This is an optimization exercise on Yosys and OpenROAD, whose aim is small area and few clock cycles per item, not a production implementation. Only simulation tests tie the RTL to the original design; equivalence was not proved. Some runs may be left out. An edit can pass the tests and still lose a function that they never use.

### A small window of the routed layout, run 1

Region (137, 137) to (167, 167) µm. Cells in gray, sequential cells in the stronger gray; small squares are vias.
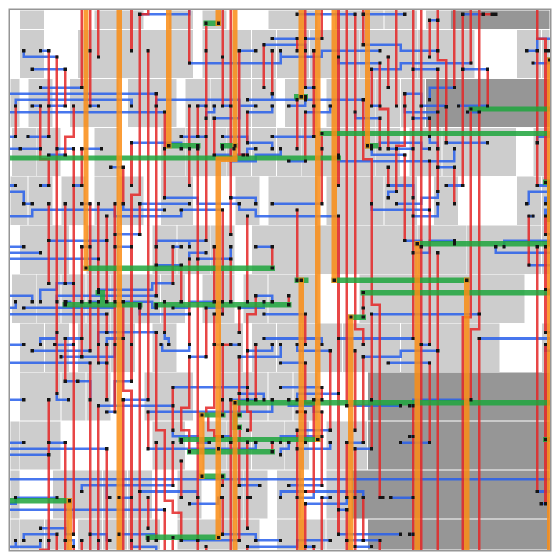
### Pin placement, run 1

Scale bar: 100 µm. Pins as bars across the die edge, other pins in gray.
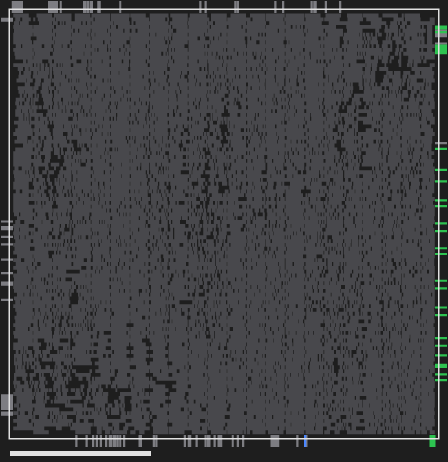
### Cell density map, run 1

Scale bar: 100 µm. The die is cut into 30 by 30 equal tiles; dark blue is low, red is high, 0 to 100% covered.
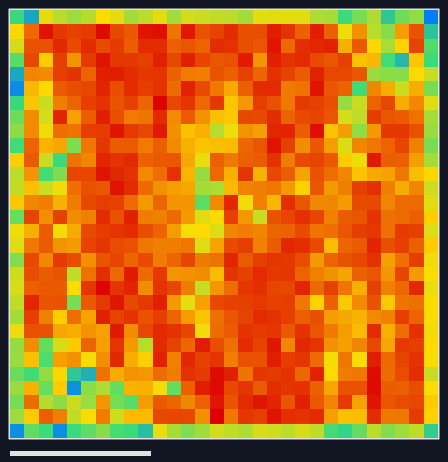
--- flow/design.v: outline only ---
// module pipeline_division: 2501 lines
module pipeline_division #(
  parameter int DIVINDED_WIDTH = 32,
  parameter int DIVISOR_WIDTH  = 32
)(
  input                           clk_i,
  input                           rst_i,
  input  [DIVINDED_WIDTH - 1 : 0] divinded_i,
  input  [DIVISOR_WIDTH - 1 : 0]  divisor_i,
  input                           valid_i,
  output                          ready_o,
  output [DIVINDED_WIDTH - 1 : 0] quotient_o,
  output [DIVISOR_WIDTH - 1 : 0]  reminder_o,
  output                          valid_o,
  input                           ready_i
);
  // ...
==> flow/run.sh <==
#!/bin/bash
# synth_recipe.tcl (not shown) runs the flow's synth.tcl, then flattens the netlist and writes it again
# the make line also repeats each setting of config.mk as NAME=value (left out here)
make -C /OpenROAD-flow-scripts/flow DESIGN_CONFIG=/design/flow/config.mk WORK_HOME=/design/flow/orfs CLKGATE_MAP_FILE= SYNTH_SCRIPT=/design/flow/synth_recipe.tcl finish
==> flow/config.mk <==
export PLATFORM = sky130hd
export DESIGN_NAME = pipeline_division
export DESIGN_NICKNAME = pipeline_division
export VERILOG_FILES = /design/flow/design.v
export SDC_FILE = /design/flow/constraint.sdc
export NUM_CORES = 4
export LEC_CHECK = 0
export ABC_AREA = 1
export CAP_MARGIN = 20
export CORE_MARGIN = 2
export CORE_UTILIZATION = 65
export PLACE_DENSITY = 0.75
export SLEW_MARGIN = 20
==> flow/constraint.sdc <==
create_clock -name core_clock -period 5.0 [get_ports {clk_i}]
set_input_delay 1.0000 -clock core_clock [delete_from_list [all_inputs] [get_ports {clk_i}]]
set_output_delay 1.0000 -clock core_clock [all_outputs]
set_load 0.01 [all_outputs]
==> impl_metrics.env, run 1 <==
export IMPL_clkTransAtPathRegs_ps=80
export IMPL_drtAntennaViolNets=0
export IMPL_final_core_util_pct=87.8
export IMPL_critPathCaptureType="register"
export IMPL_viasPerCell=6.06
export IMPL_setup_viol_count_final=129
export IMPL_skew_ps=66.2
export IMPL_fin_area_mm2=0.0788
export IMPL_placed_cell_area_mm2=0.0687
export IMPL_crit_buf_inv=5
export IMPL_core_rowCount=110
export IMPL_yosys_warnings=1
export IMPL_seq_area_mm2=0.0241
export IMPL_synth_top_area_share_pct=40.6
export IMPL_fin_crit_sh_pct=124
export IMPL_worstPathArrival_ps=6660
export IMPL_synth_most_common_cell="nand2_1"
export IMPL_check_faults="negative setup slack"
export IMPL_syn_cell_area_mm2=0.0587
export IMPL_globalplace_congestion=0.917
export IMPL_drt_wl_total_mm=208
export IMPL_synth_edf_count=793
export IMPL_worstHoldPathCells=0
export IMPL_cts_hold_buffers=0
export IMPL_instances_no_fill=11100
export IMPL_drv_slew=0
export IMPL_place_inst=10600
export IMPL_cp_start_kind="register"
export IMPL_path_common_cell="nand2_4"
export IMPL_syn2layout_area_growth_pct=34.3
export IMPL_fillers=4474
export IMPL_io_pins=134
export IMPL_final_hold_violation_count=0
export IMPL_setup_ws_ps=-1190
export IMPL_overflow=0
export IMPL_clockBufferDepth=3
export IMPL_syn_num_nets=8467
export IMPL_vias=67200
export IMPL_status="failed layout checks"
export IMPL_cts_setup_buffers=10
export IMPL_rrSetupSlack_ps=-1190
export IMPL_coreArea_mm2=0.0897
export IMPL_synthCells=8399
export IMPL_layout_drive_gt1_share_pct=26.2
export IMPL_multi_input_area_mm2=0.0333
export IMPL_maxClockFrequency_ghz=0.161
export IMPL_cts_buffers=86
export IMPL_grt_pass1_wl_mm=257
export IMPL_cts_sink_count=803
export IMPL_cts_tree="done"
export IMPL_ctsResizeCount=45
export IMPL_synth_common_cells="3177 x nand2_1, 1124 x nand3_1, 1019 x inv_1"
Testbench counts for the RTL of run 1, summed over its fixed seeds: cycles 4,040, items 4,000.
-- 'A small window of the routed layout' (at the start) --
Orange shows M4. Blue shows M1. Green shows M3. Red shows M2.
109 logic cells have their middle in the window. Sequential cells in the window: 5. Most frequent: nand2_1 (40), buf_4 (13), inv_1 (12).

-- 'Pin placement' (at the start) --
Green shows `reminder_o`, pins 32, direction output, edge 28 right, 4 bottom. Blue shows `valid_o`, pins 1, direction output, edge bottom.
All pins by edge: 44 bottom, 35 top, 33 right, 22 left.
Die Span Y: 304 µm
Port Buffers: 133

-- 'Cell density map' (at the start) --
The mean over all tiles is 84%. 80% of the tiles are over 75% full. The fullest tile reaches 100%.

==> run 1: logic make-up (layout without fill, tap and decap cells) <==
kind of cell	count (synthesis)	in the layout	synth area share, %
AOI/OAI and AO/OA	624	624	6.22
adders and majority gates	1	1	0.0171
DFF	803	803	41.0
muxes	6	6	0.115
buffers and inverters	1266	2766	8.84
xor gates and xnor gates	213	213	3.18
and+or+nand+nor	5486	5496	40.6
==> run 1: cell type report <==
class | instances | share of cell area, %
timing repair buffer | 1454 | 16.2
clock buffer | 102 | 2.82
timing repair inverter | 2 | 0.0222
multi-input combinational | 6340 | 42.2
sequential | 803 | 30.5
tap | 1176 | 1.87
inverter | 1151 | 5.56
clock inverter | 57 | 0.794
==> run 1: layer usage <==
layer,wire [µm],GRT usage [%],vias to the layer above
met5,66,0,-
met4,23200,21.0,4
met3,18700,4.21,1860
met2,102000,64.6,4587
met1,64800,33.0,30300
li1,-,-,30500
### Critical path on the layout, run 1

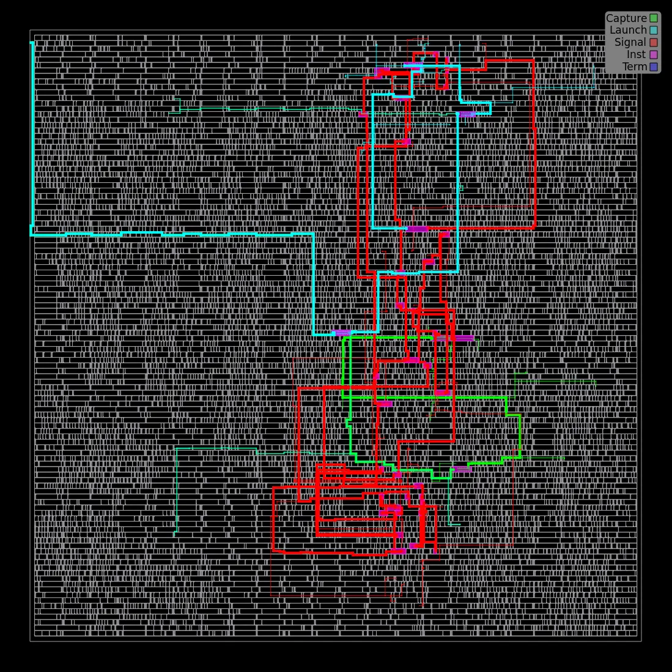

## Run 2: large edit since run 1, in outline
flow/design.v: 2501 -> 2551 lines; modules unchanged: 0
  pipeline_division: edited, 2501 -> 2551 lines
--- a/flow/config.mk
+++ b/flow/config.mk
@@ -9,5 +9,5 @@
 export CAP_MARGIN = 20
 export CORE_MARGIN = 2
-export CORE_UTILIZATION = 65
-export PLACE_DENSITY = 0.75
+export CORE_UTILIZATION = 45
+export PLACE_DENSITY = 0.6
 export SLEW_MARGIN = 20
### Critical path on the layout, run 2

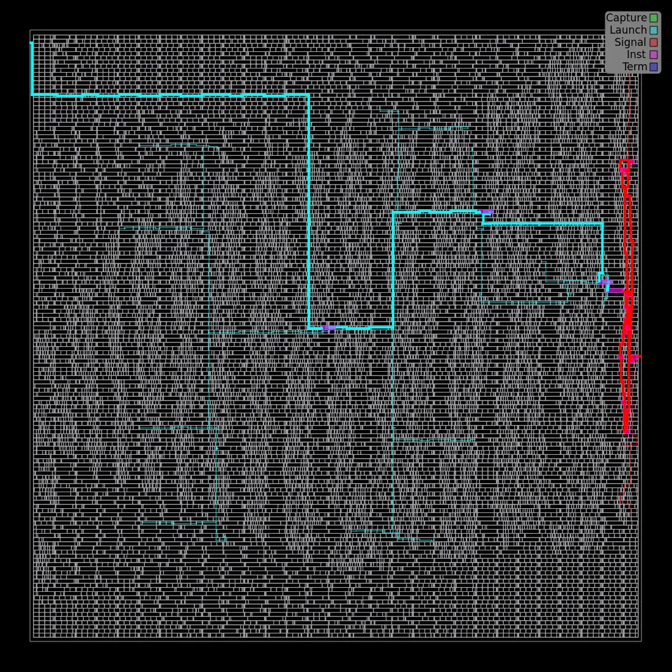
setup tns final: 0 ps
Finished Core Util: 50.9%
post-route insts no fill: 10800
final worst slack: 129 ps

==> run 2 against run 1 <==
Now clean on timing, DRC and antenna. Area after synthesis rose by 21%. Final area rose by 0.82%. Non-clock buffer count fell by 1230. Clock skew fell by 21 ps. Largest cell class is now flip-flops and latches. Highest routed layer is now met4.
==> impl_metrics.env, run 2 <==
export IMPL_fillers=14300
export IMPL_final_hold_violation_count=0
export IMPL_wl_met1_mm=54.7
export IMPL_cts_tree="done"
export IMPL_syn2layout_area_growth_pct=12.4
export IMPL_skew_ps=45.2
export IMPL_synth_common_cells="2789 x nand2_1, 1215 x edfxtp_1, 997 x inv_1"
export IMPL_overflow=0
export IMPL_coreArea_mm2=0.156
export IMPL_io_pins=134
export IMPL_viasPerCell=5.05
export IMPL_fin_crit_sh_pct=97.4
export IMPL_cts_sink_count=1230
export IMPL_grt_pass1_wl_mm=248
export IMPL_setup_viol_count_final=0
export IMPL_grt_util_met3_pct=2.55
export IMPL_core_rowCount=145
export IMPL_crit_buf_inv=5
export IMPL_drt_wl_total_mm=152
export IMPL_dr_wl_met3_mm=4.22
export IMPL_critPathCaptureType="output pin"
export IMPL_synth_edf_count=1215
export IMPL_globalplace_congestion=0.882
export IMPL_status="timing/DRC/antenna clean"
export IMPL_die_y_um=400
export IMPL_maxClockFrequency_ghz=0.205
export IMPL_grtUsageMet2_pct=38.1
export IMPL_portBuffers=133
export IMPL_clkTransAtPathRegs_ps=60
export IMPL_layout_drive_gt1_share_pct=9.41
export IMPL_ctsResizeCount=21
export IMPL_syn_num_nets=8478
export IMPL_cts_hold_buffers=0
export IMPL_drtAntennaViolNets=0
export IMPL_cts_setup_buffers=3
export IMPL_synthCells=8410
export IMPL_clockBufferDepth=3
export IMPL_synth_top_area_share_pct=51.6
export IMPL_worstPathArrival_ps=3870
export IMPL_drv_slew=0
export IMPL_busiest_layer="met2"
export IMPL_yosys_warnings=1
export IMPL_top_layer_used="met4"
export IMPL_vias=54700
export IMPL_worstHoldPathCells=0
Testbench counts for the RTL of run 2, summed over its fixed seeds: cycles 4,060, items 4,000.
### Pin placement, run 2

Scale bar: 100 µm. Pins as bars across the die edge, other pins in gray.
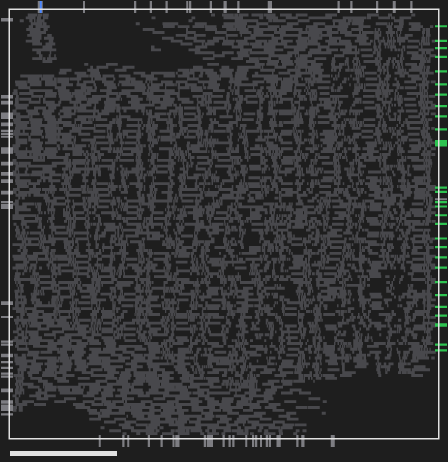
Blue shows `valid_o`, pins 1, direction output, edge top. Green shows `reminder_o`, pins 32, direction output, edge right.
All pins by edge: 51 left, 33 right, 28 bottom, 22 top.

[run 2: through the flow]
stage / setup slack (ps) / instance area, µm² / std cells / hold slack (ps)
2_1_floorplan: -57.9 / 70800 / 8410 / 400
3_3_place_gp: 321 / 74500 / 10600 / 401
3_5_place_dp: 271 / 74500 / 10600 / 405
4_1_cts: 1.85 / 79400 / 10800 / 389
5_1_grt: -164 / 79500 / 10800 / 393
6_report: 129 / 79500 / 10800 / 390
[run 2: logic make-up after synthesis]
logic type	count (synthesis)	synth area share, %
mux	11	0.175
compound gates	746	6.05
xor+xnor	285	3.65
flops	1230	52.1
buf+inv	1245	7.40
simple gates	4891	30.6
fa+ha+maj	2	0.0283
[run 2: final cells by class]
cell class | count | area [µm²] | area share (%)
Clock inverter | 86 | 1150 | 1.45
Sequential cell | 1230 | 36900 | 46.4
Tap cell | 2058 | 2570 | 3.24
Multi-Input combinational cell | 5935 | 28700 | 36.1
Inverter | 1137 | 4300 | 5.41
Antenna cell | 1 | 2.50 | 0.00315
Timing Repair Buffer | 224 | 2230 | 2.81
Clock buffer | 165 | 3660 | 4.61
### Cell density map, run 2

Scale bar: 100 µm. The die is cut into 20 by 20 equal tiles; dark blue is low, red is high, 0 to 100% covered.
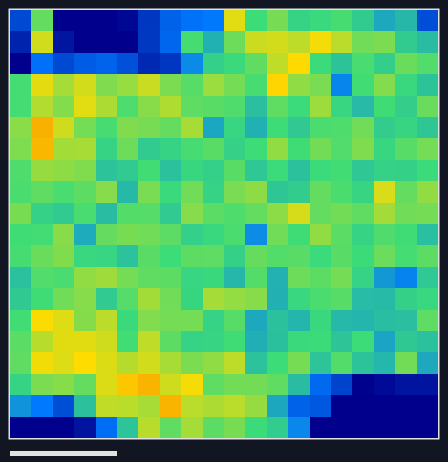

==> inputs of run 3 (changes only) <==
--- a/flow/config.mk
+++ b/flow/config.mk
@@ -10,4 +10,6 @@
 export CORE_MARGIN = 2
-export CORE_UTILIZATION = 45
-export PLACE_DENSITY = 0.6
+export CORE_UTILIZATION = 65
+export CTS_BUF_LIST = sky130_fd_sc_hd__clkbuf_8
+export CTS_CLUSTER_SIZE = 20
+export PLACE_DENSITY = 0.75
 export SLEW_MARGIN = 20
### Cell density map, run 3

Scale bar: 100 µm. The die is cut into 33 by 33 equal tiles; dark blue is low, red is high, 0 to 100% covered.
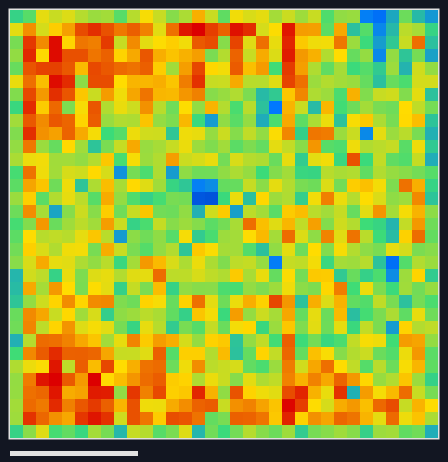
The fullest tile reaches 100%. 33% of the tiles are over 75% full. The mean over all tiles is 68%.
Finished Core Util: 71.7%
core area: 0.108 mm²
initial core utilization: 65.2%

==> run 3 against run 2 <==
Cell count shrank 5.2%. First-iteration DRC count increased by 39%. Critical path type unchanged. Largest cell class unchanged. Count of clock-buffer cells in the layout grew 33. Clock skew up 14 ps. Still clean. Routed wire length is 1.2% lower.
==> impl_metrics.env, run 3 <==
export IMPL_status="timing/DRC/antenna clean"
export IMPL_tns_ps=0
export IMPL_globalplace_congestion=0.931
export IMPL_setup_viol_count_final=0
export IMPL_viasPerCell=5.45
export IMPL_drv_slew=0
export IMPL_synth_common_cells="2789 x nand2_1, 1215 x edfxtp_1, 997 x inv_1"
export IMPL_path_common_cell="nand2_2"
export IMPL_buffers=208
export IMPL_multi_input_cells=5935
export IMPL_maxClockFrequency_ghz=0.205
export IMPL_seq_area_mm2=0.0369
export IMPL_n_all_inverters=1137
export IMPL_worstHoldPathCells=0
export IMPL_syn2layout_area_growth_pct=9.92
export IMPL_fin_area_mm2=0.0777
export IMPL_critPathCaptureType="output pin"
export IMPL_crit_buf_inv=5
export IMPL_clkCellAreaFrac_pct=5.12
export IMPL_cp_start_kind="register"
export IMPL_timing_hold_ws_ps=367
export IMPL_setup_ws_ps=124
export IMPL_drtAntennaViolNets=0
export IMPL_overflow=0
export IMPL_ctsResizeCount=48
export IMPL_instances_no_fill=10300
### Pin placement, run 3

Scale bar: 100 µm. Pins as bars across the die edge, other pins in gray.
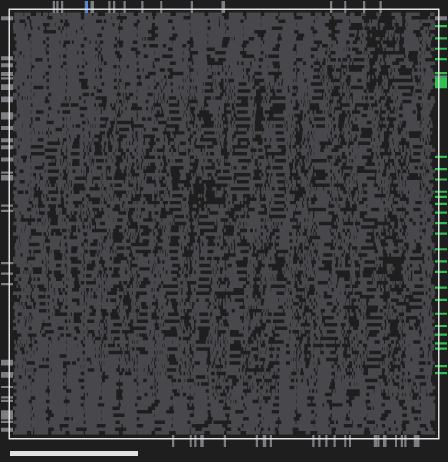
Green shows `reminder_o`, pins 32, direction output, edge right. Blue shows `valid_o`, pins 1, direction output, edge top.
All pins by edge: 53 left, 35 right, 27 bottom, 19 top.
Die Span Y: 334 µm
Die W: 334 µm

-- run 3: layer usage --
metal	global-route usage (%)	share of wire [%]
met5	0	0
met4	17.9	6.4
met3	3.33	3.2
met2	53.4	55
met1	26.2	35
-- run 3: worst register-to-register path, stage by stage, from the launching register on --
cell	delay, ps
edfxtp_1	470
inv_2	150
nand2_1	110
nand2_1	80
o21ai_0	100
nor2_2	190
nand2_4	130
nand2_4	130
nand2_8	100
nand2_4	90
nand2_2	50
nand2_2	410
buf_4	260
nand3_1	80
nand2_1	80
nand2_1	90
nand2_1	90
nand2_1	130
nor2_1	160
nand2_1	120
nor3_2	340
nand2_2	140
nand2_4	220
buf_4	250
nor2_1	90
xor2_1	150
-- run 3: kinds of logic (layout without fill, tap and decap cells) --
group | count (synthesis) | count (layout) | synth area share, %
and+or+nand+nor | 4891 | 4891 | 30.6
buffers and inverters | 1245 | 1697 | 7.40
DFF | 1230 | 1230 | 52.1
AOI/OAI and AO/OA | 746 | 746 | 6.05
xor gates and xnor gates | 285 | 285 | 3.65
muxes | 11 | 11 | 0.175
adders and majority gates | 2 | 2 | 0.0283
other | 0 | 1 | 0
### Critical path on the layout, run 3

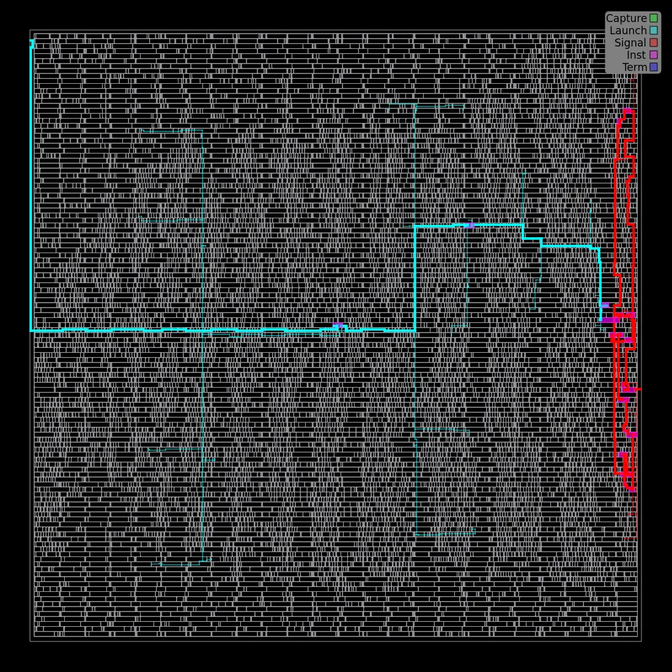

--- run 4: outline of the changes from run 3 ---
flow/design.v: 2551 -> 2273 lines; modules unchanged: 0
  pipeline_division: edited, 2551 -> 2273 lines
--- a/flow/config.mk
+++ b/flow/config.mk
@@ -9,7 +9,5 @@
 export CAP_MARGIN = 20
 export CORE_MARGIN = 2
-export CORE_UTILIZATION = 65
-export CTS_BUF_LIST = sky130_fd_sc_hd__clkbuf_8
-export CTS_CLUSTER_SIZE = 20
-export PLACE_DENSITY = 0.75
+export CORE_UTILIZATION = 45
+export PLACE_DENSITY = 0.6
 export SLEW_MARGIN = 20
### Critical path on the layout, run 4

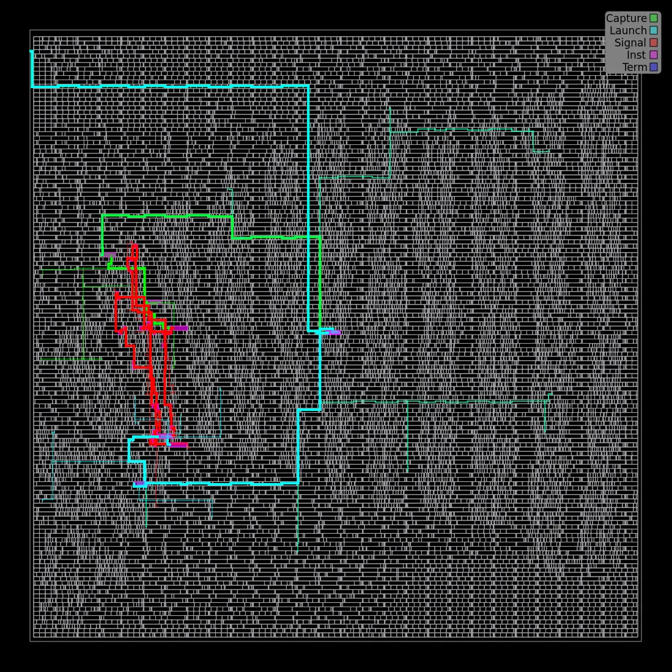
Finished Core Util: 51.6%
post-route insts no fill: 9629
minimum clock period: 4530 ps

### Cell density map, run 4

Scale bar: 100 µm. The die is cut into 39 by 39 equal tiles; dark blue is low, red is high, 0 to 100% covered.
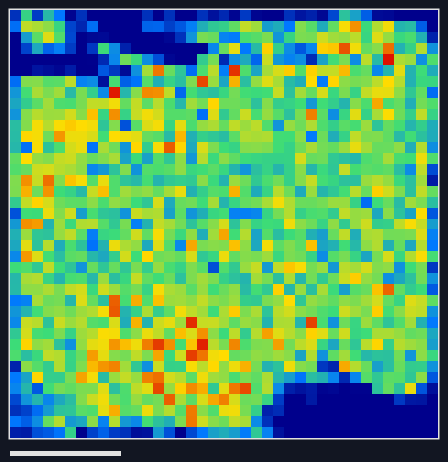
7.8% of the tiles are nearly empty. 6.8% of the tiles are over 75% full. The fullest tile reaches 98%. The mean over all tiles is 49%.

==> run 4 against run 3 <==
Still clean on timing, DRC and antenna. Routed wire length decreased by 14%. Area after synthesis decreased by 7.6%. Maximum frequency increased by 7.7%. Die area increased by 33%. Cell count decreased by 6.3%. Final area decreased by 4.5%. Setup slack improved by 350 ps.
==> impl_metrics.env, run 4 <==
export IMPL_clockBufferDepth=3
export IMPL_final_hold_violation_count=0
export IMPL_initial_core_util_pct=45.4
export IMPL_n_all_inverters=993
export IMPL_buffer_area_share_pct=3.23
export IMPL_multi_input_cells=5014
export IMPL_rrSetupSlack_ps=470
export IMPL_grtUsageMet2_pct=34.4
export IMPL_fillers=12900
export IMPL_coreArea_mm2=0.144
export IMPL_cts_tree="done"
export IMPL_busiest_layer="met2"
export IMPL_drv_slew=0
export IMPL_syn2layout_area_growth_pct=13.6
export IMPL_status="timing/DRC/antenna clean"
export IMPL_setup_ws_ps=473
export IMPL_crit_buf_inv=0
export IMPL_setup_viol_count_final=0
export IMPL_buffers=248
export IMPL_worstHoldPathCells=0
export IMPL_clkCellAreaFrac_pct=6.27
export IMPL_worstPathArrival_ps=5060
export IMPL_place_inst=9371
export IMPL_grt_util_met3_pct=2.54
export IMPL_antenna_cells=1
export IMPL_critPathCaptureType="register"
export IMPL_drt_wl_total_mm=128
export IMPL_synth_common_cells="2253 x nand2_1, 1198 x edfxtp_1, 957 x inv_1"
export IMPL_clkTransAtPathRegs_ps=60
export IMPL_sh_seq_area_pct=49.0
export IMPL_grt_util_met1_pct=18.0
export IMPL_globalplace_congestion=0.892
Testbench counts for the RTL of run 4, summed over its fixed seeds: cycles 4,060, items 4,000.
==> run 4: cell types whose count changed after synthesis, moves of 39 or more <==
cell | before | now
a21oi_1 | 202 | 144
nand3_1 | 799 | 660
inv_2 | 134 | 32
nand4_1 | 218 | 170
inv_1 | 997 | 957
xor2_1 | 256 | 424
o21ai_1 | 103 | 41
nand2_1 | 2789 | 2253
nor2_2 | 43 | 4
nand2_2 | 112 | 69
nor2_1 | 658 | 575
xnor2_1 | 18 | 57
==> run 4: kinds of logic (layout without fill, tap and decap cells) <==
| logic type | after synthesis | in the layout | share of synthesized area, % |
|---|---|---|---|
| AOI/OAI and AO/OA | 564 | 564 | 4.85 |
| xor gates and xnor gates | 486 | 486 | 6.57 |
| adders and majority gates | 6 | 6 | 0.0977 |
| buffers and inverters | 1064 | 1498 | 6.58 |
| DFF | 1213 | 1213 | 55.6 |
| muxes | 11 | 11 | 0.190 |
| other | 0 | 1 | 0 |
| and+or+nand+nor | 3947 | 3947 | 26.1 |
==> run 4: what timing repair did <==
| item | 4_1_cts | 5_1_grt |
|---|---|---|
| gates resized for setup | 0 | 3 |
| hold buffers | 0 | 0 |
| setup endpoints to repair | 0 | 18 |
### Pin placement, run 4

Scale bar: 100 µm. Pins as bars across the die edge, other pins in gray.
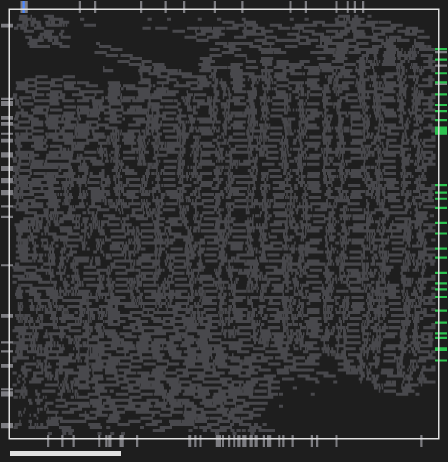

==> inputs of run 5 (changes only) <==
--- a/flow/config.mk
+++ b/flow/config.mk
@@ -10,4 +10,6 @@
 export CORE_MARGIN = 2
-export CORE_UTILIZATION = 45
-export PLACE_DENSITY = 0.6
+export CORE_UTILIZATION = 65
+export CTS_BUF_LIST = sky130_fd_sc_hd__clkbuf_8
+export CTS_CLUSTER_SIZE = 20
+export PLACE_DENSITY = 0.75
 export SLEW_MARGIN = 20
### Pin placement, run 5

Scale bar: 100 µm. Pins as bars across the die edge, other pins in gray.
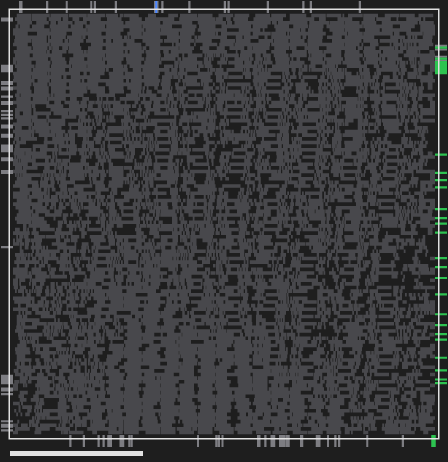
Blue shows `valid_o`, pins 1, direction output, edge top. Green shows `reminder_o`, pins 32, direction output, edge 29 right, 3 bottom.
All pins by edge: 42 bottom, 41 left, 33 right, 18 top.
Die W: 321 µm
Die Span Y: 321 µm

==> run 5 against run 4 <==
Routed wire length decreased by 1.6%. Final area decreased by 2.7%. Maximum frequency about the same. Setup slack improved by 2.1 ps. Critical endpoint unchanged. Sequential share of layout area increased by 1.3 points. Flip-flop and latch count unchanged. Still clean.
==> impl_metrics.env, run 5 <==
export IMPL_cts_tree="done"
export IMPL_synthCells=7291
export IMPL_placed_cell_area_mm2=0.0685
export IMPL_pre_cts_slack_ps=-181
export IMPL_synth_xor_area_share_pct=6.57
export IMPL_coreArea_mm2=0.0999
export IMPL_portBuffers=133
export IMPL_setup_ws_ps=475
export IMPL_syn_num_nets=7359
export IMPL_worstPathArrival_ps=5150
export IMPL_io_pins=134
export IMPL_fin_crit_ps=4520
export IMPL_synth_top_family_by_area="simple AND/OR/NAND/NOR gates"
export IMPL_maxClockFrequency_ghz=0.221
export IMPL_critPathCaptureType="register"
export IMPL_grt_util_met1_pct=25.3
export IMPL_synth_common_cells="2253 x nand2_1, 1198 x edfxtp_1, 957 x inv_1"
export IMPL_drt_wl_total_mm=126
export IMPL_initial_core_util_pct=65.4
export IMPL_grt_pass1_wl_mm=209
export IMPL_status="timing/DRC/antenna clean"
export IMPL_overflow=0
export IMPL_muxShareOfSynthArea_pct=0.190
export IMPL_syn_cell_area_mm2=0.0653
export IMPL_wl_met1_mm=47.7
export IMPL_fin_area_mm2=0.0723
export IMPL_synth_top_area_share_pct=55.1
export IMPL_busiest_layer="met2"
### Gate-type map, run 5

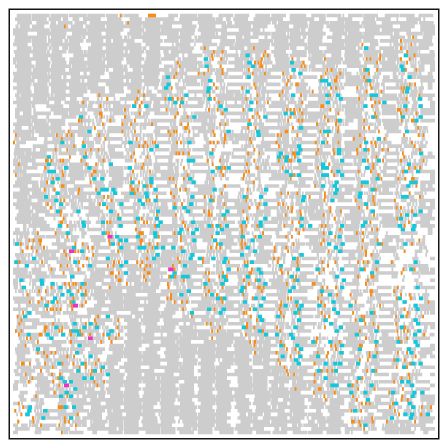
Orange shows inv cells, cells 993, most used inv_1, where widely spread. Magenta shows fa/ha/maj cells, cells 6. Cyan shows xor and xnor cells, cells 486, most used xor2_1, where widely spread.
fraction of area in multi-input gates: 34.2%
post-route insts no fill: 9079
commonest non-fill, non-tap cell in the layout: nand2_1

## run 5: cell count changes in the layout (fill, tap and decap cells not counted), sizes merged
cell and change:
inv +74, buf -41, clkbuf +33, clkinv -6
clkinvlp -5
## run 5: timing repair
item | CTS | global route
setup endpoints to repair | 0 | 17
hold endpoints to repair | 0 | 0
resized for setup | 0 | 7
## run 5: critical path, stage by stage (launching register included)
cell	delay, ps
edfxtp_1	490
nand2_2	130
nand2_1	80
a21oi_2	160
a21oi_1	120
maj3_2	350
nand2_1	70
nand2_1	90
nand2_1	90
nand2_2	70
nand2_1	60
nand2_1	110
o21ai_1	240
nand2_1	110
nor2_2	300
nand2_1	80
nand2_1	130
nand2_1	80
nand3_1	110
nand2_1	120
nand3_1	90
nand2_1	140
nand2_1	90
nand2_1	100
nand3_1	90
nand3_1	350
o21ai_0	320
nand2_1	70
## run 5: final cells by class
class,count,share of cell area [%]
diodes,1,0.00346
clock buffers,199,3.79
clock inverters,154,1.44
inverters,993,5.18
multi-input cells,5014,34.2
flip-flops and latches,1213,50.3
well taps,1298,2.25
repair buffers,207,2.84
### A small window of the routed layout, run 5

Region (146, 146) to (176, 176) µm. Cells in gray, sequential cells in the stronger gray; small squares are vias.
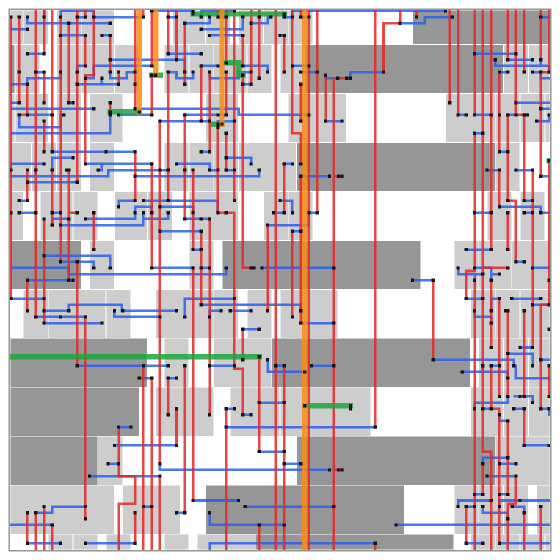

==> inputs of run 6 (changes only) <==
--- a/flow/config.mk
+++ b/flow/config.mk
@@ -12,3 +12,4 @@
 export CTS_BUF_LIST = sky130_fd_sc_hd__clkbuf_8
-export CTS_CLUSTER_SIZE = 20
+export CTS_CLUSTER_DIAMETER = 80
+export CTS_CLUSTER_SIZE = 16
 export PLACE_DENSITY = 0.75
### A small window of the routed layout, run 6

Region (146, 146) to (176, 176) µm. Cells in gray, sequential cells in the stronger gray; small squares are vias.
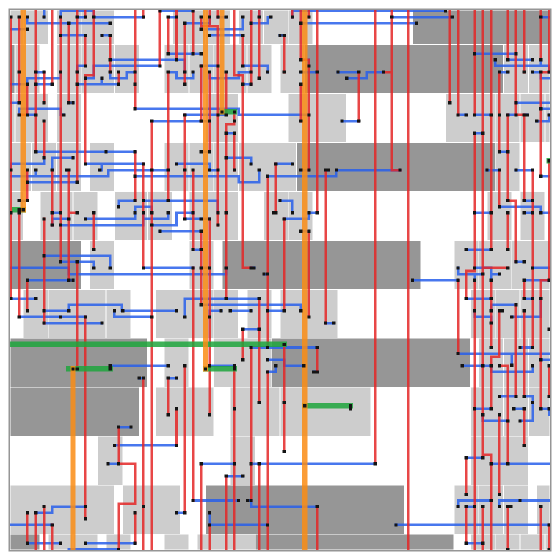
Red shows M2. Blue shows M1. Green shows M3. Orange shows M4.
88 logic cells have their middle in the window. Sequential cells in the window: 8. Most frequent: nand2_1 (33), inv_1 (13), xor2_1 (10).

==> run 6 against run 5 <==
Still clean. Critical path type unchanged. Highest routed layer unchanged. Largest cell class unchanged. Cell count down 2.5%. Sequential share of layout area up 1.6 points. Final area down 3.1%.
==> impl_metrics.env, run 6 <==
export IMPL_status="timing/DRC/antenna clean"
export IMPL_initial_core_util_pct=65.4
export IMPL_timing_hold_ws_ps=390
export IMPL_max_stage_delay_ps=500
export IMPL_cp_slowest_cell="edfxtp_1"
export IMPL_synth_compound_area_share_pct=4.85
export IMPL_final_common_cell="nand2_1"
export IMPL_instances_no_fill=8853
export IMPL_seq_area_mm2=0.0363
export IMPL_final_core_util_pct=70.1
export IMPL_layout_drive_gt1_share_pct=5.49
export IMPL_vias=47300
export IMPL_overflow=0
export IMPL_die_w_um=321
export IMPL_synth_fa_ha_area_share_pct=0.0977
export IMPL_setup_ws_ps=465
export IMPL_synth_xor_area_share_pct=6.57
export IMPL_multi_input_area_mm2=0.0247
export IMPL_synth_most_common_cell="nand2_1"
export IMPL_worstHoldPathCells=0
export IMPL_muxShareOfSynthArea_pct=0.190
export IMPL_place_inst=8725
export IMPL_cts_hold_buffers=0
export IMPL_synthCells=7291
export IMPL_cts_buffers=88
export IMPL_portBuffers=133
export IMPL_tns_ps=0
### Pin placement, run 6

Scale bar: 100 µm. Pins as bars across the die edge, other pins in gray.
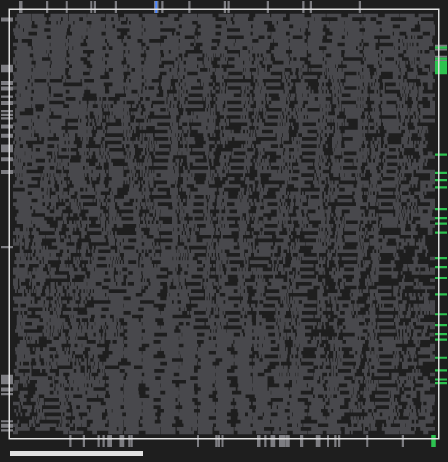
Green shows `reminder_o`, pins 32, direction output, edge 29 right, 3 bottom. Blue shows `valid_o`, pins 1, direction output, edge top.
All pins by edge: 42 bottom, 41 left, 33 right, 18 top.

run 6: cell counts after synthesis:
No cell type changed its count.
run 6: timing repair:
item	CTS	global route
endpoints found under the hold margin	0	0
gates resized for setup	0	8
setup buffers	0	0
endpoints found under the setup margin	0	22
run 6: routing by layer:
layer	wire length, µm	GRT usage, %	vias to the layer above
met5	0	0	-
met4	7400	13.7	0
met3	3600	2.84	313
met2	65700	46.6	822
met1	46900	25.2	21700
li1	-	-	24500
run 6: cell families (layout without fill, tap and decap cells):
family / count (synthesis) / after routing
multiplexers: 11 / 11
flip-flops: 1213 / 1213
other: 0 / 1
AND/OR/NAND/NOR: 3947 / 3947
XOR/XNOR: 486 / 486
buffers and inverters: 1064 / 1327
AO/OA/AOI/OAI: 564 / 564
adder cells (fa/ha/maj): 6 / 6
run 6: final cells by class:
cell class	instances	area share, %
antenna	1	0.00357
clock buffer	88	1.73
clock inverter	39	0.438
inverter	993	5.35
multi-input combinational	5014	35.3
sequential	1213	51.9
tap	1298	2.32
timing repair buffer	207	2.93
### Cell density map, run 6

Scale bar: 100 µm. The die is cut into 32 by 32 equal tiles; dark blue is low, red is high, 0 to 100% covered.
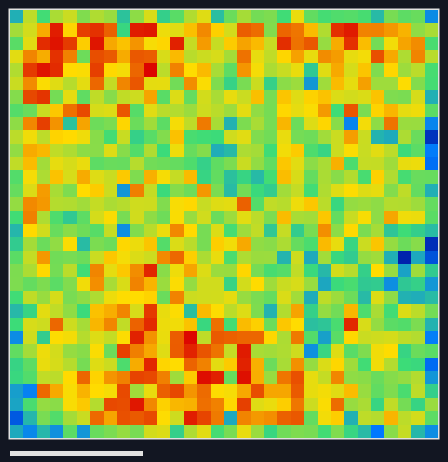

==> inputs of run 7 (changes only) <==
--- a/flow/config.mk
+++ b/flow/config.mk
@@ -11,4 +11,3 @@
 export CORE_UTILIZATION = 65
-export CTS_BUF_LIST = sky130_fd_sc_hd__clkbuf_8
-export CTS_CLUSTER_DIAMETER = 80
+export CTS_BUF_LIST = sky130_fd_sc_hd__clkbuf_4
 export CTS_CLUSTER_SIZE = 16
### Cell density map, run 7

Scale bar: 100 µm. The die is cut into 32 by 32 equal tiles; dark blue is low, red is high, 0 to 100% covered.
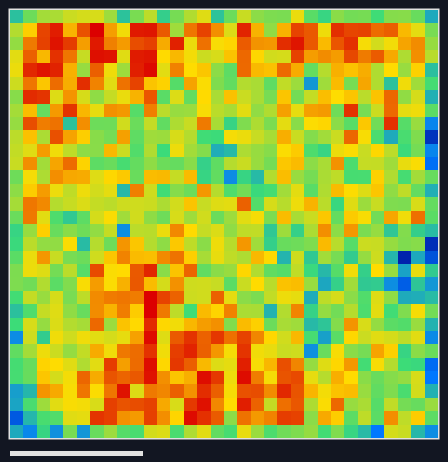
34% of the tiles are over 75% full. The mean over all tiles is 69%. The fullest tile reaches 100%.

==> run 7 against run 6 <==
Critical endpoint is now rem_9[13]. First-iteration DRC count is 5.6% higher. Highest routed layer unchanged. Synthesized cell count stayed put. Still clean on timing, DRC and antenna. Register-to-register slack worse by 98 ps. Worst hold slack worse by 230 ps. Critical path type unchanged. Sequential share of layout area is 1.7 points lower.
==> impl_metrics.env, run 7 <==
export IMPL_multi_input_cells=5014
export IMPL_synth_most_common_cell="nand2_1"
export IMPL_path_common_cell="nand2_1"
export IMPL_final_hold_violation_count=0
export IMPL_syn2layout_area_growth_pct=10.9
export IMPL_place_inst=8725
export IMPL_final_core_util_pct=72.5
export IMPL_grtUsageMet2_pct=47.9
export IMPL_drtAntennaViolNets=0
export IMPL_cts_buffers=322
export IMPL_dr_wl_met3_mm=4.10
export IMPL_nClkBuffers=446
export IMPL_portBuffers=133
export IMPL_die_y_um=321
export IMPL_final_common_cell="nand2_1"
export IMPL_clockBufferDepth=4
export IMPL_globalplace_congestion=0.895
export IMPL_synth_edf_count=1198
export IMPL_ctsResizeCount=0
export IMPL_drt_wl_total_mm=128
export IMPL_status="timing/DRC/antenna clean"
export IMPL_top_layer_used="met4"
export IMPL_initial_core_util_pct=65.4
export IMPL_cts_hold_buffers=0
export IMPL_busiest_layer="met2"
export IMPL_synth_top_area_share_pct=55.1
export IMPL_multi_input_area_share_pct=34.1
export IMPL_wl_met1_mm=47.6
export IMPL_fillers=7326
export IMPL_timing_hold_ws_ps=162
export IMPL_io_pins=134
export IMPL_vias=48900
export IMPL_setup_viol_count_final=0
### Gate-type map, run 7

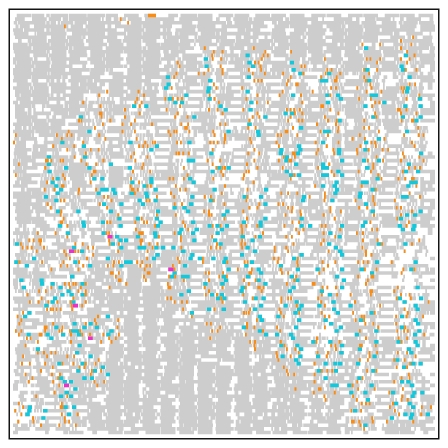
Orange shows inv cells, cells 993, most used inv_1, where widely spread. Cyan shows xor and xnor cells, cells 486, most used xor2_1, where widely spread. Magenta shows fa/ha/maj cells, cells 6.

==> run 7: cell types whose count changed in the layout (fill, tap and decap cells not counted), sizes merged <==
cell / delta
clkbuf: +358
clkinv: +85
diode: +4
inv: -24
clkinvlp: +1
bufinv: +4
==> run 7: through the flow <==
step	setup WS, ps	cell area, µm²
floorplan	-18.6	65400
global placement	-162	68500
detailed placement	-181	68500
CTS	325	72400
global route	-5.81	72400
finish	367	72400
==> run 7: cell families (layout without fill, tap and decap cells) <==
group / count (synthesis) / count (layout) / synth area share [%]
other: 0 / 5 / 0
and+or+nand+nor: 3947 / 3947 / 26.1
DFF: 1213 / 1213 / 55.6
AOI/OAI and AO/OA: 564 / 564 / 4.85
buffers and inverters: 1064 / 1751 / 6.58
muxes: 11 / 11 / 0.190
adders and majority gates: 6 / 6 / 0.0977
xor gates and xnor gates: 486 / 486 / 6.57
### A small window of the routed layout, run 7

Region (146, 146) to (176, 176) µm. Cells in gray, sequential cells in the stronger gray; small squares are vias.
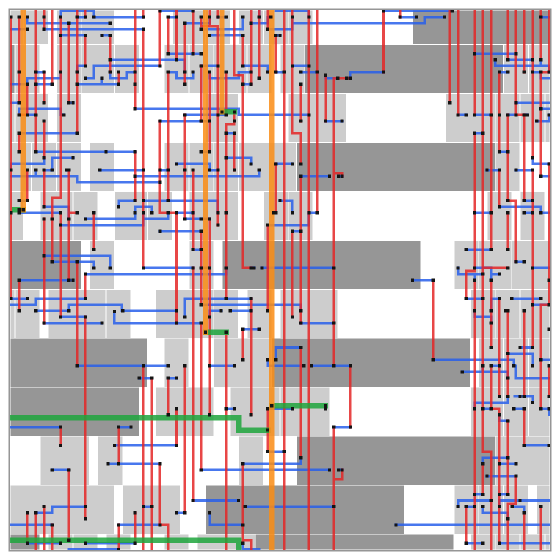

--- run 8: outline of the changes from run 7 ---
flow/design.v: 2273 -> 2299 lines; modules unchanged: 0
  pipeline_division: edited, 2273 -> 2174 lines
  pipeline_division_steps_1_6: new, 125 lines
==> module pipeline_division_steps_1_6 as of run 8 <==
module pipeline_division_steps_1_6 (
  input  [31:0] sh_i,
  input  [31:0] dv_i,
  output [5:0] rem_o,
  output [31:0] sh_o
);
  logic [0:0] x_1;
  assign x_1 = sh_i[31];
  logic [0:0] g0_1, e0_1;
  assign g0_1 = ~x_1 & dv_i[0:0];
  assign e0_1 = ~x_1 | dv_i[0:0];
  logic q_1;
  assign q_1 = !g0_1[0] && ( dv_i[31:1] == 31'( 0 ) );
  logic [0:0] bw_1;
  assign bw_1 = { 1'b0 };
  logic [0:0] r_1;
  assign r_1 = x_1 ^ ( { 1{ q_1 } } & ( dv_i[0:0] ^ bw_1 ) );
  logic [31:0] s_1;
  assign s_1 = { sh_i[30:0], q_1 };
  logic [1:0] x_2;
  assign x_2 = { r_1, s_1[31] };
  logic [1:0] g0_2, e0_2;
  assign g0_2 = ~x_2 & dv_i[1:0];
  assign e0_2 = ~x_2 | dv_i[1:0];
  logic g1_2_1; assign g1_2_1 = g0_2[1] | ( e0_2[1] & g0_2[0] );
  logic e1_2_1; assign e1_2_1 = e0_2[1] & e0_2[0];
  logic q_2;
  assign q_2 = !g1_2_1 && ( dv_i[31:2] == 30'( 0 ) );
  logic [1:0] bw_2;
  assign bw_2 = { g0_2[0], 1'b0 };
  logic [1:0] r_2;
  assign r_2 = x_2 ^ ( { 2{ q_2 } } & ( dv_i[1:0] ^ bw_2 ) );
  logic [31:0] s_2;
  assign s_2 = { s_1[30:0], q_2 };
  logic [2:0] x_3;
  assign x_3 = { r_2, s_2[31] };
  logic [2:0] g0_3, e0_3;
  assign g0_3 = ~x_3 & dv_i[2:0];
  assign e0_3 = ~x_3 | dv_i[2:0];
  logic g1_3_1; assign g1_3_1 = g0_3[1] | ( e0_3[1] & g0_3[0] );
  logic e1_3_1; assign e1_3_1 = e0_3[1] & e0_3[0];
  logic g4_3_2; assign g4_3_2 = g0_3[2] | ( e0_3[2] & g1_3_1 );
  logic e4_3_2; assign e4_3_2 = e0_3[2] & e1_3_1;
  logic q_3;
  assign q_3 = !g4_3_2 && ( dv_i[31:3] == 29'( 0 ) );
  logic [2:0] bw_3;
  assign bw_3 = { g1_3_1, g0_3[0], 1'b0 };
  logic [2:0] r_3;
  assign r_3 = x_3 ^ ( { 3{ q_3 } } & ( dv_i[2:0] ^ bw_3 ) );
  logic [31:0] s_3;
  assign s_3 = { s_2[30:0], q_3 };
  logic [3:0] x_4;
  assign x_4 = { r_3, s_3[31] };
  logic [3:0] g0_4, e0_4;
  assign g0_4 = ~x_4 & dv_i[3:0];
  assign e0_4 = ~x_4 | dv_i[3:0];
  logic g1_4_1; assign g1_4_1 = g0_4[1] | ( e0_4[1] & g0_4[0] );
  logic e1_4_1; assign e1_4_1 = e0_4[1] & e0_4[0];
  logic g1_4_3; assign g1_4_3 = g0_4[3] | ( e0_4[3] & g0_4[2] );
  logic e1_4_3; assign e1_4_3 = e0_4[3] & e0_4[2];
  logic g2_4_3; assign g2_4_3 = g1_4_3 | ( e1_4_3 & g1_4_1 );
  logic e2_4_3; assign e2_4_3 = e1_4_3 & e1_4_1;
  logic g4_4_2; assign g4_4_2 = g0_4[2] | ( e0_4[2] & g1_4_1 );
  logic e4_4_2; assign e4_4_2 = e0_4[2] & e1_4_1;
  logic q_4;
  assign q_4 = !g2_4_3 && ( dv_i[31:4] == 28'( 0 ) );
  logic [3:0] bw_4;
  assign bw_4 = { g4_4_2, g1_4_1, g0_4[0], 1'b0 };
  logic [3:0] r_4;
  assign r_4 = x_4 ^ ( { 4{ q_4 } } & ( dv_i[3:0] ^ bw_4 ) );
  logic [31:0] s_4;
  assign s_4 = { s_3[30:0], q_4 };
  logic [4:0] x_5;
  assign x_5 = { r_4, s_4[31] };
  logic [4:0] g0_5, e0_5;
  assign g0_5 = ~x_5 & dv_i[4:0];
  assign e0_5 = ~x_5 | dv_i[4:0];
  logic g1_5_1; assign g1_5_1 = g0_5[1] | ( e0_5[1] & g0_5[0] );
  logic e1_5_1; assign e1_5_1 = e0_5[1] & e0_5[0];
  logic g1_5_3; assign g1_5_3 = g0_5[3] | ( e0_5[3] & g0_5[2] );
  logic e1_5_3; assign e1_5_3 = e0_5[3] & e0_5[2];
  logic g2_5_3; assign g2_5_3 = g1_5_3 | ( e1_5_3 & g1_5_1 );
  logic e2_5_3; assign e2_5_3 = e1_5_3 & e1_5_1;
  logic g6_5_2; assign g6_5_2 = g0_5[2] | ( e0_5[2] & g1_5_1 );
  logic e6_5_2; assign e6_5_2 = e0_5[2] & e1_5_1;
  logic g6_5_4; assign g6_5_4 = g0_5[4] | ( e0_5[4] & g2_5_3 );
  logic e6_5_4; assign e6_5_4 = e0_5[4] & e2_5_3;
  logic q_5;
  assign q_5 = !g6_5_4 && ( dv_i[31:5] == 27'( 0 ) );
  logic [4:0] bw_5;
  assign bw_5 = { g2_5_3, g6_5_2, g1_5_1, g0_5[0], 1'b0 };
  logic [4:0] r_5;
  assign r_5 = x_5 ^ ( { 5{ q_5 } } & ( dv_i[4:0] ^ bw_5 ) );
  logic [31:0] s_5;
  assign s_5 = { s_4[30:0], q_5 };
  logic [5:0] x_6;
  assign x_6 = { r_5, s_5[31] };
  logic [5:0] g0_6, e0_6;
  assign g0_6 = ~x_6 & dv_i[5:0];
  assign e0_6 = ~x_6 | dv_i[5:0];
  logic g1_6_1; assign g1_6_1 = g0_6[1] | ( e0_6[1] & g0_6[0] );
  logic e1_6_1; assign e1_6_1 = e0_6[1] & e0_6[0];
  logic g1_6_3; assign g1_6_3 = g0_6[3] | ( e0_6[3] & g0_6[2] );
  logic e1_6_3; assign e1_6_3 = e0_6[3] & e0_6[2];
  logic g1_6_5; assign g1_6_5 = g0_6[5] | ( e0_6[5] & g0_6[4] );
  logic e1_6_5; assign e1_6_5 = e0_6[5] & e0_6[4];
  logic g2_6_3; assign g2_6_3 = g1_6_3 | ( e1_6_3 & g1_6_1 );
  logic e2_6_3; assign e2_6_3 = e1_6_3 & e1_6_1;
  logic g5_6_5; assign g5_6_5 = g1_6_5 | ( e1_6_5 & g2_6_3 );
  logic e5_6_5; assign e5_6_5 = e1_6_5 & e2_6_3;
  logic g6_6_2; assign g6_6_2 = g0_6[2] | ( e0_6[2] & g1_6_1 );
  logic e6_6_2; assign e6_6_2 = e0_6[2] & e1_6_1;
  logic g6_6_4; assign g6_6_4 = g0_6[4] | ( e0_6[4] & g2_6_3 );
  logic e6_6_4; assign e6_6_4 = e0_6[4] & e2_6_3;
  logic q_6;
  assign q_6 = !g5_6_5 && ( dv_i[31:6] == 26'( 0 ) );
  logic [5:0] bw_6;
  assign bw_6 = { g6_6_4, g2_6_3, g6_6_2, g1_6_1, g0_6[0], 1'b0 };
  logic [5:0] r_6;
  assign r_6 = x_6 ^ ( { 6{ q_6 } } & ( dv_i[5:0] ^ bw_6 ) );
  logic [31:0] s_6;
  assign s_6 = { s_5[30:0], q_6 };
  assign rem_o = r_6;
  assign sh_o  = s_6;
endmodule
--- a/flow/config.mk
+++ b/flow/config.mk
@@ -10,6 +10,7 @@
 export CORE_MARGIN = 2
 export CORE_UTILIZATION = 65
-export CTS_BUF_LIST = sky130_fd_sc_hd__clkbuf_4
-export CTS_CLUSTER_SIZE = 16
+export CTS_BUF_LIST = sky130_fd_sc_hd__clkbuf_8
+export CTS_CLUSTER_SIZE = 20
 export PLACE_DENSITY = 0.75
 export SLEW_MARGIN = 20
+export SYNTH_HIERARCHICAL = 1
### A small window of the routed layout, run 8

Region (144, 144) to (174, 174) µm. Cells in gray, sequential cells in the stronger gray; small squares are vias.
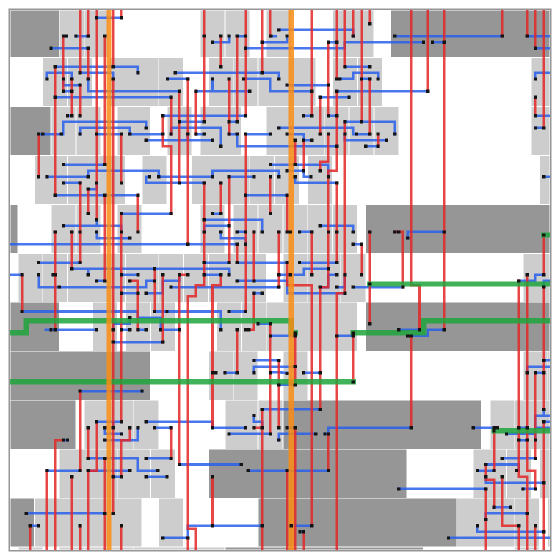
Red shows M2. Blue shows M1. Green shows M3. Orange shows M4.
Sequential cells in the window: 7. Most frequent: nand2_1 (33), inv_1 (16). 86 logic cells have their middle in the window.

==> run 8 against run 7 <==
Still clean. Routed wire length is 3.2% lower. Register-to-register slack barely moved. Largest cell class unchanged. Highest routed layer unchanged.
==> impl_metrics.env, run 8 <==
export IMPL_status="timing/DRC/antenna clean"
export IMPL_cts_sink_count=1144
export IMPL_worstHoldPathCells=0
export IMPL_initial_core_util_pct=65.5
export IMPL_synth_simple_area_share_pct=27.5
export IMPL_synth_most_common_cell="nand2_1"
export IMPL_max_stage_delay_ps=460
export IMPL_drv_slew=0
export IMPL_placed_cell_area_mm2=0.0671
export IMPL_worstPathArrival_ps=5220
export IMPL_final_common_cell="nand2_1"
export IMPL_cts_hold_buffers=0
export IMPL_drt_wl_total_mm=124
export IMPL_die_w_um=318
export IMPL_maxClockFrequency_ghz=0.216
export IMPL_busiest_layer="met2"
export IMPL_syn_num_nets=7354
export IMPL_cpLargestDelayFamily="simple AND/OR/NAND/NOR gates"
export IMPL_synth_compound_area_share_pct=5.17
export IMPL_cp_slowest_cell="edfxtp_1"
export IMPL_synth_edf_count=1130
export IMPL_rrSetupSlack_ps=380
export IMPL_synthCells=7286
export IMPL_overflow=0
export IMPL_final_core_util_pct=72.0
export IMPL_viasPerCell=5.32
export IMPL_muxShareOfSynthArea_pct=0.175
export IMPL_clockBufferDepth=3
export IMPL_grtUsageMet2_pct=47.7
export IMPL_yosys_warnings=7
export IMPL_fin_crit_sh_pct=92.4
export IMPL_grt_pass1_wl_mm=206
export IMPL_synth_top_family_by_area="simple AND/OR/NAND/NOR gates"
export IMPL_fin_crit_ps=4620
export IMPL_globalplace_congestion=0.853
export IMPL_setup_viol_count_final=0
export IMPL_clkTransAtPathRegs_ps=60
export IMPL_vias=48000
export IMPL_instances_no_fill=9025
export IMPL_layout_drive_gt1_share_pct=9.18
export IMPL_tns_ps=0
export IMPL_synth_top_area_share_pct=52.8
export IMPL_synth_xor_area_share_pct=6.45
export IMPL_coreArea_mm2=0.0981
export IMPL_syn2layout_area_growth_pct=9.92
export IMPL_place_inst=8688
Testbench counts for the RTL of run 8, summed over its fixed seeds: cycles 4,056, items 4,000.
### Pin placement, run 8

Scale bar: 100 µm. Pins as bars across the die edge, other pins in gray.
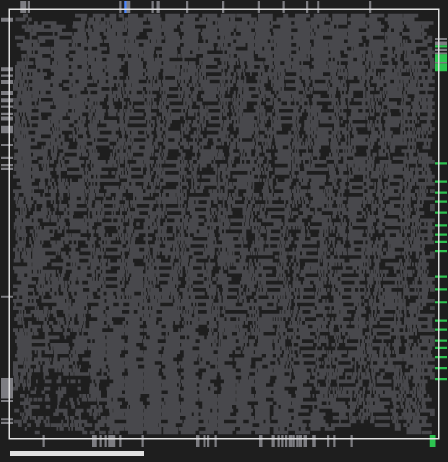
Green shows `reminder_o`, pins 32, direction output, edge 28 right, 4 bottom. Blue shows `valid_o`, pins 1, direction output, edge top.

==> run 8: cell count changes after synthesis, moves of 16 or more <==
cell | previous run | this run
or2_2 | 28 | 44
nand2_2 | 69 | 94
inv_2 | 32 | 63
o21ai_0 | 275 | 251
inv_1 | 957 | 919
nor2_1 | 575 | 524
buf_4 | 14 | 45
nor2_2 | 4 | 27
nand3_2 | 12 | 29
edfxtp_1 | 1198 | 1130
nand3_1 | 660 | 682
==> run 8: metal layers <==
layer,wire (µm),share of wire [%],vias up
met5,0,0,-
met3,3760,3.0,321
li1,-,-,24700
met1,45600,37,22000
met4,7110,5.8,0
met2,67100,54,881
==> run 8: area by class of cell <==
type                    instances  area, µm²
diodes                          1       2.50
clock buffers                 187       2570
clock inverters               148        911
fillers                      7255      27500
inverters                     991       3740
multi-input cells            5045      25400
flip-flops and latches       1144      34300
well taps                    1287       1610
repair buffers                222       2110
### Congestion heat map, run 8

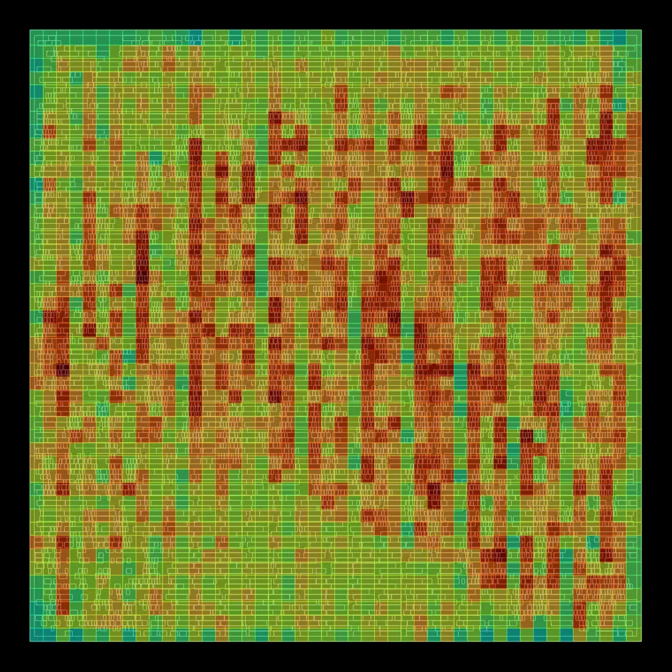

## Run 9: large edit since run 8, in outline
flow/design.v: 2299 -> 2284 lines; modules unchanged: 1
  pipeline_division: edited, 2174 -> 2007 lines
  pipeline_division_steps_7_10: new, 152 lines
==> module pipeline_division_steps_7_10 as of run 9 <==
module pipeline_division_steps_7_10 (
  input  [5:0] rem_i,
  input  [31:0] sh_i,
  input  [31:0] dv_i,
  output [9:0] rem_o,
  output [31:0] sh_o
);
  logic [6:0] x_7;
  assign x_7 = { rem_i, sh_i[31] };
  logic [6:0] g0_7, e0_7;
  assign g0_7 = ~x_7 & dv_i[6:0];
  assign e0_7 = ~x_7 | dv_i[6:0];
  logic g1_7_1; assign g1_7_1 = g0_7[1] | ( e0_7[1] & g0_7[0] );
  logic e1_7_1; assign e1_7_1 = e0_7[1] & e0_7[0];
  logic g1_7_3; assign g1_7_3 = g0_7[3] | ( e0_7[3] & g0_7[2] );
  logic e1_7_3; assign e1_7_3 = e0_7[3] & e0_7[2];
  logic g1_7_5; assign g1_7_5 = g0_7[5] | ( e0_7[5] & g0_7[4] );
  logic e1_7_5; assign e1_7_5 = e0_7[5] & e0_7[4];
  logic g2_7_3; assign g2_7_3 = g1_7_3 | ( e1_7_3 & g1_7_1 );
  logic e2_7_3; assign e2_7_3 = e1_7_3 & e1_7_1;
  logic g5_7_5; assign g5_7_5 = g1_7_5 | ( e1_7_5 & g2_7_3 );
  logic e5_7_5; assign e5_7_5 = e1_7_5 & e2_7_3;
  logic g6_7_2; assign g6_7_2 = g0_7[2] | ( e0_7[2] & g1_7_1 );
  logic e6_7_2; assign e6_7_2 = e0_7[2] & e1_7_1;
  logic g6_7_4; assign g6_7_4 = g0_7[4] | ( e0_7[4] & g2_7_3 );
  logic e6_7_4; assign e6_7_4 = e0_7[4] & e2_7_3;
  logic g6_7_6; assign g6_7_6 = g0_7[6] | ( e0_7[6] & g5_7_5 );
  logic e6_7_6; assign e6_7_6 = e0_7[6] & e5_7_5;
  logic q_7;
  assign q_7 = !g6_7_6 && ( dv_i[31:7] == 25'( 0 ) );
  logic [6:0] bw_7;
  assign bw_7 = { g5_7_5, g6_7_4, g2_7_3, g6_7_2, g1_7_1, g0_7[0], 1'b0 };
  logic [6:0] r_7;
  assign r_7 = x_7 ^ ( { 7{ q_7 } } & ( dv_i[6:0] ^ bw_7 ) );
  logic [31:0] s_7;
  assign s_7 = { sh_i[30:0], q_7 };
  logic [7:0] x_8;
  assign x_8 = { r_7, s_7[31] };
  logic [7:0] g0_8, e0_8;
  assign g0_8 = ~x_8 & dv_i[7:0];
  assign e0_8 = ~x_8 | dv_i[7:0];
  logic g1_8_1; assign g1_8_1 = g0_8[1] | ( e0_8[1] & g0_8[0] );
  logic e1_8_1; assign e1_8_1 = e0_8[1] & e0_8[0];
  logic g1_8_3; assign g1_8_3 = g0_8[3] | ( e0_8[3] & g0_8[2] );
  logic e1_8_3; assign e1_8_3 = e0_8[3] & e0_8[2];
  logic g1_8_5; assign g1_8_5 = g0_8[5] | ( e0_8[5] & g0_8[4] );
  logic e1_8_5; assign e1_8_5 = e0_8[5] & e0_8[4];
  logic g1_8_7; assign g1_8_7 = g0_8[7] | ( e0_8[7] & g0_8[6] );
  logic e1_8_7; assign e1_8_7 = e0_8[7] & e0_8[6];
  logic g2_8_3; assign g2_8_3 = g1_8_3 | ( e1_8_3 & g1_8_1 );
  logic e2_8_3; assign e2_8_3 = e1_8_3 & e1_8_1;
  logic g2_8_7; assign g2_8_7 = g1_8_7 | ( e1_8_7 & g1_8_5 );
  logic e2_8_7; assign e2_8_7 = e1_8_7 & e1_8_5;
  logic g3_8_7; assign g3_8_7 = g2_8_7 | ( e2_8_7 & g2_8_3 );
  logic e3_8_7; assign e3_8_7 = e2_8_7 & e2_8_3;
  logic g5_8_5; assign g5_8_5 = g1_8_5 | ( e1_8_5 & g2_8_3 );
  logic e5_8_5; assign e5_8_5 = e1_8_5 & e2_8_3;
  logic g6_8_2; assign g6_8_2 = g0_8[2] | ( e0_8[2] & g1_8_1 );
  logic e6_8_2; assign e6_8_2 = e0_8[2] & e1_8_1;
  logic g6_8_4; assign g6_8_4 = g0_8[4] | ( e0_8[4] & g2_8_3 );
  logic e6_8_4; assign e6_8_4 = e0_8[4] & e2_8_3;
  logic g6_8_6; assign g6_8_6 = g0_8[6] | ( e0_8[6] & g5_8_5 );
  logic e6_8_6; assign e6_8_6 = e0_8[6] & e5_8_5;
  logic q_8;
  assign q_8 = !g3_8_7 && ( dv_i[31:8] == 24'( 0 ) );
  logic [7:0] bw_8;
  assign bw_8 = { g6_8_6, g5_8_5, g6_8_4, g2_8_3, g6_8_2, g1_8_1, g0_8[0], 1'b0 };
  logic [7:0] r_8;
  assign r_8 = x_8 ^ ( { 8{ q_8 } } & ( dv_i[7:0] ^ bw_8 ) );
  logic [31:0] s_8;
  assign s_8 = { s_7[30:0], q_8 };
  logic [8:0] x_9;
  assign x_9 = { r_8, s_8[31] };
  logic [8:0] g0_9, e0_9;
  assign g0_9 = ~x_9 & dv_i[8:0];
  assign e0_9 = ~x_9 | dv_i[8:0];
  logic g1_9_1; assign g1_9_1 = g0_9[1] | ( e0_9[1] & g0_9[0] );
  logic e1_9_1; assign e1_9_1 = e0_9[1] & e0_9[0];
  logic g1_9_3; assign g1_9_3 = g0_9[3] | ( e0_9[3] & g0_9[2] );
  logic e1_9_3; assign e1_9_3 = e0_9[3] & e0_9[2];
  logic g1_9_5; assign g1_9_5 = g0_9[5] | ( e0_9[5] & g0_9[4] );
  logic e1_9_5; assign e1_9_5 = e0_9[5] & e0_9[4];
  logic g1_9_7; assign g1_9_7 = g0_9[7] | ( e0_9[7] & g0_9[6] );
  logic e1_9_7; assign e1_9_7 = e0_9[7] & e0_9[6];
  logic g2_9_3; assign g2_9_3 = g1_9_3 | ( e1_9_3 & g1_9_1 );
  logic e2_9_3; assign e2_9_3 = e1_9_3 & e1_9_1;
  logic g2_9_7; assign g2_9_7 = g1_9_7 | ( e1_9_7 & g1_9_5 );
  logic e2_9_7; assign e2_9_7 = e1_9_7 & e1_9_5;
  logic g3_9_7; assign g3_9_7 = g2_9_7 | ( e2_9_7 & g2_9_3 );
  logic e3_9_7; assign e3_9_7 = e2_9_7 & e2_9_3;
  logic g7_9_5; assign g7_9_5 = g1_9_5 | ( e1_9_5 & g2_9_3 );
  logic e7_9_5; assign e7_9_5 = e1_9_5 & e2_9_3;
  logic g8_9_2; assign g8_9_2 = g0_9[2] | ( e0_9[2] & g1_9_1 );
  logic e8_9_2; assign e8_9_2 = e0_9[2] & e1_9_1;
  logic g8_9_4; assign g8_9_4 = g0_9[4] | ( e0_9[4] & g2_9_3 );
  logic e8_9_4; assign e8_9_4 = e0_9[4] & e2_9_3;
  logic g8_9_6; assign g8_9_6 = g0_9[6] | ( e0_9[6] & g7_9_5 );
  logic e8_9_6; assign e8_9_6 = e0_9[6] & e7_9_5;
  logic g8_9_8; assign g8_9_8 = g0_9[8] | ( e0_9[8] & g3_9_7 );
  logic e8_9_8; assign e8_9_8 = e0_9[8] & e3_9_7;
  logic q_9;
  assign q_9 = !g8_9_8 && ( dv_i[31:9] == 23'( 0 ) );
  logic [8:0] bw_9;
  assign bw_9 = { g3_9_7, g8_9_6, g7_9_5, g8_9_4, g2_9_3, g8_9_2, g1_9_1, g0_9[0], 1'b0 };
  logic [8:0] r_9;
  assign r_9 = x_9 ^ ( { 9{ q_9 } } & ( dv_i[8:0] ^ bw_9 ) );
  logic [31:0] s_9;
  assign s_9 = { s_8[30:0], q_9 };
  logic [9:0] x_10;
  assign x_10 = { r_9, s_9[31] };
  logic [9:0] g0_10, e0_10;
  assign g0_10 = ~x_10 & dv_i[9:0];
  assign e0_10 = ~x_10 | dv_i[9:0];
  logic g1_10_1; assign g1_10_1 = g0_10[1] | ( e0_10[1] & g0_10[0] );
  logic e1_10_1; assign e1_10_1 = e0_10[1] & e0_10[0];
  logic g1_10_3; assign g1_10_3 = g0_10[3] | ( e0_10[3] & g0_10[2] );
  logic e1_10_3; assign e1_10_3 = e0_10[3] & e0_10[2];
  logic g1_10_5; assign g1_10_5 = g0_10[5] | ( e0_10[5] & g0_10[4] );
  logic e1_10_5; assign e1_10_5 = e0_10[5] & e0_10[4];
  logic g1_10_7; assign g1_10_7 = g0_10[7] | ( e0_10[7] & g0_10[6] );
  logic e1_10_7; assign e1_10_7 = e0_10[7] & e0_10[6];
  logic g1_10_9; assign g1_10_9 = g0_10[9] | ( e0_10[9] & g0_10[8] );
  logic e1_10_9; assign e1_10_9 = e0_10[9] & e0_10[8];
  logic g2_10_3; assign g2_10_3 = g1_10_3 | ( e1_10_3 & g1_10_1 );
  logic e2_10_3; assign e2_10_3 = e1_10_3 & e1_10_1;
  logic g2_10_7; assign g2_10_7 = g1_10_7 | ( e1_10_7 & g1_10_5 );
  logic e2_10_7; assign e2_10_7 = e1_10_7 & e1_10_5;
  logic g3_10_7; assign g3_10_7 = g2_10_7 | ( e2_10_7 & g2_10_3 );
  logic e3_10_7; assign e3_10_7 = e2_10_7 & e2_10_3;
  logic g7_10_5; assign g7_10_5 = g1_10_5 | ( e1_10_5 & g2_10_3 );
  logic e7_10_5; assign e7_10_5 = e1_10_5 & e2_10_3;
  logic g7_10_9; assign g7_10_9 = g1_10_9 | ( e1_10_9 & g3_10_7 );
  logic e7_10_9; assign e7_10_9 = e1_10_9 & e3_10_7;
  logic g8_10_2; assign g8_10_2 = g0_10[2] | ( e0_10[2] & g1_10_1 );
  logic e8_10_2; assign e8_10_2 = e0_10[2] & e1_10_1;
  logic g8_10_4; assign g8_10_4 = g0_10[4] | ( e0_10[4] & g2_10_3 );
  logic e8_10_4; assign e8_10_4 = e0_10[4] & e2_10_3;
  logic g8_10_6; assign g8_10_6 = g0_10[6] | ( e0_10[6] & g7_10_5 );
  logic e8_10_6; assign e8_10_6 = e0_10[6] & e7_10_5;
  logic g8_10_8; assign g8_10_8 = g0_10[8] | ( e0_10[8] & g3_10_7 );
  logic e8_10_8; assign e8_10_8 = e0_10[8] & e3_10_7;
  logic q_10;
  assign q_10 = !g7_10_9 && ( dv_i[31:10] == 22'( 0 ) );
  logic [9:0] bw_10;
  assign bw_10 = { g8_10_8, g3_10_7, g8_10_6, g7_10_5, g8_10_4, g2_10_3, g8_10_2, g1_10_1, g0_10[0], 1'b0 };
  logic [9:0] r_10;
  assign r_10 = x_10 ^ ( { 10{ q_10 } } & ( dv_i[9:0] ^ bw_10 ) );
  logic [31:0] s_10;
  assign s_10 = { s_9[30:0], q_10 };
  assign rem_o = r_10;
  assign sh_o  = s_10;
endmodule
### Congestion heat map, run 9

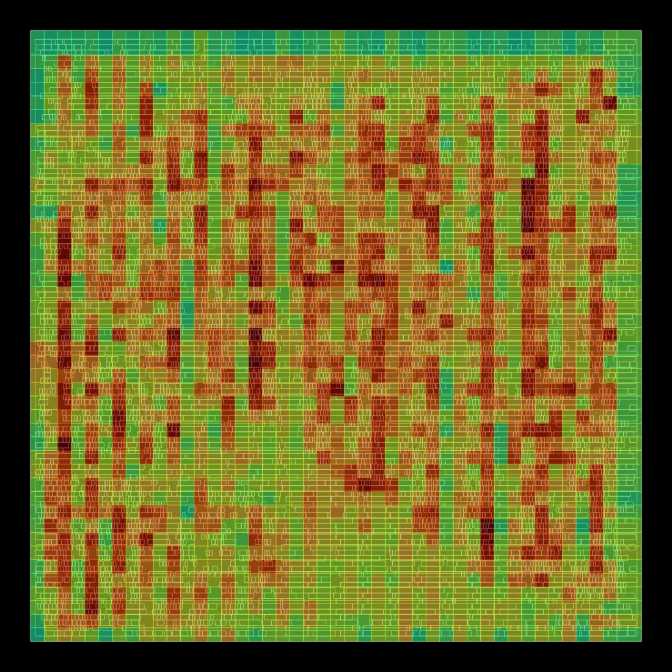
gr usage total: 26.5%
busiest grt layer: met2
met2 GRT Util: 50.7%
WL/cell: 14.2 µm

==> run 9 against run 8 <==
Die area shrank 5.8%. Still clean. Flip-flop and latch count shrank 151. Utilization grew 1.8 points. Cell count is essentially flat. Critical path depth grew 1. Critical endpoint is now rem_10[4]. Worst hold slack lost 14 ps.
==> impl_metrics.env, run 9 <==
export IMPL_place_inst=8693
export IMPL_synth_most_common_cell="nand2_1"
export IMPL_cts_tree="done"
export IMPL_yosys_warnings=7
export IMPL_overflow=0
export IMPL_status="timing/DRC/antenna clean"
export IMPL_path_common_cell="nand2_1"
export IMPL_cts_sink_count=993
export IMPL_final_hold_violation_count=0
export IMPL_synth_common_cells="2260 x nand2_1, 981 x edfxtp_1, 940 x inv_1"
export IMPL_grt_pass1_wl_mm=207
export IMPL_top_layer_used="met4"
export IMPL_die_y_um=309
export IMPL_cp_slowest_cell="edfxtp_1"
export IMPL_core_rowCount=111
export IMPL_cts_hold_buffers=0
export IMPL_fin_area_mm2=0.0678
export IMPL_syn2layout_area_growth_pct=12.1
export IMPL_final_common_cell="nand2_1"
export IMPL_fillers=6747
export IMPL_synthCells=7286
export IMPL_clockBufferDepth=3
export IMPL_coreArea_mm2=0.0919
export IMPL_setup_ws_ps=172
export IMPL_io_pins=134
export IMPL_rrSetupSlack_ps=170
export IMPL_cts_setup_buffers=0
export IMPL_clkTransAtPathRegs_ps=60
export IMPL_synth_edf_count=981
export IMPL_vias=48000
export IMPL_setup_viol_count_final=0
export IMPL_wl_met2_mm=67.7
export IMPL_cts_buffers=161
export IMPL_skew_ps=50.9
export IMPL_max_stage_delay_ps=480
export IMPL_dr_wl_met3_mm=4.61
export IMPL_drt_wl_total_mm=128
Testbench counts for the RTL of run 9, summed over its fixed seeds: cycles 4,048, items 4,000.
### Cell density map, run 9

Scale bar: 100 µm. The die is cut into 31 by 31 equal tiles; dark blue is low, red is high, 0 to 100% covered.
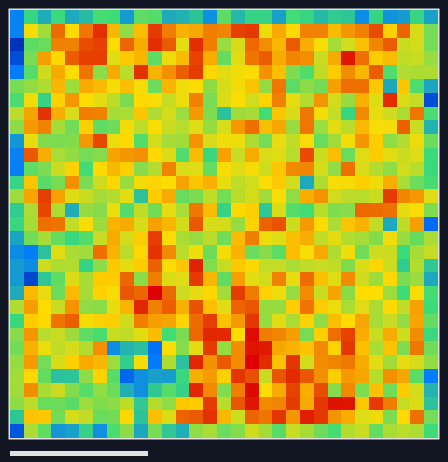
40% of the tiles are over 75% full. The fullest tile reaches 100%. The mean over all tiles is 69%.
initial core utilization: 65.8%
Finished Core Util: 73.8%

[run 9: per-layer routing]
layer	up-vias	global-route usage, %
met1	21900	27.9
met2	1023	50.7
met5	-	0
li1	24700	-
met4	0	14.5
met3	382	3.67
[run 9: cell type report]
cell class	instances	area, µm²	share of cell area (%)
diodes	2	5.00	0.00738
clock buffers	168	2310	3.41
clock inverters	124	825	1.22
inverters	1012	3830	5.64
multi-input cells	5133	26100	38.5
flip-flops and latches	993	29800	43.9
well taps	1243	1560	2.29
repair buffers	353	3420	5.04
[run 9: cell families (layout without fill, tap and decap cells)]
kind of cell	Yosys count	after routing	synth area share, %
XOR/XNOR	478	478	6.96
other	0	2	0
multiplexers	8	8	0.149
AO/OA/AOI/OAI	512	512	5.01
flip-flops	993	993	49.2
buffers and inverters	1162	1657	8.23
adder cells (fa/ha/maj)	7	7	0.128
AND/OR/NAND/NOR	4126	4128	30.3
[run 9: worst register-to-register path, delay by kind of cell (launching register included)]
| kind | cells | cell delay (ps) |
|---|---|---|
| simple gates | 23 | 1980 |
| flops | 1 | 480 |
| fa+ha+maj | 1 | 360 |
| buf+inv | 5 | 700 |
| compound gates | 5 | 860 |
| xor+xnor | 1 | 170 |
### A small window of the routed layout, run 9

Region (140, 140) to (170, 170) µm. Cells in gray, sequential cells in the stronger gray; small squares are vias.
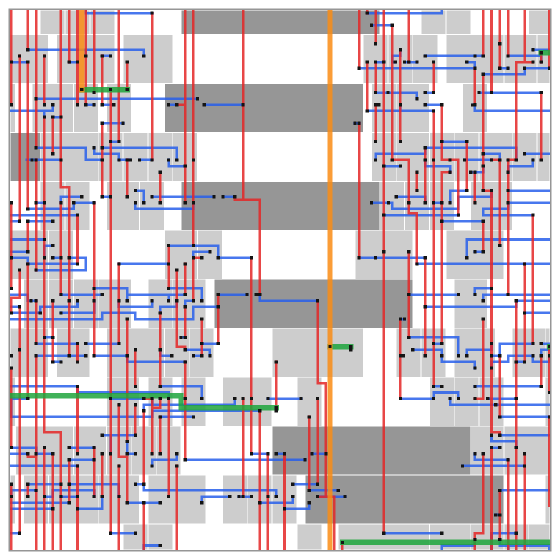

==> inputs of run 10 (changes only) <==
--- a/flow/config.mk
+++ b/flow/config.mk
@@ -12,3 +12,4 @@
 export CTS_BUF_LIST = sky130_fd_sc_hd__clkbuf_8
-export CTS_CLUSTER_SIZE = 20
+export CTS_CLUSTER_DIAMETER = 80
+export CTS_CLUSTER_SIZE = 16
 export PLACE_DENSITY = 0.75
### A small window of the routed layout, run 10

Region (140, 140) to (170, 170) µm. Cells in gray, sequential cells in the stronger gray; small squares are vias.
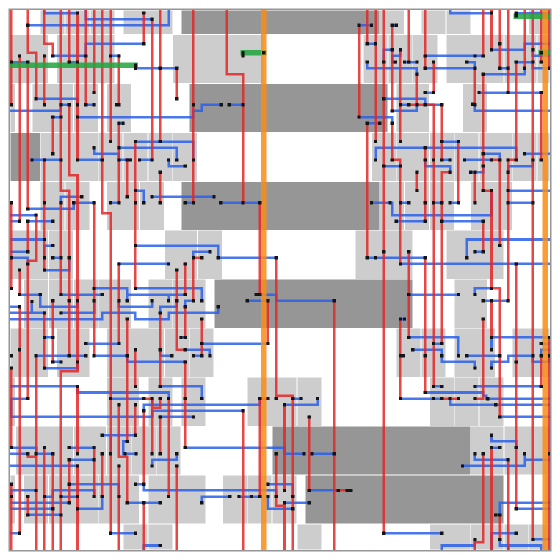
Red shows M2. Blue shows M1. Green shows M3. Orange shows M4.
Most frequent: nand2_1 (30), inv_1 (12), nand3_1 (11). 88 logic cells have their middle in the window. Sequential cells in the window: 5.

### Pin placement, run 10

Scale bar: 100 µm. Pins as bars across the die edge, other pins in gray.
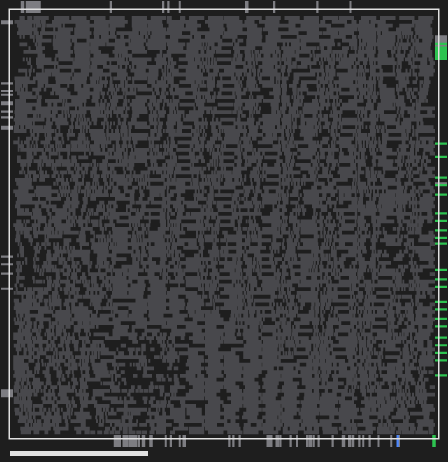
Green shows `reminder_o`, pins 32, direction output, edge 30 right, 2 bottom. Blue shows `valid_o`, pins 1, direction output, edge bottom.

==> run 10 against run 9 <==
Global-route usage shrank 0.54 points. Register-to-register slack got worse by 20 ps. Synthesized cell count unchanged. Clock skew hardly changed. Setup slack worse by 25 ps. Flip-flop and latch count unchanged. Utilization shrank 2.0 points.
==> impl_metrics.env, run 10 <==
export IMPL_final_common_cell="nand2_1"
export IMPL_initial_core_util_pct=65.8
export IMPL_yosys_warnings=7
export IMPL_cp_start_kind="register"
export IMPL_worstHoldPathCells=0
export IMPL_path_depth=33
export IMPL_path_common_cell="nand2_2"
export IMPL_grt_util_met1_pct=28.0
export IMPL_fin_crit_sh_pct=97.0
export IMPL_final_hold_violation_count=0
export IMPL_rrSetupSlack_ps=150
export IMPL_syn2layout_area_growth_pct=9.11
export IMPL_grt_util_met3_pct=2.70
export IMPL_maxClockFrequency_ghz=0.206
export IMPL_grtUsageMet2_pct=50.5
export IMPL_setup_ws_ps=148
export IMPL_synth_simple_area_share_pct=30.3
export IMPL_fin_crit_ps=4850
export IMPL_drt_wl_total_mm=126
export IMPL_synth_xor_area_share_pct=6.96
export IMPL_busiest_layer="met2"
export IMPL_viasPerCell=5.33
export IMPL_synth_edf_count=981
export IMPL_clockBufferDepth=3
export IMPL_synth_compound_area_share_pct=5.01
export IMPL_syn_num_nets=7354
export IMPL_place_inst=8693
export IMPL_timing_hold_ws_ps=401
export IMPL_portBuffers=133
export IMPL_die_y_um=309
export IMPL_cts_buffers=75
export IMPL_cp_slowest_cell="edfxtp_1"
export IMPL_cts_hold_buffers=0
export IMPL_synth_most_common_cell="nand2_1"
export IMPL_instances_no_fill=8848
export IMPL_cts_sink_count=993
export IMPL_drv_slew=0
export IMPL_coreArea_mm2=0.0919
export IMPL_io_pins=134
export IMPL_die_w_um=309
export IMPL_skew_ps=50.8
export IMPL_muxShareOfSynthArea_pct=0.149
export IMPL_pre_cts_slack_ps=-164
export IMPL_crit_buf_inv=6
export IMPL_tns_ps=0
export IMPL_status="timing/DRC/antenna clean"
export IMPL_synth_fa_ha_area_share_pct=0.128
export IMPL_vias=47200
export IMPL_layout_drive_gt1_share_pct=10.3
export IMPL_synthCells=7286
export IMPL_synth_top_family_by_area="simple AND/OR/NAND/NOR gates"
export IMPL_worstPathArrival_ps=5360
export IMPL_grt_pass1_wl_mm=204
export IMPL_core_rowCount=111
export IMPL_critPathCaptureType="register"
[run 10: cell count changes in the layout (fill, tap and decap cells not counted), sizes merged]
cell,change
nor2,+1
diode,+2
bufinv,-6
inv,-32
clkinvlp,-4
clkbuf,-93
clkinv,-55
buf,+7
[run 10: metal layers]
| metal | vias up | part of all wire (%) |
|---|---|---|
| li1 | 24400 | - |
| met1 | 21700 | 39 |
| met2 | 813 | 53 |
| met3 | 299 | 2.8 |
| met4 | 0 | 5.3 |
| met5 | - | 0 |
[run 10: area by class of cell]
cell class / instances / area [µm²]
diodes: 4 / 10.0
well taps: 1243 / 1560
multi-input cells: 5134 / 26100
repair buffers: 360 / 3450
flip-flops and latches: 993 / 29800
fillers: 6977 / 25900
clock inverters: 27 / 250
inverters: 1012 / 3820
clock buffers: 75 / 1030
[run 10: what timing repair did]
action,CTS,global route
setup endpoints to repair,0,168
buffers inserted,0,41
gates resized for setup,0,81
### Gate-type map, run 10

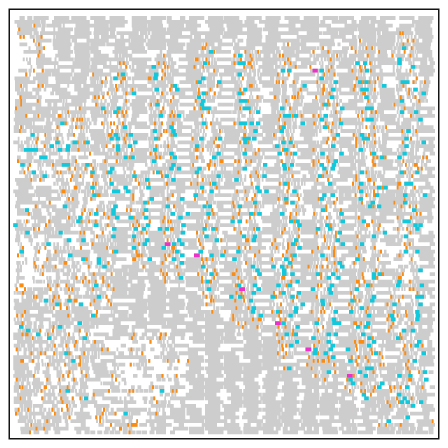

--- run 11: outline of the changes from run 10 ---
flow/design.v: 2284 -> 2302 lines; modules unchanged: 2
  pipeline_division: edited, 2007 -> 1685 lines
  pipeline_division_steps_11_13: new, 153 lines
  pipeline_division_steps_14_16: new, 187 lines
--- a/flow/config.mk
+++ b/flow/config.mk
@@ -11,6 +11,5 @@
 export CORE_UTILIZATION = 65
 export CTS_BUF_LIST = sky130_fd_sc_hd__clkbuf_8
-export CTS_CLUSTER_DIAMETER = 80
-export CTS_CLUSTER_SIZE = 16
+export CTS_CLUSTER_SIZE = 20
 export PLACE_DENSITY = 0.75
 export SLEW_MARGIN = 20
### Gate-type map, run 11

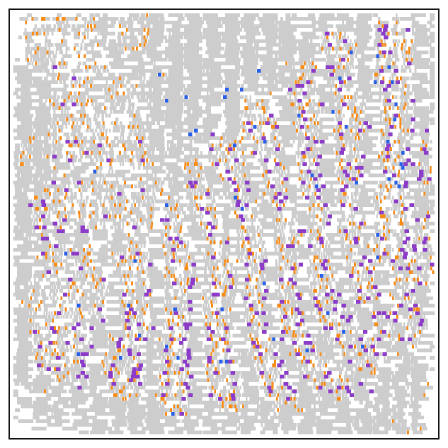
Orange shows inv cells, cells 1043, most used inv_1, where widely spread. Purple shows xor and xnor cells, cells 459, most used xor2_1. Blue shows and/or cells, cells 60, most used or2_2, where widely spread.

==> run 11 against run 10 <==
Sequential share of layout area fell by 1.2 points. Critical path type unchanged. Synthesized cell count rose by 2.6%. Still clean. Critical endpoint is now rem_2[1].
==> impl_metrics.env, run 11 <==
export IMPL_path_depth=34
export IMPL_pre_cts_slack_ps=-78.2
export IMPL_cpLargestDelayFamily="simple AND/OR/NAND/NOR gates"
export IMPL_clockBufferDepth=3
export IMPL_layout_drive_gt1_share_pct=10.8
export IMPL_syn_cell_area_mm2=0.0618
export IMPL_viasPerCell=5.34
export IMPL_top_layer_used="met4"
export IMPL_drv_slew=0
export IMPL_setup_ws_ps=353
export IMPL_die_w_um=312
export IMPL_wl_per_cell_um=14.2
export IMPL_drt_wl_total_mm=129
export IMPL_cts_sink_count=993
export IMPL_synth_edf_count=981
export IMPL_cts_buffers=162
export IMPL_crit_buf_inv=3
export IMPL_yosys_warnings=7
export IMPL_muxShareOfSynthArea_pct=0.146
export IMPL_globalplace_congestion=0.902
export IMPL_syn2layout_area_growth_pct=9.65
export IMPL_critPathCaptureType="register"
export IMPL_placed_cell_area_mm2=0.0642
export IMPL_syn_num_nets=7542
export IMPL_fin_crit_sh_pct=92.9
export IMPL_final_hold_violation_count=0
export IMPL_core_rowCount=113
export IMPL_rrSetupSlack_ps=350
export IMPL_synth_top_family_by_area="simple AND/OR/NAND/NOR gates"
export IMPL_wl_met2_mm=67.0
export IMPL_dr_wl_met3_mm=4.94
export IMPL_synth_common_cells="2268 x nand2_1, 981 x edfxtp_1, 950 x inv_1"
export IMPL_fin_area_mm2=0.0678
export IMPL_status="timing/DRC/antenna clean"
export IMPL_max_stage_delay_ps=530
export IMPL_cp_start_kind="register"
export IMPL_cp_slowest_cell="edfxtp_1"
export IMPL_maxClockFrequency_ghz=0.215
export IMPL_cts_hold_buffers=0
export IMPL_synth_compound_area_share_pct=5.33
export IMPL_synth_xor_area_share_pct=6.58
export IMPL_synthCells=7474
export IMPL_globalRouteTotalUtil_pct=26.6
export IMPL_io_pins=134
export IMPL_coreArea_mm2=0.0946
export IMPL_fin_crit_ps=4650
export IMPL_setup_viol_count_final=0
export IMPL_wl_met1_mm=52.1
export IMPL_die_y_um=312
export IMPL_path_common_cell="nand2_1"
export IMPL_synth_simple_area_share_pct=30.7
export IMPL_initial_core_util_pct=65.4
Testbench counts for the RTL of run 11, summed over its fixed seeds: cycles 4,048, items 4,000.
### A small window of the routed layout, run 11

Region (141, 141) to (171, 171) µm. Cells in gray, sequential cells in the stronger gray; small squares are vias.
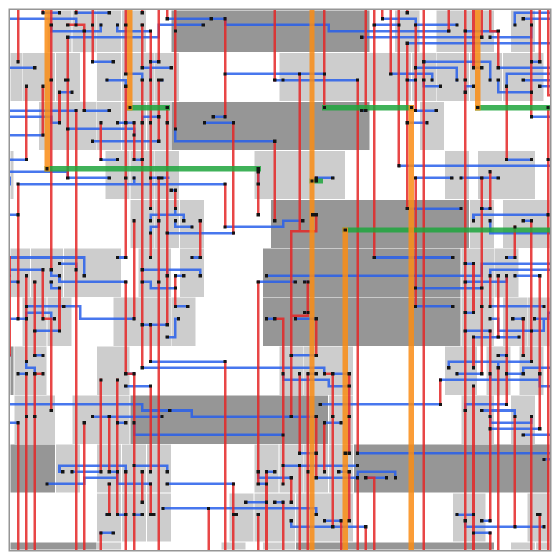
Green shows M3. Blue shows M1. Orange shows M4. Red shows M2.
82 logic cells have their middle in the window. Sequential cells in the window: 7. Most frequent: nand2_1 (27), inv_1 (16), nand3_1 (9).

==> run 11: metrics by stage <==
| stage | setup TNS [ps] | hold WS [ps] | cells | util (%) |
|---|---|---|---|---|
| after floorplan | 0 | 400 | 7474 | - |
| after global placement | 0 | 400 | 8783 | 67.9 |
| after detailed placement | -341 | 405 | 8783 | 67.9 |
| after CTS | 0 | 400 | 9079 | 71.3 |
| after global routing | -258 | 403 | 9110 | 71.7 |
| final | 0 | 407 | 9110 | 71.7 |
==> run 11: per-layer routing <==
layer | vias up | GRT usage [%]
met4 | 0 | 11.4
met5 | - | 0
met3 | 318 | 3.87
met2 | 1011 | 49.1
met1 | 22300 | 30.5
li1 | 25000 | -
==> run 11: final cells by class <==
class                      instances  area [µm²]
clock buffer                     167        2300
clock inverter                   129         917
tap                             1265        1580
multi-input combinational       5224       26600
timing repair buffer             288        2700
sequential                       993       29800
antenna                            1        2.50
inverter                        1043        3940
fill                            7162       26800
==> run 11: what timing repair did <==
| action | CTS | global route |
|---|---|---|
| resized for setup | 0 | 29 |
| setup endpoints to repair | 0 | 40 |
| setup buffers | 0 | 27 |
### Congestion heat map, run 11

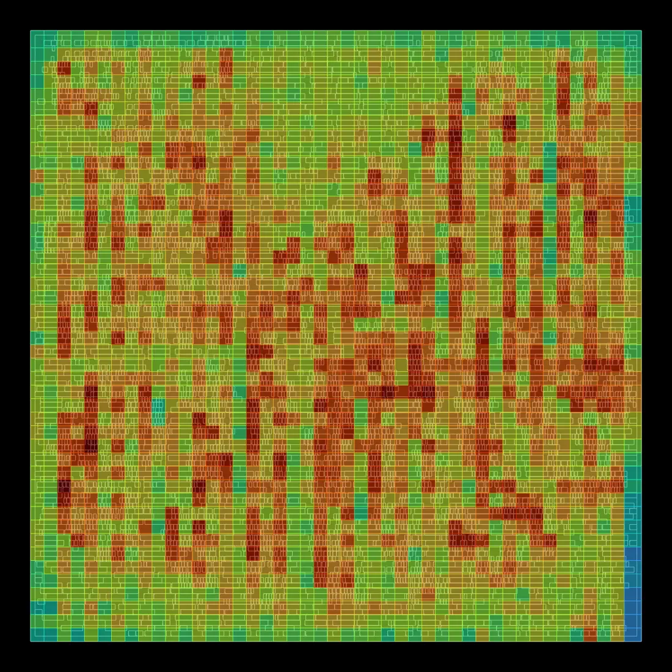

==> inputs of run 12 (changes only) <==
--- a/flow/config.mk
+++ b/flow/config.mk
@@ -13,2 +13,3 @@
 export CTS_CLUSTER_SIZE = 20
+export GPL_TIMING_DRIVEN = 0
 export PLACE_DENSITY = 0.75
### Congestion heat map, run 12

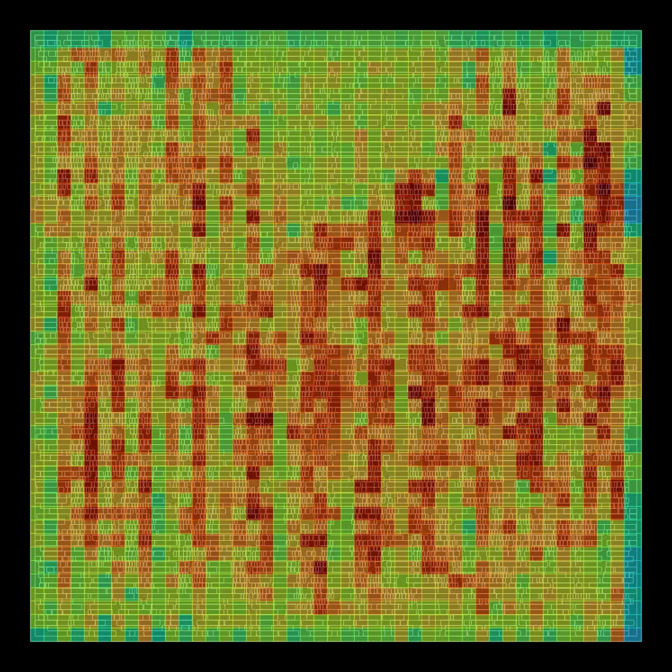
gr usage total: 27.6%
M3 GR Usage: 3.80%
Finished Core Util: 72.5%
met2 GRT Util: 51.3%

### A small window of the routed layout, run 12

Region (141, 141) to (171, 171) µm. Cells in gray, sequential cells in the stronger gray; small squares are vias.
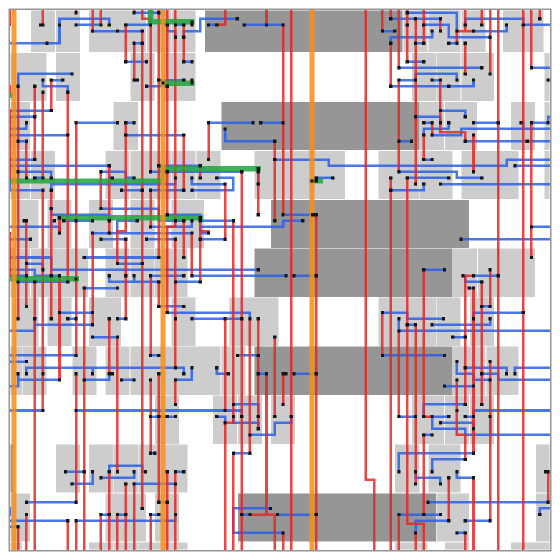
Red shows M2. Blue shows M1. Orange shows M4. Green shows M3.
Sequential cells in the window: 6. Most frequent: nand2_1 (27), inv_1 (15), nand3_1 (9). 84 logic cells have their middle in the window.

==> run 12 against run 11 <==
Still clean on timing, DRC and antenna. Flip-flop and latch count did not move. Register-to-register slack got worse by 110 ps. Critical path depth fell by 27. Utilization rose by 0.80 points. Area after synthesis did not move. Global-route usage rose by 1.1 points. Non-clock buffer count rose by 94. Setup slack got worse by 160 ps. Via count rose by 1.6%. Sequential share of layout area fell by 0.49 points. Synthesized cell count did not move.
==> impl_metrics.env, run 12 <==
export IMPL_wl_per_cell_um=14.7
export IMPL_io_pins=134
export IMPL_synth_simple_area_share_pct=30.7
export IMPL_overflow=0
export IMPL_die_w_um=312
export IMPL_rrSetupSlack_ps=240
export IMPL_well_tap_count=1265
export IMPL_ctsResizeCount=1
export IMPL_nFlopsAndLatches=993
export IMPL_yosys_warnings=7
export IMPL_viasPerCell=5.37
export IMPL_setup_viol_count_final=0
export IMPL_seq_area_mm2=0.0298
export IMPL_syn_num_nets=7542
export IMPL_synth_compound_area_share_pct=5.33
export IMPL_cts_buffers=164
export IMPL_fin_crit_sh_pct=96.1
export IMPL_worstHoldPathCells=1
export IMPL_crit_buf_inv=6
export IMPL_cts_hold_buffers=0
export IMPL_drv_slew=0
export IMPL_tns_ps=0
export IMPL_syn_cell_area_mm2=0.0618
export IMPL_critPathCaptureType="output pin"
export IMPL_clockBufferDepth=3
export IMPL_synth_xor_area_share_pct=6.58
export IMPL_vias=49400
export IMPL_pre_cts_slack_ps=-319
export IMPL_status="timing/DRC/antenna clean"
export IMPL_multi_input_cells=5222
export IMPL_fin_crit_ps=4810
export IMPL_worstPathArrival_ps=3810
export IMPL_synthCells=7474
export IMPL_max_stage_delay_ps=630
==> run 12: changes by cell type in the layout (fill, tap and decap cells not counted), moves of 10 or more <==
cell             previous run  this run
buf_12                     16         2
buf_2                       0        15
buf_4                     138       183
buf_6                       1        44
clkbuf_1                    0        10
clkdlybuf4s50_1           133       107
inv_1                     980       995
nand3_1                   757       745
==> run 12: cells by family (layout without fill, tap and decap cells) <==
kind of cell / Yosys count / in the layout
and+or+nand+nor: 4196 / 4197
xor gates and xnor gates: 459 / 459
muxes: 8 / 8
DFF: 993 / 993
AOI/OAI and AO/OA: 557 / 557
buffers and inverters: 1260 / 1722
adders and majority gates: 1 / 1
other: 0 / 2
==> run 12: metal layers <==
metal	up-vias	track usage [%]	wire length, µm	share of wire [%]
met1	22700	29.6	52200	38
met4	0	16.9	8240	6.1
li1	25100	-	-	-
met2	1188	51.3	69800	51
met5	-	0	0	0
met3	416	3.80	5450	4.0
### Pin placement, run 12

Scale bar: 100 µm. Pins as bars across the die edge, other pins in gray.
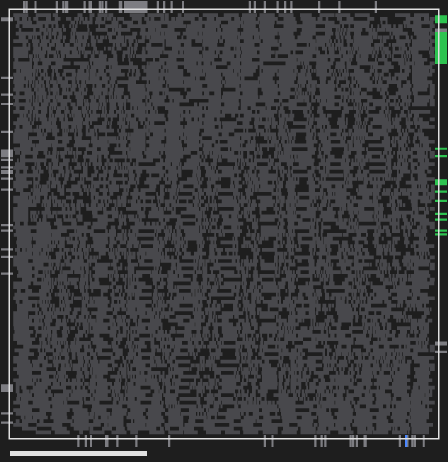

==> inputs of run 13 (changes only) <==
--- a/flow/config.mk
+++ b/flow/config.mk
@@ -10,7 +10,6 @@
 export CORE_MARGIN = 2
-export CORE_UTILIZATION = 65
+export CORE_UTILIZATION = 75
 export CTS_BUF_LIST = sky130_fd_sc_hd__clkbuf_8
 export CTS_CLUSTER_SIZE = 20
-export GPL_TIMING_DRIVEN = 0
-export PLACE_DENSITY = 0.75
+export PLACE_DENSITY = 0.85
 export SLEW_MARGIN = 20
### Pin placement, run 13

Scale bar: 100 µm. Pins as bars across the die edge, other pins in gray.
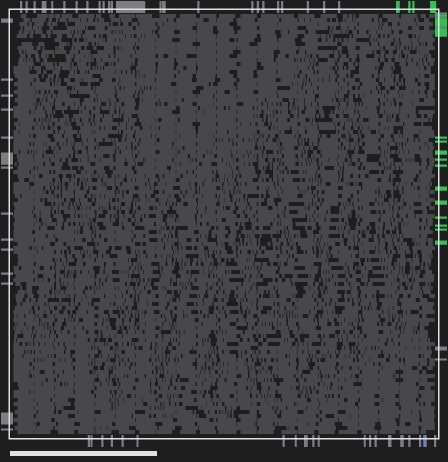
Blue shows `valid_o`, pins 1, direction output, edge bottom. Green shows `reminder_o`, pins 32, direction output, edge 24 right, 8 top.
All pins by edge: 55 top, 30 right, 25 left, 24 bottom.

### Congestion heat map, run 13

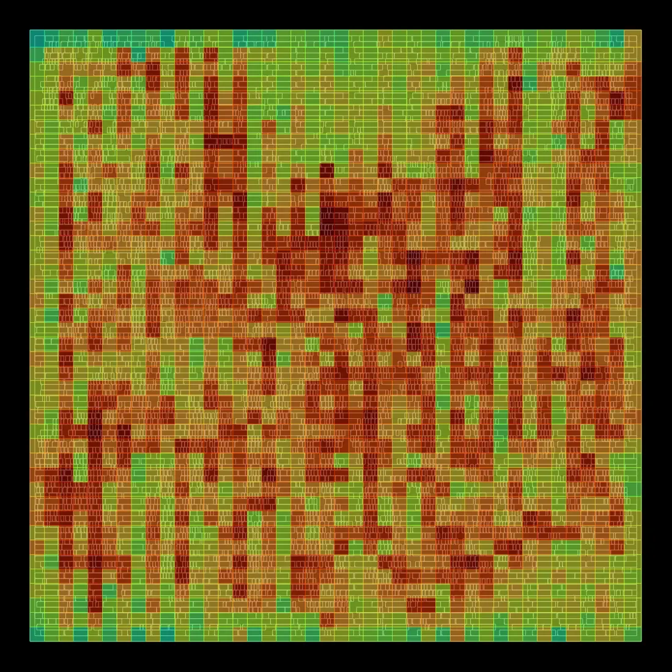
M3 GR Usage: 5.05%
gr usage total: 32.2%
met2 GRT Util: 59.7%
WL/cell: 15.7 µm

==> run 13 against run 12 <==
Non-clock buffer count down 119. Critical path depth is 33 higher. Flip-flop and latch count unchanged. Final area shrank 2.0%. Register-to-register slack lost 20 ps. Via count up 2.2%. Critical path type is now register to register.
==> impl_metrics.env, run 13 <==
export IMPL_path_depth=40
export IMPL_cp_slowest_cell="edfxtp_1"
export IMPL_timing_hold_ws_ps=363
export IMPL_initial_core_util_pct=75.5
export IMPL_drt_wl_total_mm=139
export IMPL_syn_num_nets=7542
export IMPL_status="timing/DRC/antenna clean"
export IMPL_busiest_layer="met2"
export IMPL_syn2layout_area_growth_pct=8.61
export IMPL_coreArea_mm2=0.0818
export IMPL_clockBufferDepth=3
export IMPL_clkTransAtPathRegs_ps=130
export IMPL_critPathCaptureType="register"
export IMPL_layout_drive_gt1_share_pct=10.2
export IMPL_globalplace_congestion=0.928
export IMPL_crit_buf_inv=5
export IMPL_synthCells=7474
export IMPL_synth_xor_area_share_pct=6.58
export IMPL_synth_edf_count=981
export IMPL_cp_start_kind="register"
export IMPL_worstPathArrival_ps=5360
export IMPL_final_hold_violation_count=0
[run 13: cell count changes in the layout (fill, tap and decap cells not counted), moves of 6 or more]
cell             previous run  this run
buf_12                      2        13
buf_16                      7         0
buf_2                      15         0
buf_4                     183       117
buf_6                      44         0
clkbuf_1                   10         0
clkdlybuf4s50_1           107       133
clkinv_2                   24        18
nand2_1                  2255      2265
nand2_2                   130       124
nand3_1                   745       759
nand3_2                    59        48
nor2_2                     20        27
[run 13: layout make-up]
cell class / instances / area share [%]
sequential: 993 / 44.3
tap: 1070 / 1.99
clock inverter: 128 / 1.28
timing repair buffer: 263 / 3.68
inverter: 1043 / 5.87
clock buffer: 162 / 3.32
multi-input combinational: 5223 / 39.5
antenna: 2 / 0.00745
[run 13: through the flow]
stage | instance area, µm² | setup TNS (ps) | setup slack, ps | std cells | utilization (%)
final | 67100 | 0 | 217 | 8884 | 82.0
after global routing | 67100 | -1690 | -223 | 8883 | 82.0
after CTS | 66800 | 0 | 123 | 8848 | 81.6
after detailed placement | 63700 | -552 | -124 | 8558 | 77.8
after global placement | 63700 | 0 | 1.84 | 8558 | 77.8
after floorplan | 61800 | 0 | 307 | 7474 | -
### Gate-type map, run 13

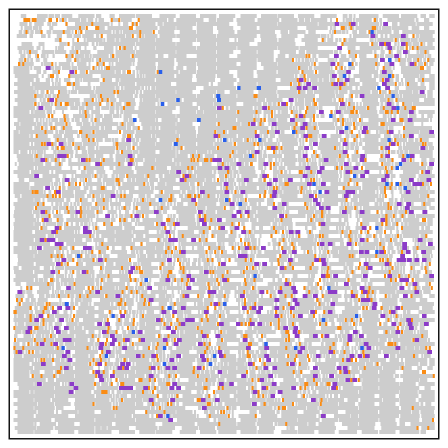

==> inputs of run 14 (changes only) <==
--- a/flow/config.mk
+++ b/flow/config.mk
@@ -10,6 +10,7 @@
 export CORE_MARGIN = 2
-export CORE_UTILIZATION = 75
+export CORE_UTILIZATION = 65
 export CTS_BUF_LIST = sky130_fd_sc_hd__clkbuf_8
-export CTS_CLUSTER_SIZE = 20
-export PLACE_DENSITY = 0.85
+export CTS_CLUSTER_DIAMETER = 80
+export CTS_CLUSTER_SIZE = 16
+export PLACE_DENSITY = 0.75
 export SLEW_MARGIN = 20
### Gate-type map, run 14

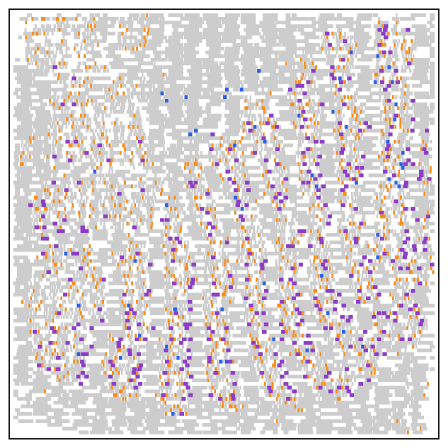
Purple shows xor and xnor cells, cells 459, most used xor2_1. Blue shows and/or cells, cells 60, most used or2_2, where widely spread. Orange shows inv cells, cells 1043, most used inv_1, where widely spread.

==> run 14 against run 13 <==
Worst hold slack better by 31 ps. Final area fell by 1.9%. Area after synthesis unchanged. Clock skew fell by 10 ps. First-iteration DRC count down 18%. Sequential share of layout area grew 0.87 points. Maximum frequency grew 1.7%. Setup slack improved by 79 ps. Register-to-register slack better by 80 ps. Critical path type unchanged. Largest cell class unchanged.
==> impl_metrics.env, run 14 <==
export IMPL_place_inst=8783
export IMPL_worstPathArrival_ps=5210
export IMPL_globalplace_congestion=0.902
export IMPL_status="timing/DRC/antenna clean"
export IMPL_cts_sink_count=993
export IMPL_final_core_util_pct=69.6
export IMPL_syn_num_nets=7542
export IMPL_tns_ps=0
export IMPL_cp_start_kind="register"
export IMPL_synth_common_cells="2268 x nand2_1, 981 x edfxtp_1, 950 x inv_1"
export IMPL_fin_crit_sh_pct=94.1
export IMPL_critPathCaptureType="register"
export IMPL_synth_most_common_cell="nand2_1"
export IMPL_grtUsageMet2_pct=48.7
export IMPL_viasPerCell=5.38
export IMPL_core_rowCount=113
export IMPL_path_depth=32
export IMPL_synth_fa_ha_area_share_pct=0.0182
export IMPL_die_w_um=312
export IMPL_grt_util_met1_pct=30.7
export IMPL_cts_buffers=74
export IMPL_grt_pass1_wl_mm=210
export IMPL_synth_simple_area_share_pct=30.7
export IMPL_dr_wl_met3_mm=4.53
export IMPL_clockBufferDepth=3
export IMPL_drv_slew=0
export IMPL_synth_compound_area_share_pct=5.33
export IMPL_synth_edf_count=981
export IMPL_grt_util_met3_pct=2.54
export IMPL_wl_met2_mm=66.1
export IMPL_vias=48000
export IMPL_yosys_warnings=7
export IMPL_coreArea_mm2=0.0946
export IMPL_drt_wl_total_mm=128
export IMPL_wl_met1_mm=52.2
export IMPL_synthCells=7474
export IMPL_muxShareOfSynthArea_pct=0.146
export IMPL_path_common_cell="nand2_1"
export IMPL_rrSetupSlack_ps=300
export IMPL_final_hold_violation_count=0
export IMPL_fin_crit_ps=4700
export IMPL_setup_viol_count_final=0
export IMPL_final_common_cell="nand2_1"
export IMPL_placed_cell_area_mm2=0.0642
export IMPL_seq_area_mm2=0.0298
export IMPL_multi_input_area_mm2=0.0266
export IMPL_cpLargestDelayFamily="simple AND/OR/NAND/NOR gates"
export IMPL_synth_top_family_by_area="simple AND/OR/NAND/NOR gates"
export IMPL_top_layer_used="met4"
export IMPL_syn2layout_area_growth_pct=6.53
export IMPL_synth_top_area_share_pct=47.7
### A small window of the routed layout, run 14

Region (141, 141) to (171, 171) µm. Cells in gray, sequential cells in the stronger gray; small squares are vias.
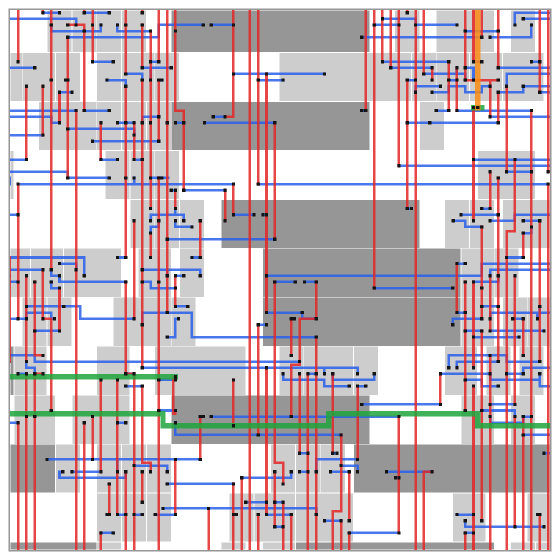
Red shows M2. Orange shows M4. Green shows M3. Blue shows M1.
Most frequent: nand2_1 (27), inv_1 (16), nand3_1 (9). 81 logic cells have their middle in the window. Sequential cells in the window: 7.

run 14: layout make-up:
class	count	area share, %
Sequential cell	993	45.2
Tap cell	1265	2.40
Multi-Input combinational cell	5225	40.4
Antenna cell	2	0.00760
Clock inverter	22	0.247
Inverter	1043	5.97
Timing Repair Buffer	293	4.17
Clock buffer	77	1.61
run 14: per-stage QoR:
stage / hold slack [ps] / worst slack [ps]
after floorplan: 400 / 307
after global placement: 400 / 22.5
after detailed placement: 405 / -78.2
after CTS: 410 / 119
after global routing: 421 / -43.3
final: 394 / 297
run 14: timing repair:
item / CTS / global route
setup buffers: 0 / 32
hold endpoints to repair: 0 / 0
resized for setup: 0 / 27
hold buffers: 0 / 0
setup endpoints to repair: 0 / 41
### Pin placement, run 14

Scale bar: 100 µm. Pins as bars across the die edge, other pins in gray.
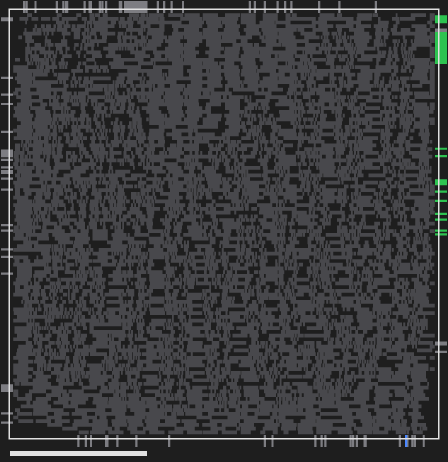

==> inputs of run 15 (changes only) <==
--- a/flow/config.mk
+++ b/flow/config.mk
@@ -10,3 +10,3 @@
 export CORE_MARGIN = 2
-export CORE_UTILIZATION = 65
+export CORE_UTILIZATION = 70
 export CTS_BUF_LIST = sky130_fd_sc_hd__clkbuf_8
@@ -14,3 +14,3 @@
 export CTS_CLUSTER_SIZE = 16
-export PLACE_DENSITY = 0.75
+export PLACE_DENSITY = 0.8
 export SLEW_MARGIN = 20
### Pin placement, run 15

Scale bar: 100 µm. Pins as bars across the die edge, other pins in gray.
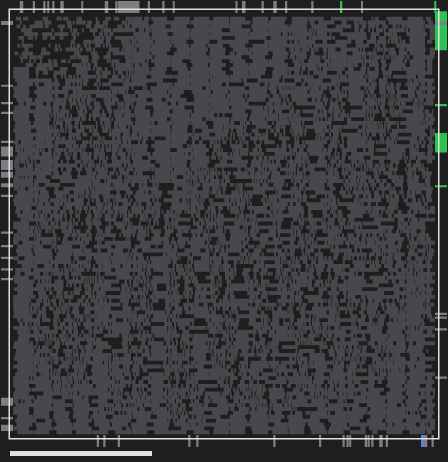
Green shows `reminder_o`, pins 32, direction output, edge 30 right, 2 top. Blue shows `valid_o`, pins 1, direction output, edge bottom.
All pins by edge: 42 top, 36 right, 35 left, 21 bottom.

==> run 15 against run 14 <==
Still clean on timing, DRC and antenna. Final area is 0.22% lower. Cell count decreased by 1.3%. Utilization increased by 5.8 points. Area after synthesis unchanged. Maximum frequency up 0.76%. Sequential share of layout area rose by 0.10 points. Flip-flop and latch count did not move. Non-clock buffer count decreased by 3. Count of clock-buffer cells in the layout decreased by 2. Largest cell class unchanged.
==> impl_metrics.env, run 15 <==
export IMPL_maxClockFrequency_ghz=0.214
export IMPL_pre_cts_slack_ps=-153
export IMPL_die_y_um=301
export IMPL_multi_input_area_mm2=0.0266
export IMPL_coreArea_mm2=0.0872
export IMPL_grt_util_met3_pct=3.24
export IMPL_skew_ps=59.2
export IMPL_synth_common_cells="2268 x nand2_1, 981 x edfxtp_1, 950 x inv_1"
export IMPL_path_depth=31
export IMPL_viasPerCell=5.56
export IMPL_path_common_cell="nand2_1"
export IMPL_grt_pass1_wl_mm=218
export IMPL_synth_fa_ha_area_share_pct=0.0182
export IMPL_busiest_layer="met2"
export IMPL_yosys_warnings=7
export IMPL_cts_tree="done"
export IMPL_syn_num_nets=7542
export IMPL_cp_slowest_cell="nor4_2"
export IMPL_cts_sink_count=993
export IMPL_drtAntennaViolNets=0
export IMPL_final_core_util_pct=75.4
export IMPL_fin_crit_sh_pct=93.4
export IMPL_syn_cell_area_mm2=0.0618
export IMPL_synth_top_family_by_area="simple AND/OR/NAND/NOR gates"
export IMPL_critPathCaptureType="register"
export IMPL_final_common_cell="nand2_1"
export IMPL_cts_hold_buffers=0
export IMPL_worstHoldPathCells=0
export IMPL_crit_buf_inv=3
export IMPL_status="timing/DRC/antenna clean"
export IMPL_drt_wl_total_mm=134
export IMPL_max_stage_delay_ps=470
export IMPL_place_inst=8668
export IMPL_placed_cell_area_mm2=0.0640
export IMPL_muxShareOfSynthArea_pct=0.146
export IMPL_synth_top_area_share_pct=47.7
export IMPL_io_pins=134
export IMPL_timing_hold_ws_ps=405
export IMPL_clkTransAtPathRegs_ps=100
export IMPL_die_w_um=301
export IMPL_cpLargestDelayFamily="simple AND/OR/NAND/NOR gates"
export IMPL_synth_edf_count=981
export IMPL_rrSetupSlack_ps=330
export IMPL_fin_crit_ps=4670
export IMPL_clockBufferDepth=3
export IMPL_initial_core_util_pct=70.9
export IMPL_fillers=6417
export IMPL_synth_compound_area_share_pct=5.33
export IMPL_overflow=0
export IMPL_cts_buffers=73
export IMPL_fin_area_mm2=0.0657
export IMPL_instances_no_fill=8804
export IMPL_synth_most_common_cell="nand2_1"
### A small window of the routed layout, run 15

Region (136, 136) to (166, 166) µm. Cells in gray, sequential cells in the stronger gray; small squares are vias.
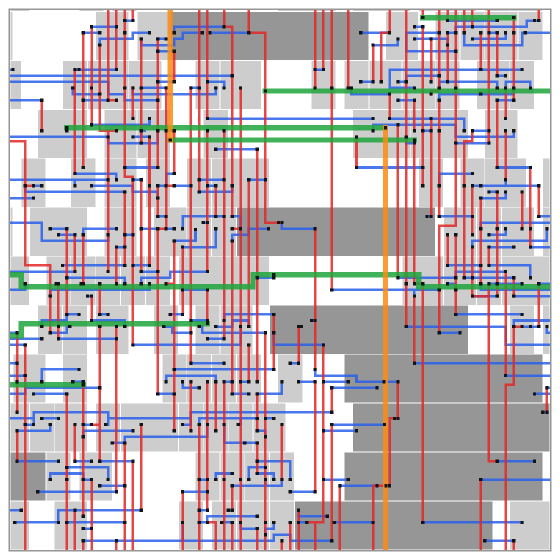
Red shows M2. Orange shows M4. Blue shows M1. Green shows M3.
96 logic cells have their middle in the window. Most frequent: nand2_1 (29), inv_1 (13), nand3_1 (13). Sequential cells in the window: 7.

## run 15: repair_timing
item,4_1_cts,5_1_grt
setup buffers,0,33
setup endpoints to repair,0,81
resized for setup,0,37
## run 15: worst reg2reg max path: cells and delay by family (launching register included)
family	cells	cell delay [ps]
simple gates	25	3060
buf+inv	3	440
compound gates	3	460
flops	1	450
## run 15: cell families after synthesis
logic type | after synthesis
compound gates | 557
buf+inv | 1260
mux | 8
flops | 993
simple gates | 4196
fa+ha+maj | 1
xor+xnor | 459
## run 15: layout make-up
class                           instances  area share, %
Multi-Input combinational cell       5225           40.5
Clock inverter                         22          0.297
Inverter                             1043           5.99
Antenna cell                            1        0.00381
Timing Repair Buffer                  290           4.13
Tap cell                             1155           2.20
Sequential cell                       993           45.3
Clock buffer                           75           1.57
## run 15: metal layers
layer / wire, µm / vias to the layer above
met3: 6280 / 326
li1: - / 24700
met4: 6080 / 0
met2: 67500 / 1277
met1: 53800 / 22700
met5: 0 / -
### Gate-type map, run 15

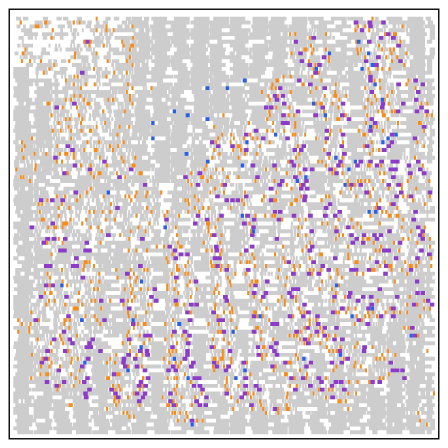

==> run 16: too many edits to list; what changed since run 15 <==
flow/design.v: 2302 -> 2308 lines; modules unchanged: 4
  pipeline_division: edited, 1685 -> 1215 lines
  pipeline_division_steps_17_19: new, 221 lines
  pipeline_division_steps_20_22: new, 255 lines
--- a/flow/config.mk
+++ b/flow/config.mk
@@ -9,9 +9,8 @@
 export CAP_MARGIN = 20
 export CORE_MARGIN = 2
-export CORE_UTILIZATION = 70
+export CORE_UTILIZATION = 65
 export CTS_BUF_LIST = sky130_fd_sc_hd__clkbuf_8
-export CTS_CLUSTER_DIAMETER = 80
-export CTS_CLUSTER_SIZE = 16
-export PLACE_DENSITY = 0.8
+export CTS_CLUSTER_SIZE = 20
+export PLACE_DENSITY = 0.75
 export SLEW_MARGIN = 20
 export SYNTH_HIERARCHICAL = 1
### Gate-type map, run 16

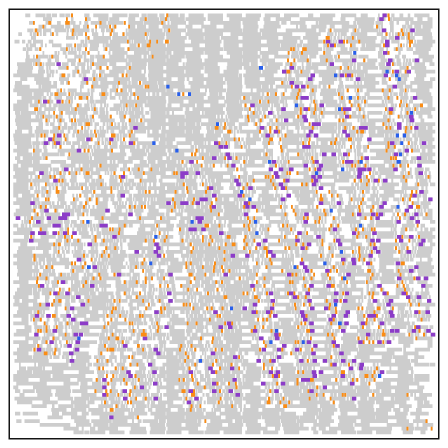
Blue shows and/or cells, cells 50, most used or2_2. Purple shows xor and xnor cells, cells 410, most used xor2_1, where widely spread. Orange shows inv cells, cells 1045, most used inv_1, where widely spread.

### Cell density map, run 16

Scale bar: 100 µm. The die is cut into 31 by 31 equal tiles; dark blue is low, red is high, 0 to 100% covered.
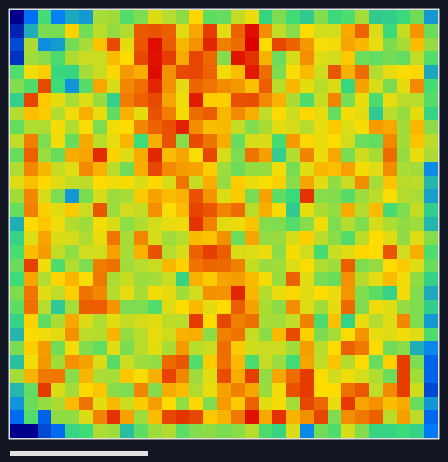
0.30% of the tiles are nearly empty. The fullest tile reaches 100%. 38% of the tiles are over 75% full. The mean over all tiles is 70%.
Finished Core Util: 73.8%
initial core utilization: 65.3%

==> run 16 against run 15 <==
The layout now fails its checks (negative setup slack). Register-to-register slack got worse by 400 ps. Highest routed layer is now met5. Critical endpoint is now rem_5[8]. Largest cell class is now multi-input gates. Setup slack got worse by 400 ps. Routed wire length rose by 1.2%. Area after synthesis fell by 1.7%. Critical path depth rose by 4. Flip-flop and latch count fell by 84.
==> impl_metrics.env, run 16 <==
export IMPL_setup_viol_count_final=9
export IMPL_globalplace_congestion=0.900
export IMPL_multi_input_area_share_pct=41.2
export IMPL_maxClockFrequency_ghz=0.197
export IMPL_status="failed layout checks"
export IMPL_synth_most_common_cell="nand2_1"
export IMPL_critPathCaptureType="register"
export IMPL_synth_top_area_share_pct=44.4
export IMPL_drv_slew=0
export IMPL_well_tap_count=1254
export IMPL_check_faults="negative setup slack"
export IMPL_portBuffers=133
export IMPL_layout_drive_gt1_share_pct=15.7
export IMPL_buffer_area_share_pct=6.64
export IMPL_place_inst=9072
export IMPL_synthCells=7680
export IMPL_cpLargestDelayFamily="simple AND/OR/NAND/NOR gates"
export IMPL_worstPathArrival_ps=5660
export IMPL_drtAntennaViolNets=0
export IMPL_buffers=501
export IMPL_cp_slowest_cell="edfxtp_1"
export IMPL_worstHoldPathCells=0
export IMPL_final_common_cell="nand2_1"
export IMPL_cts_sink_count=909
export IMPL_wl_per_cell_um=14.3
export IMPL_vias=50600
export IMPL_timing_hold_ws_ps=400
export IMPL_io_pins=134
export IMPL_fin_crit_sh_pct=101
export IMPL_antenna_cells=5
export IMPL_max_stage_delay_ps=390
export IMPL_placed_cell_area_mm2=0.0640
export IMPL_nClkBuffers=153
export IMPL_largest_cell_class="multi-input gates"
export IMPL_drt_wl_total_mm=135
export IMPL_viasPerCell=5.36
export IMPL_syn2layout_area_growth_pct=12.9
export IMPL_crit_buf_inv=6
export IMPL_globalRouteTotalUtil_pct=27.2
export IMPL_fillers=7091
export IMPL_cp_start_kind="register"
export IMPL_top_layer_used="met5"
export IMPL_grt_util_met1_pct=30.3
export IMPL_skew_ps=39.3
export IMPL_die_w_um=310
export IMPL_coreArea_mm2=0.0930
export IMPL_setup_ws_ps=-64.9
export IMPL_path_common_cell="nand2_2"
export IMPL_cts_hold_buffers=0
export IMPL_core_rowCount=112
export IMPL_grt_util_met3_pct=4.11
Testbench counts for the RTL of run 16, summed over its fixed seeds: cycles 4,044, items 4,000.
run 16: changes by cell type in the layout (fill, tap and decap cells not counted), moves of 31 or more:
cell	before	now
xor2_1	415	355
nand4_1	224	255
nand3_1	756	816
nand2_1	2264	2425
buf_4	136	330
clkbuf_8	75	153
nor2_1	539	468
nand3_2	52	83
o21ai_0	224	184
nand2_2	124	187
edfxtp_1	981	898
inv_2	76	122
run 16: cell families after synthesis:
group           after synthesis  share of synthesized area (%)
flops                       909                           44.8
simple gates               4525                           34.0
buf+inv                    1338                           10.2
compound gates              491                           4.79
xor+xnor                    410                           6.02
mux                           7                          0.130
run 16: worst register-to-register path, delay by kind of cell, from the launching register on:
family	cells	cell delay, ps
flops	1	390
xor+xnor	1	160
buf+inv	6	880
compound gates	3	440
simple gates	25	2950
run 16: timing repair:
action,4_1_cts,5_1_grt
endpoints found under the setup margin,11,90
gates resized for setup,1,207
pin swaps,0,73
endpoints found under the hold margin,0,0
setup buffers,0,66
cloned,0,18

==> layout pictures side by side <==
Critical path on the layout.
image #1
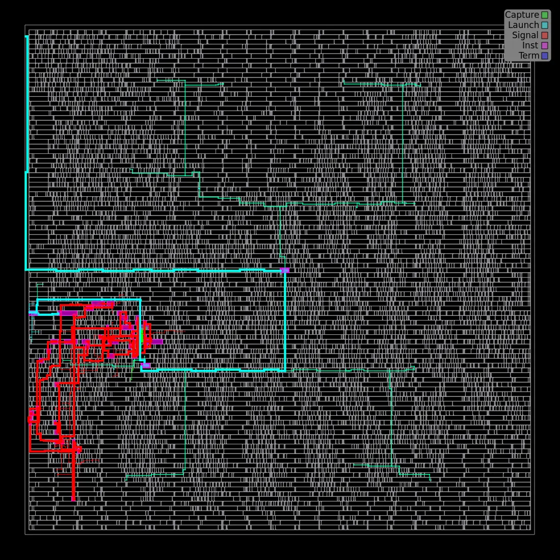
image #2
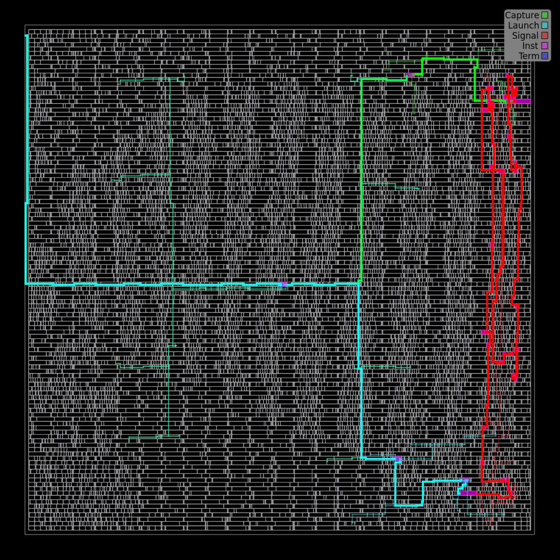
image #3
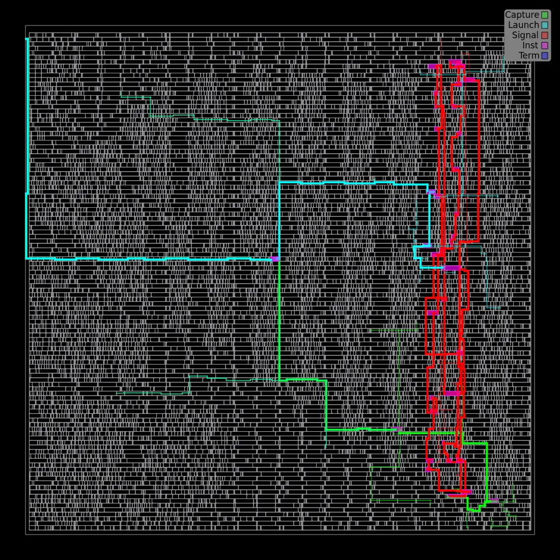
image #4
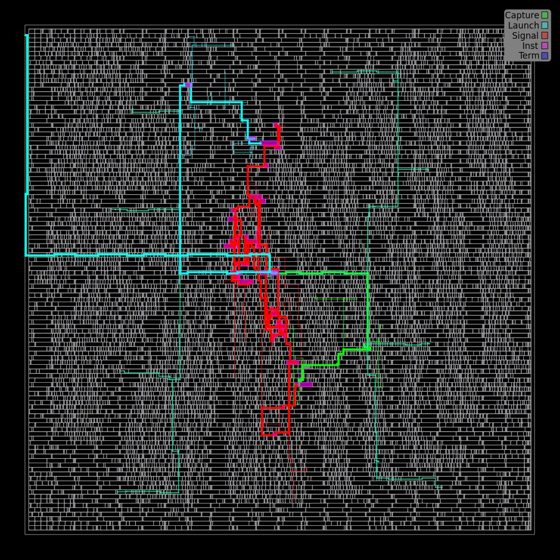
Image #3 is run 10.
Image #2 is run 8.
Image #4 is run 16.
Image #1 is run 13.

-- port drivers added, routing unchanged --
How much do the figures lean on ideal ports? The routed layouts below were timed once more, with nothing changed but the port constraints. Step 1: set_driving_cell puts a clkbuf_16 on clk_i and a buf_2 on each other input, an assumption about the parent block. Step 2 times the ports against the registers' clock, not the clock port: input delays grow and output delays shrink by t, the midpoint of the rising clock arrivals with the driver on. a / b / c = no drivers / after step 1 / after step 2; a / b = the first two.
run	t, ns	setup WS [ns]	latest minus earliest clock arrival (ns)
run 1	0.786	-1.195 / -1.195 / -1.195	0.067 / 0.067
run 2	0.852	0.129 / 0.049 / 0.612	0.046 / 0.046
run 3	0.951	0.124 / 0.052 / 0.531	0.061 / 0.061
run 4	0.835	0.473 / 0.473 / 0.132	0.059 / 0.060
run 5	0.940	0.475 / 0.475 / -0.187	0.043 / 0.043
run 6	0.862	0.465 / 0.465 / -0.171	0.058 / 0.058
run 7	1.203	0.367 / 0.367 / -0.067	0.151 / 0.151
run 8	0.923	0.378 / 0.378 / -0.196	0.048 / 0.049
run 9	0.892	0.172 / 0.172 / -0.101	0.053 / 0.052
run 10	0.796	0.148 / 0.148 / -0.099	0.054 / 0.054
run 11	0.919	0.353 / 0.353 / -0.088	0.029 / 0.029
run 12	0.907	0.195 / 0.165 / -0.430	0.050 / 0.050
run 13	0.907	0.217 / 0.217 / -0.172	0.076 / 0.077
run 14	0.827	0.297 / 0.297 / -0.039	0.048 / 0.048
run 15	0.824	0.332 / 0.332 / -0.173	0.063 / 0.064
run 16	0.909	-0.065 / -0.065 / -0.069	0.045 / 0.045
With both steps, setup timing fails in 11 of these runs, where it was met with ideal ports. For run 5, which loses most, drivers alone change the setup slack by 0.000 ns; drivers and shift together by -0.662 ns.
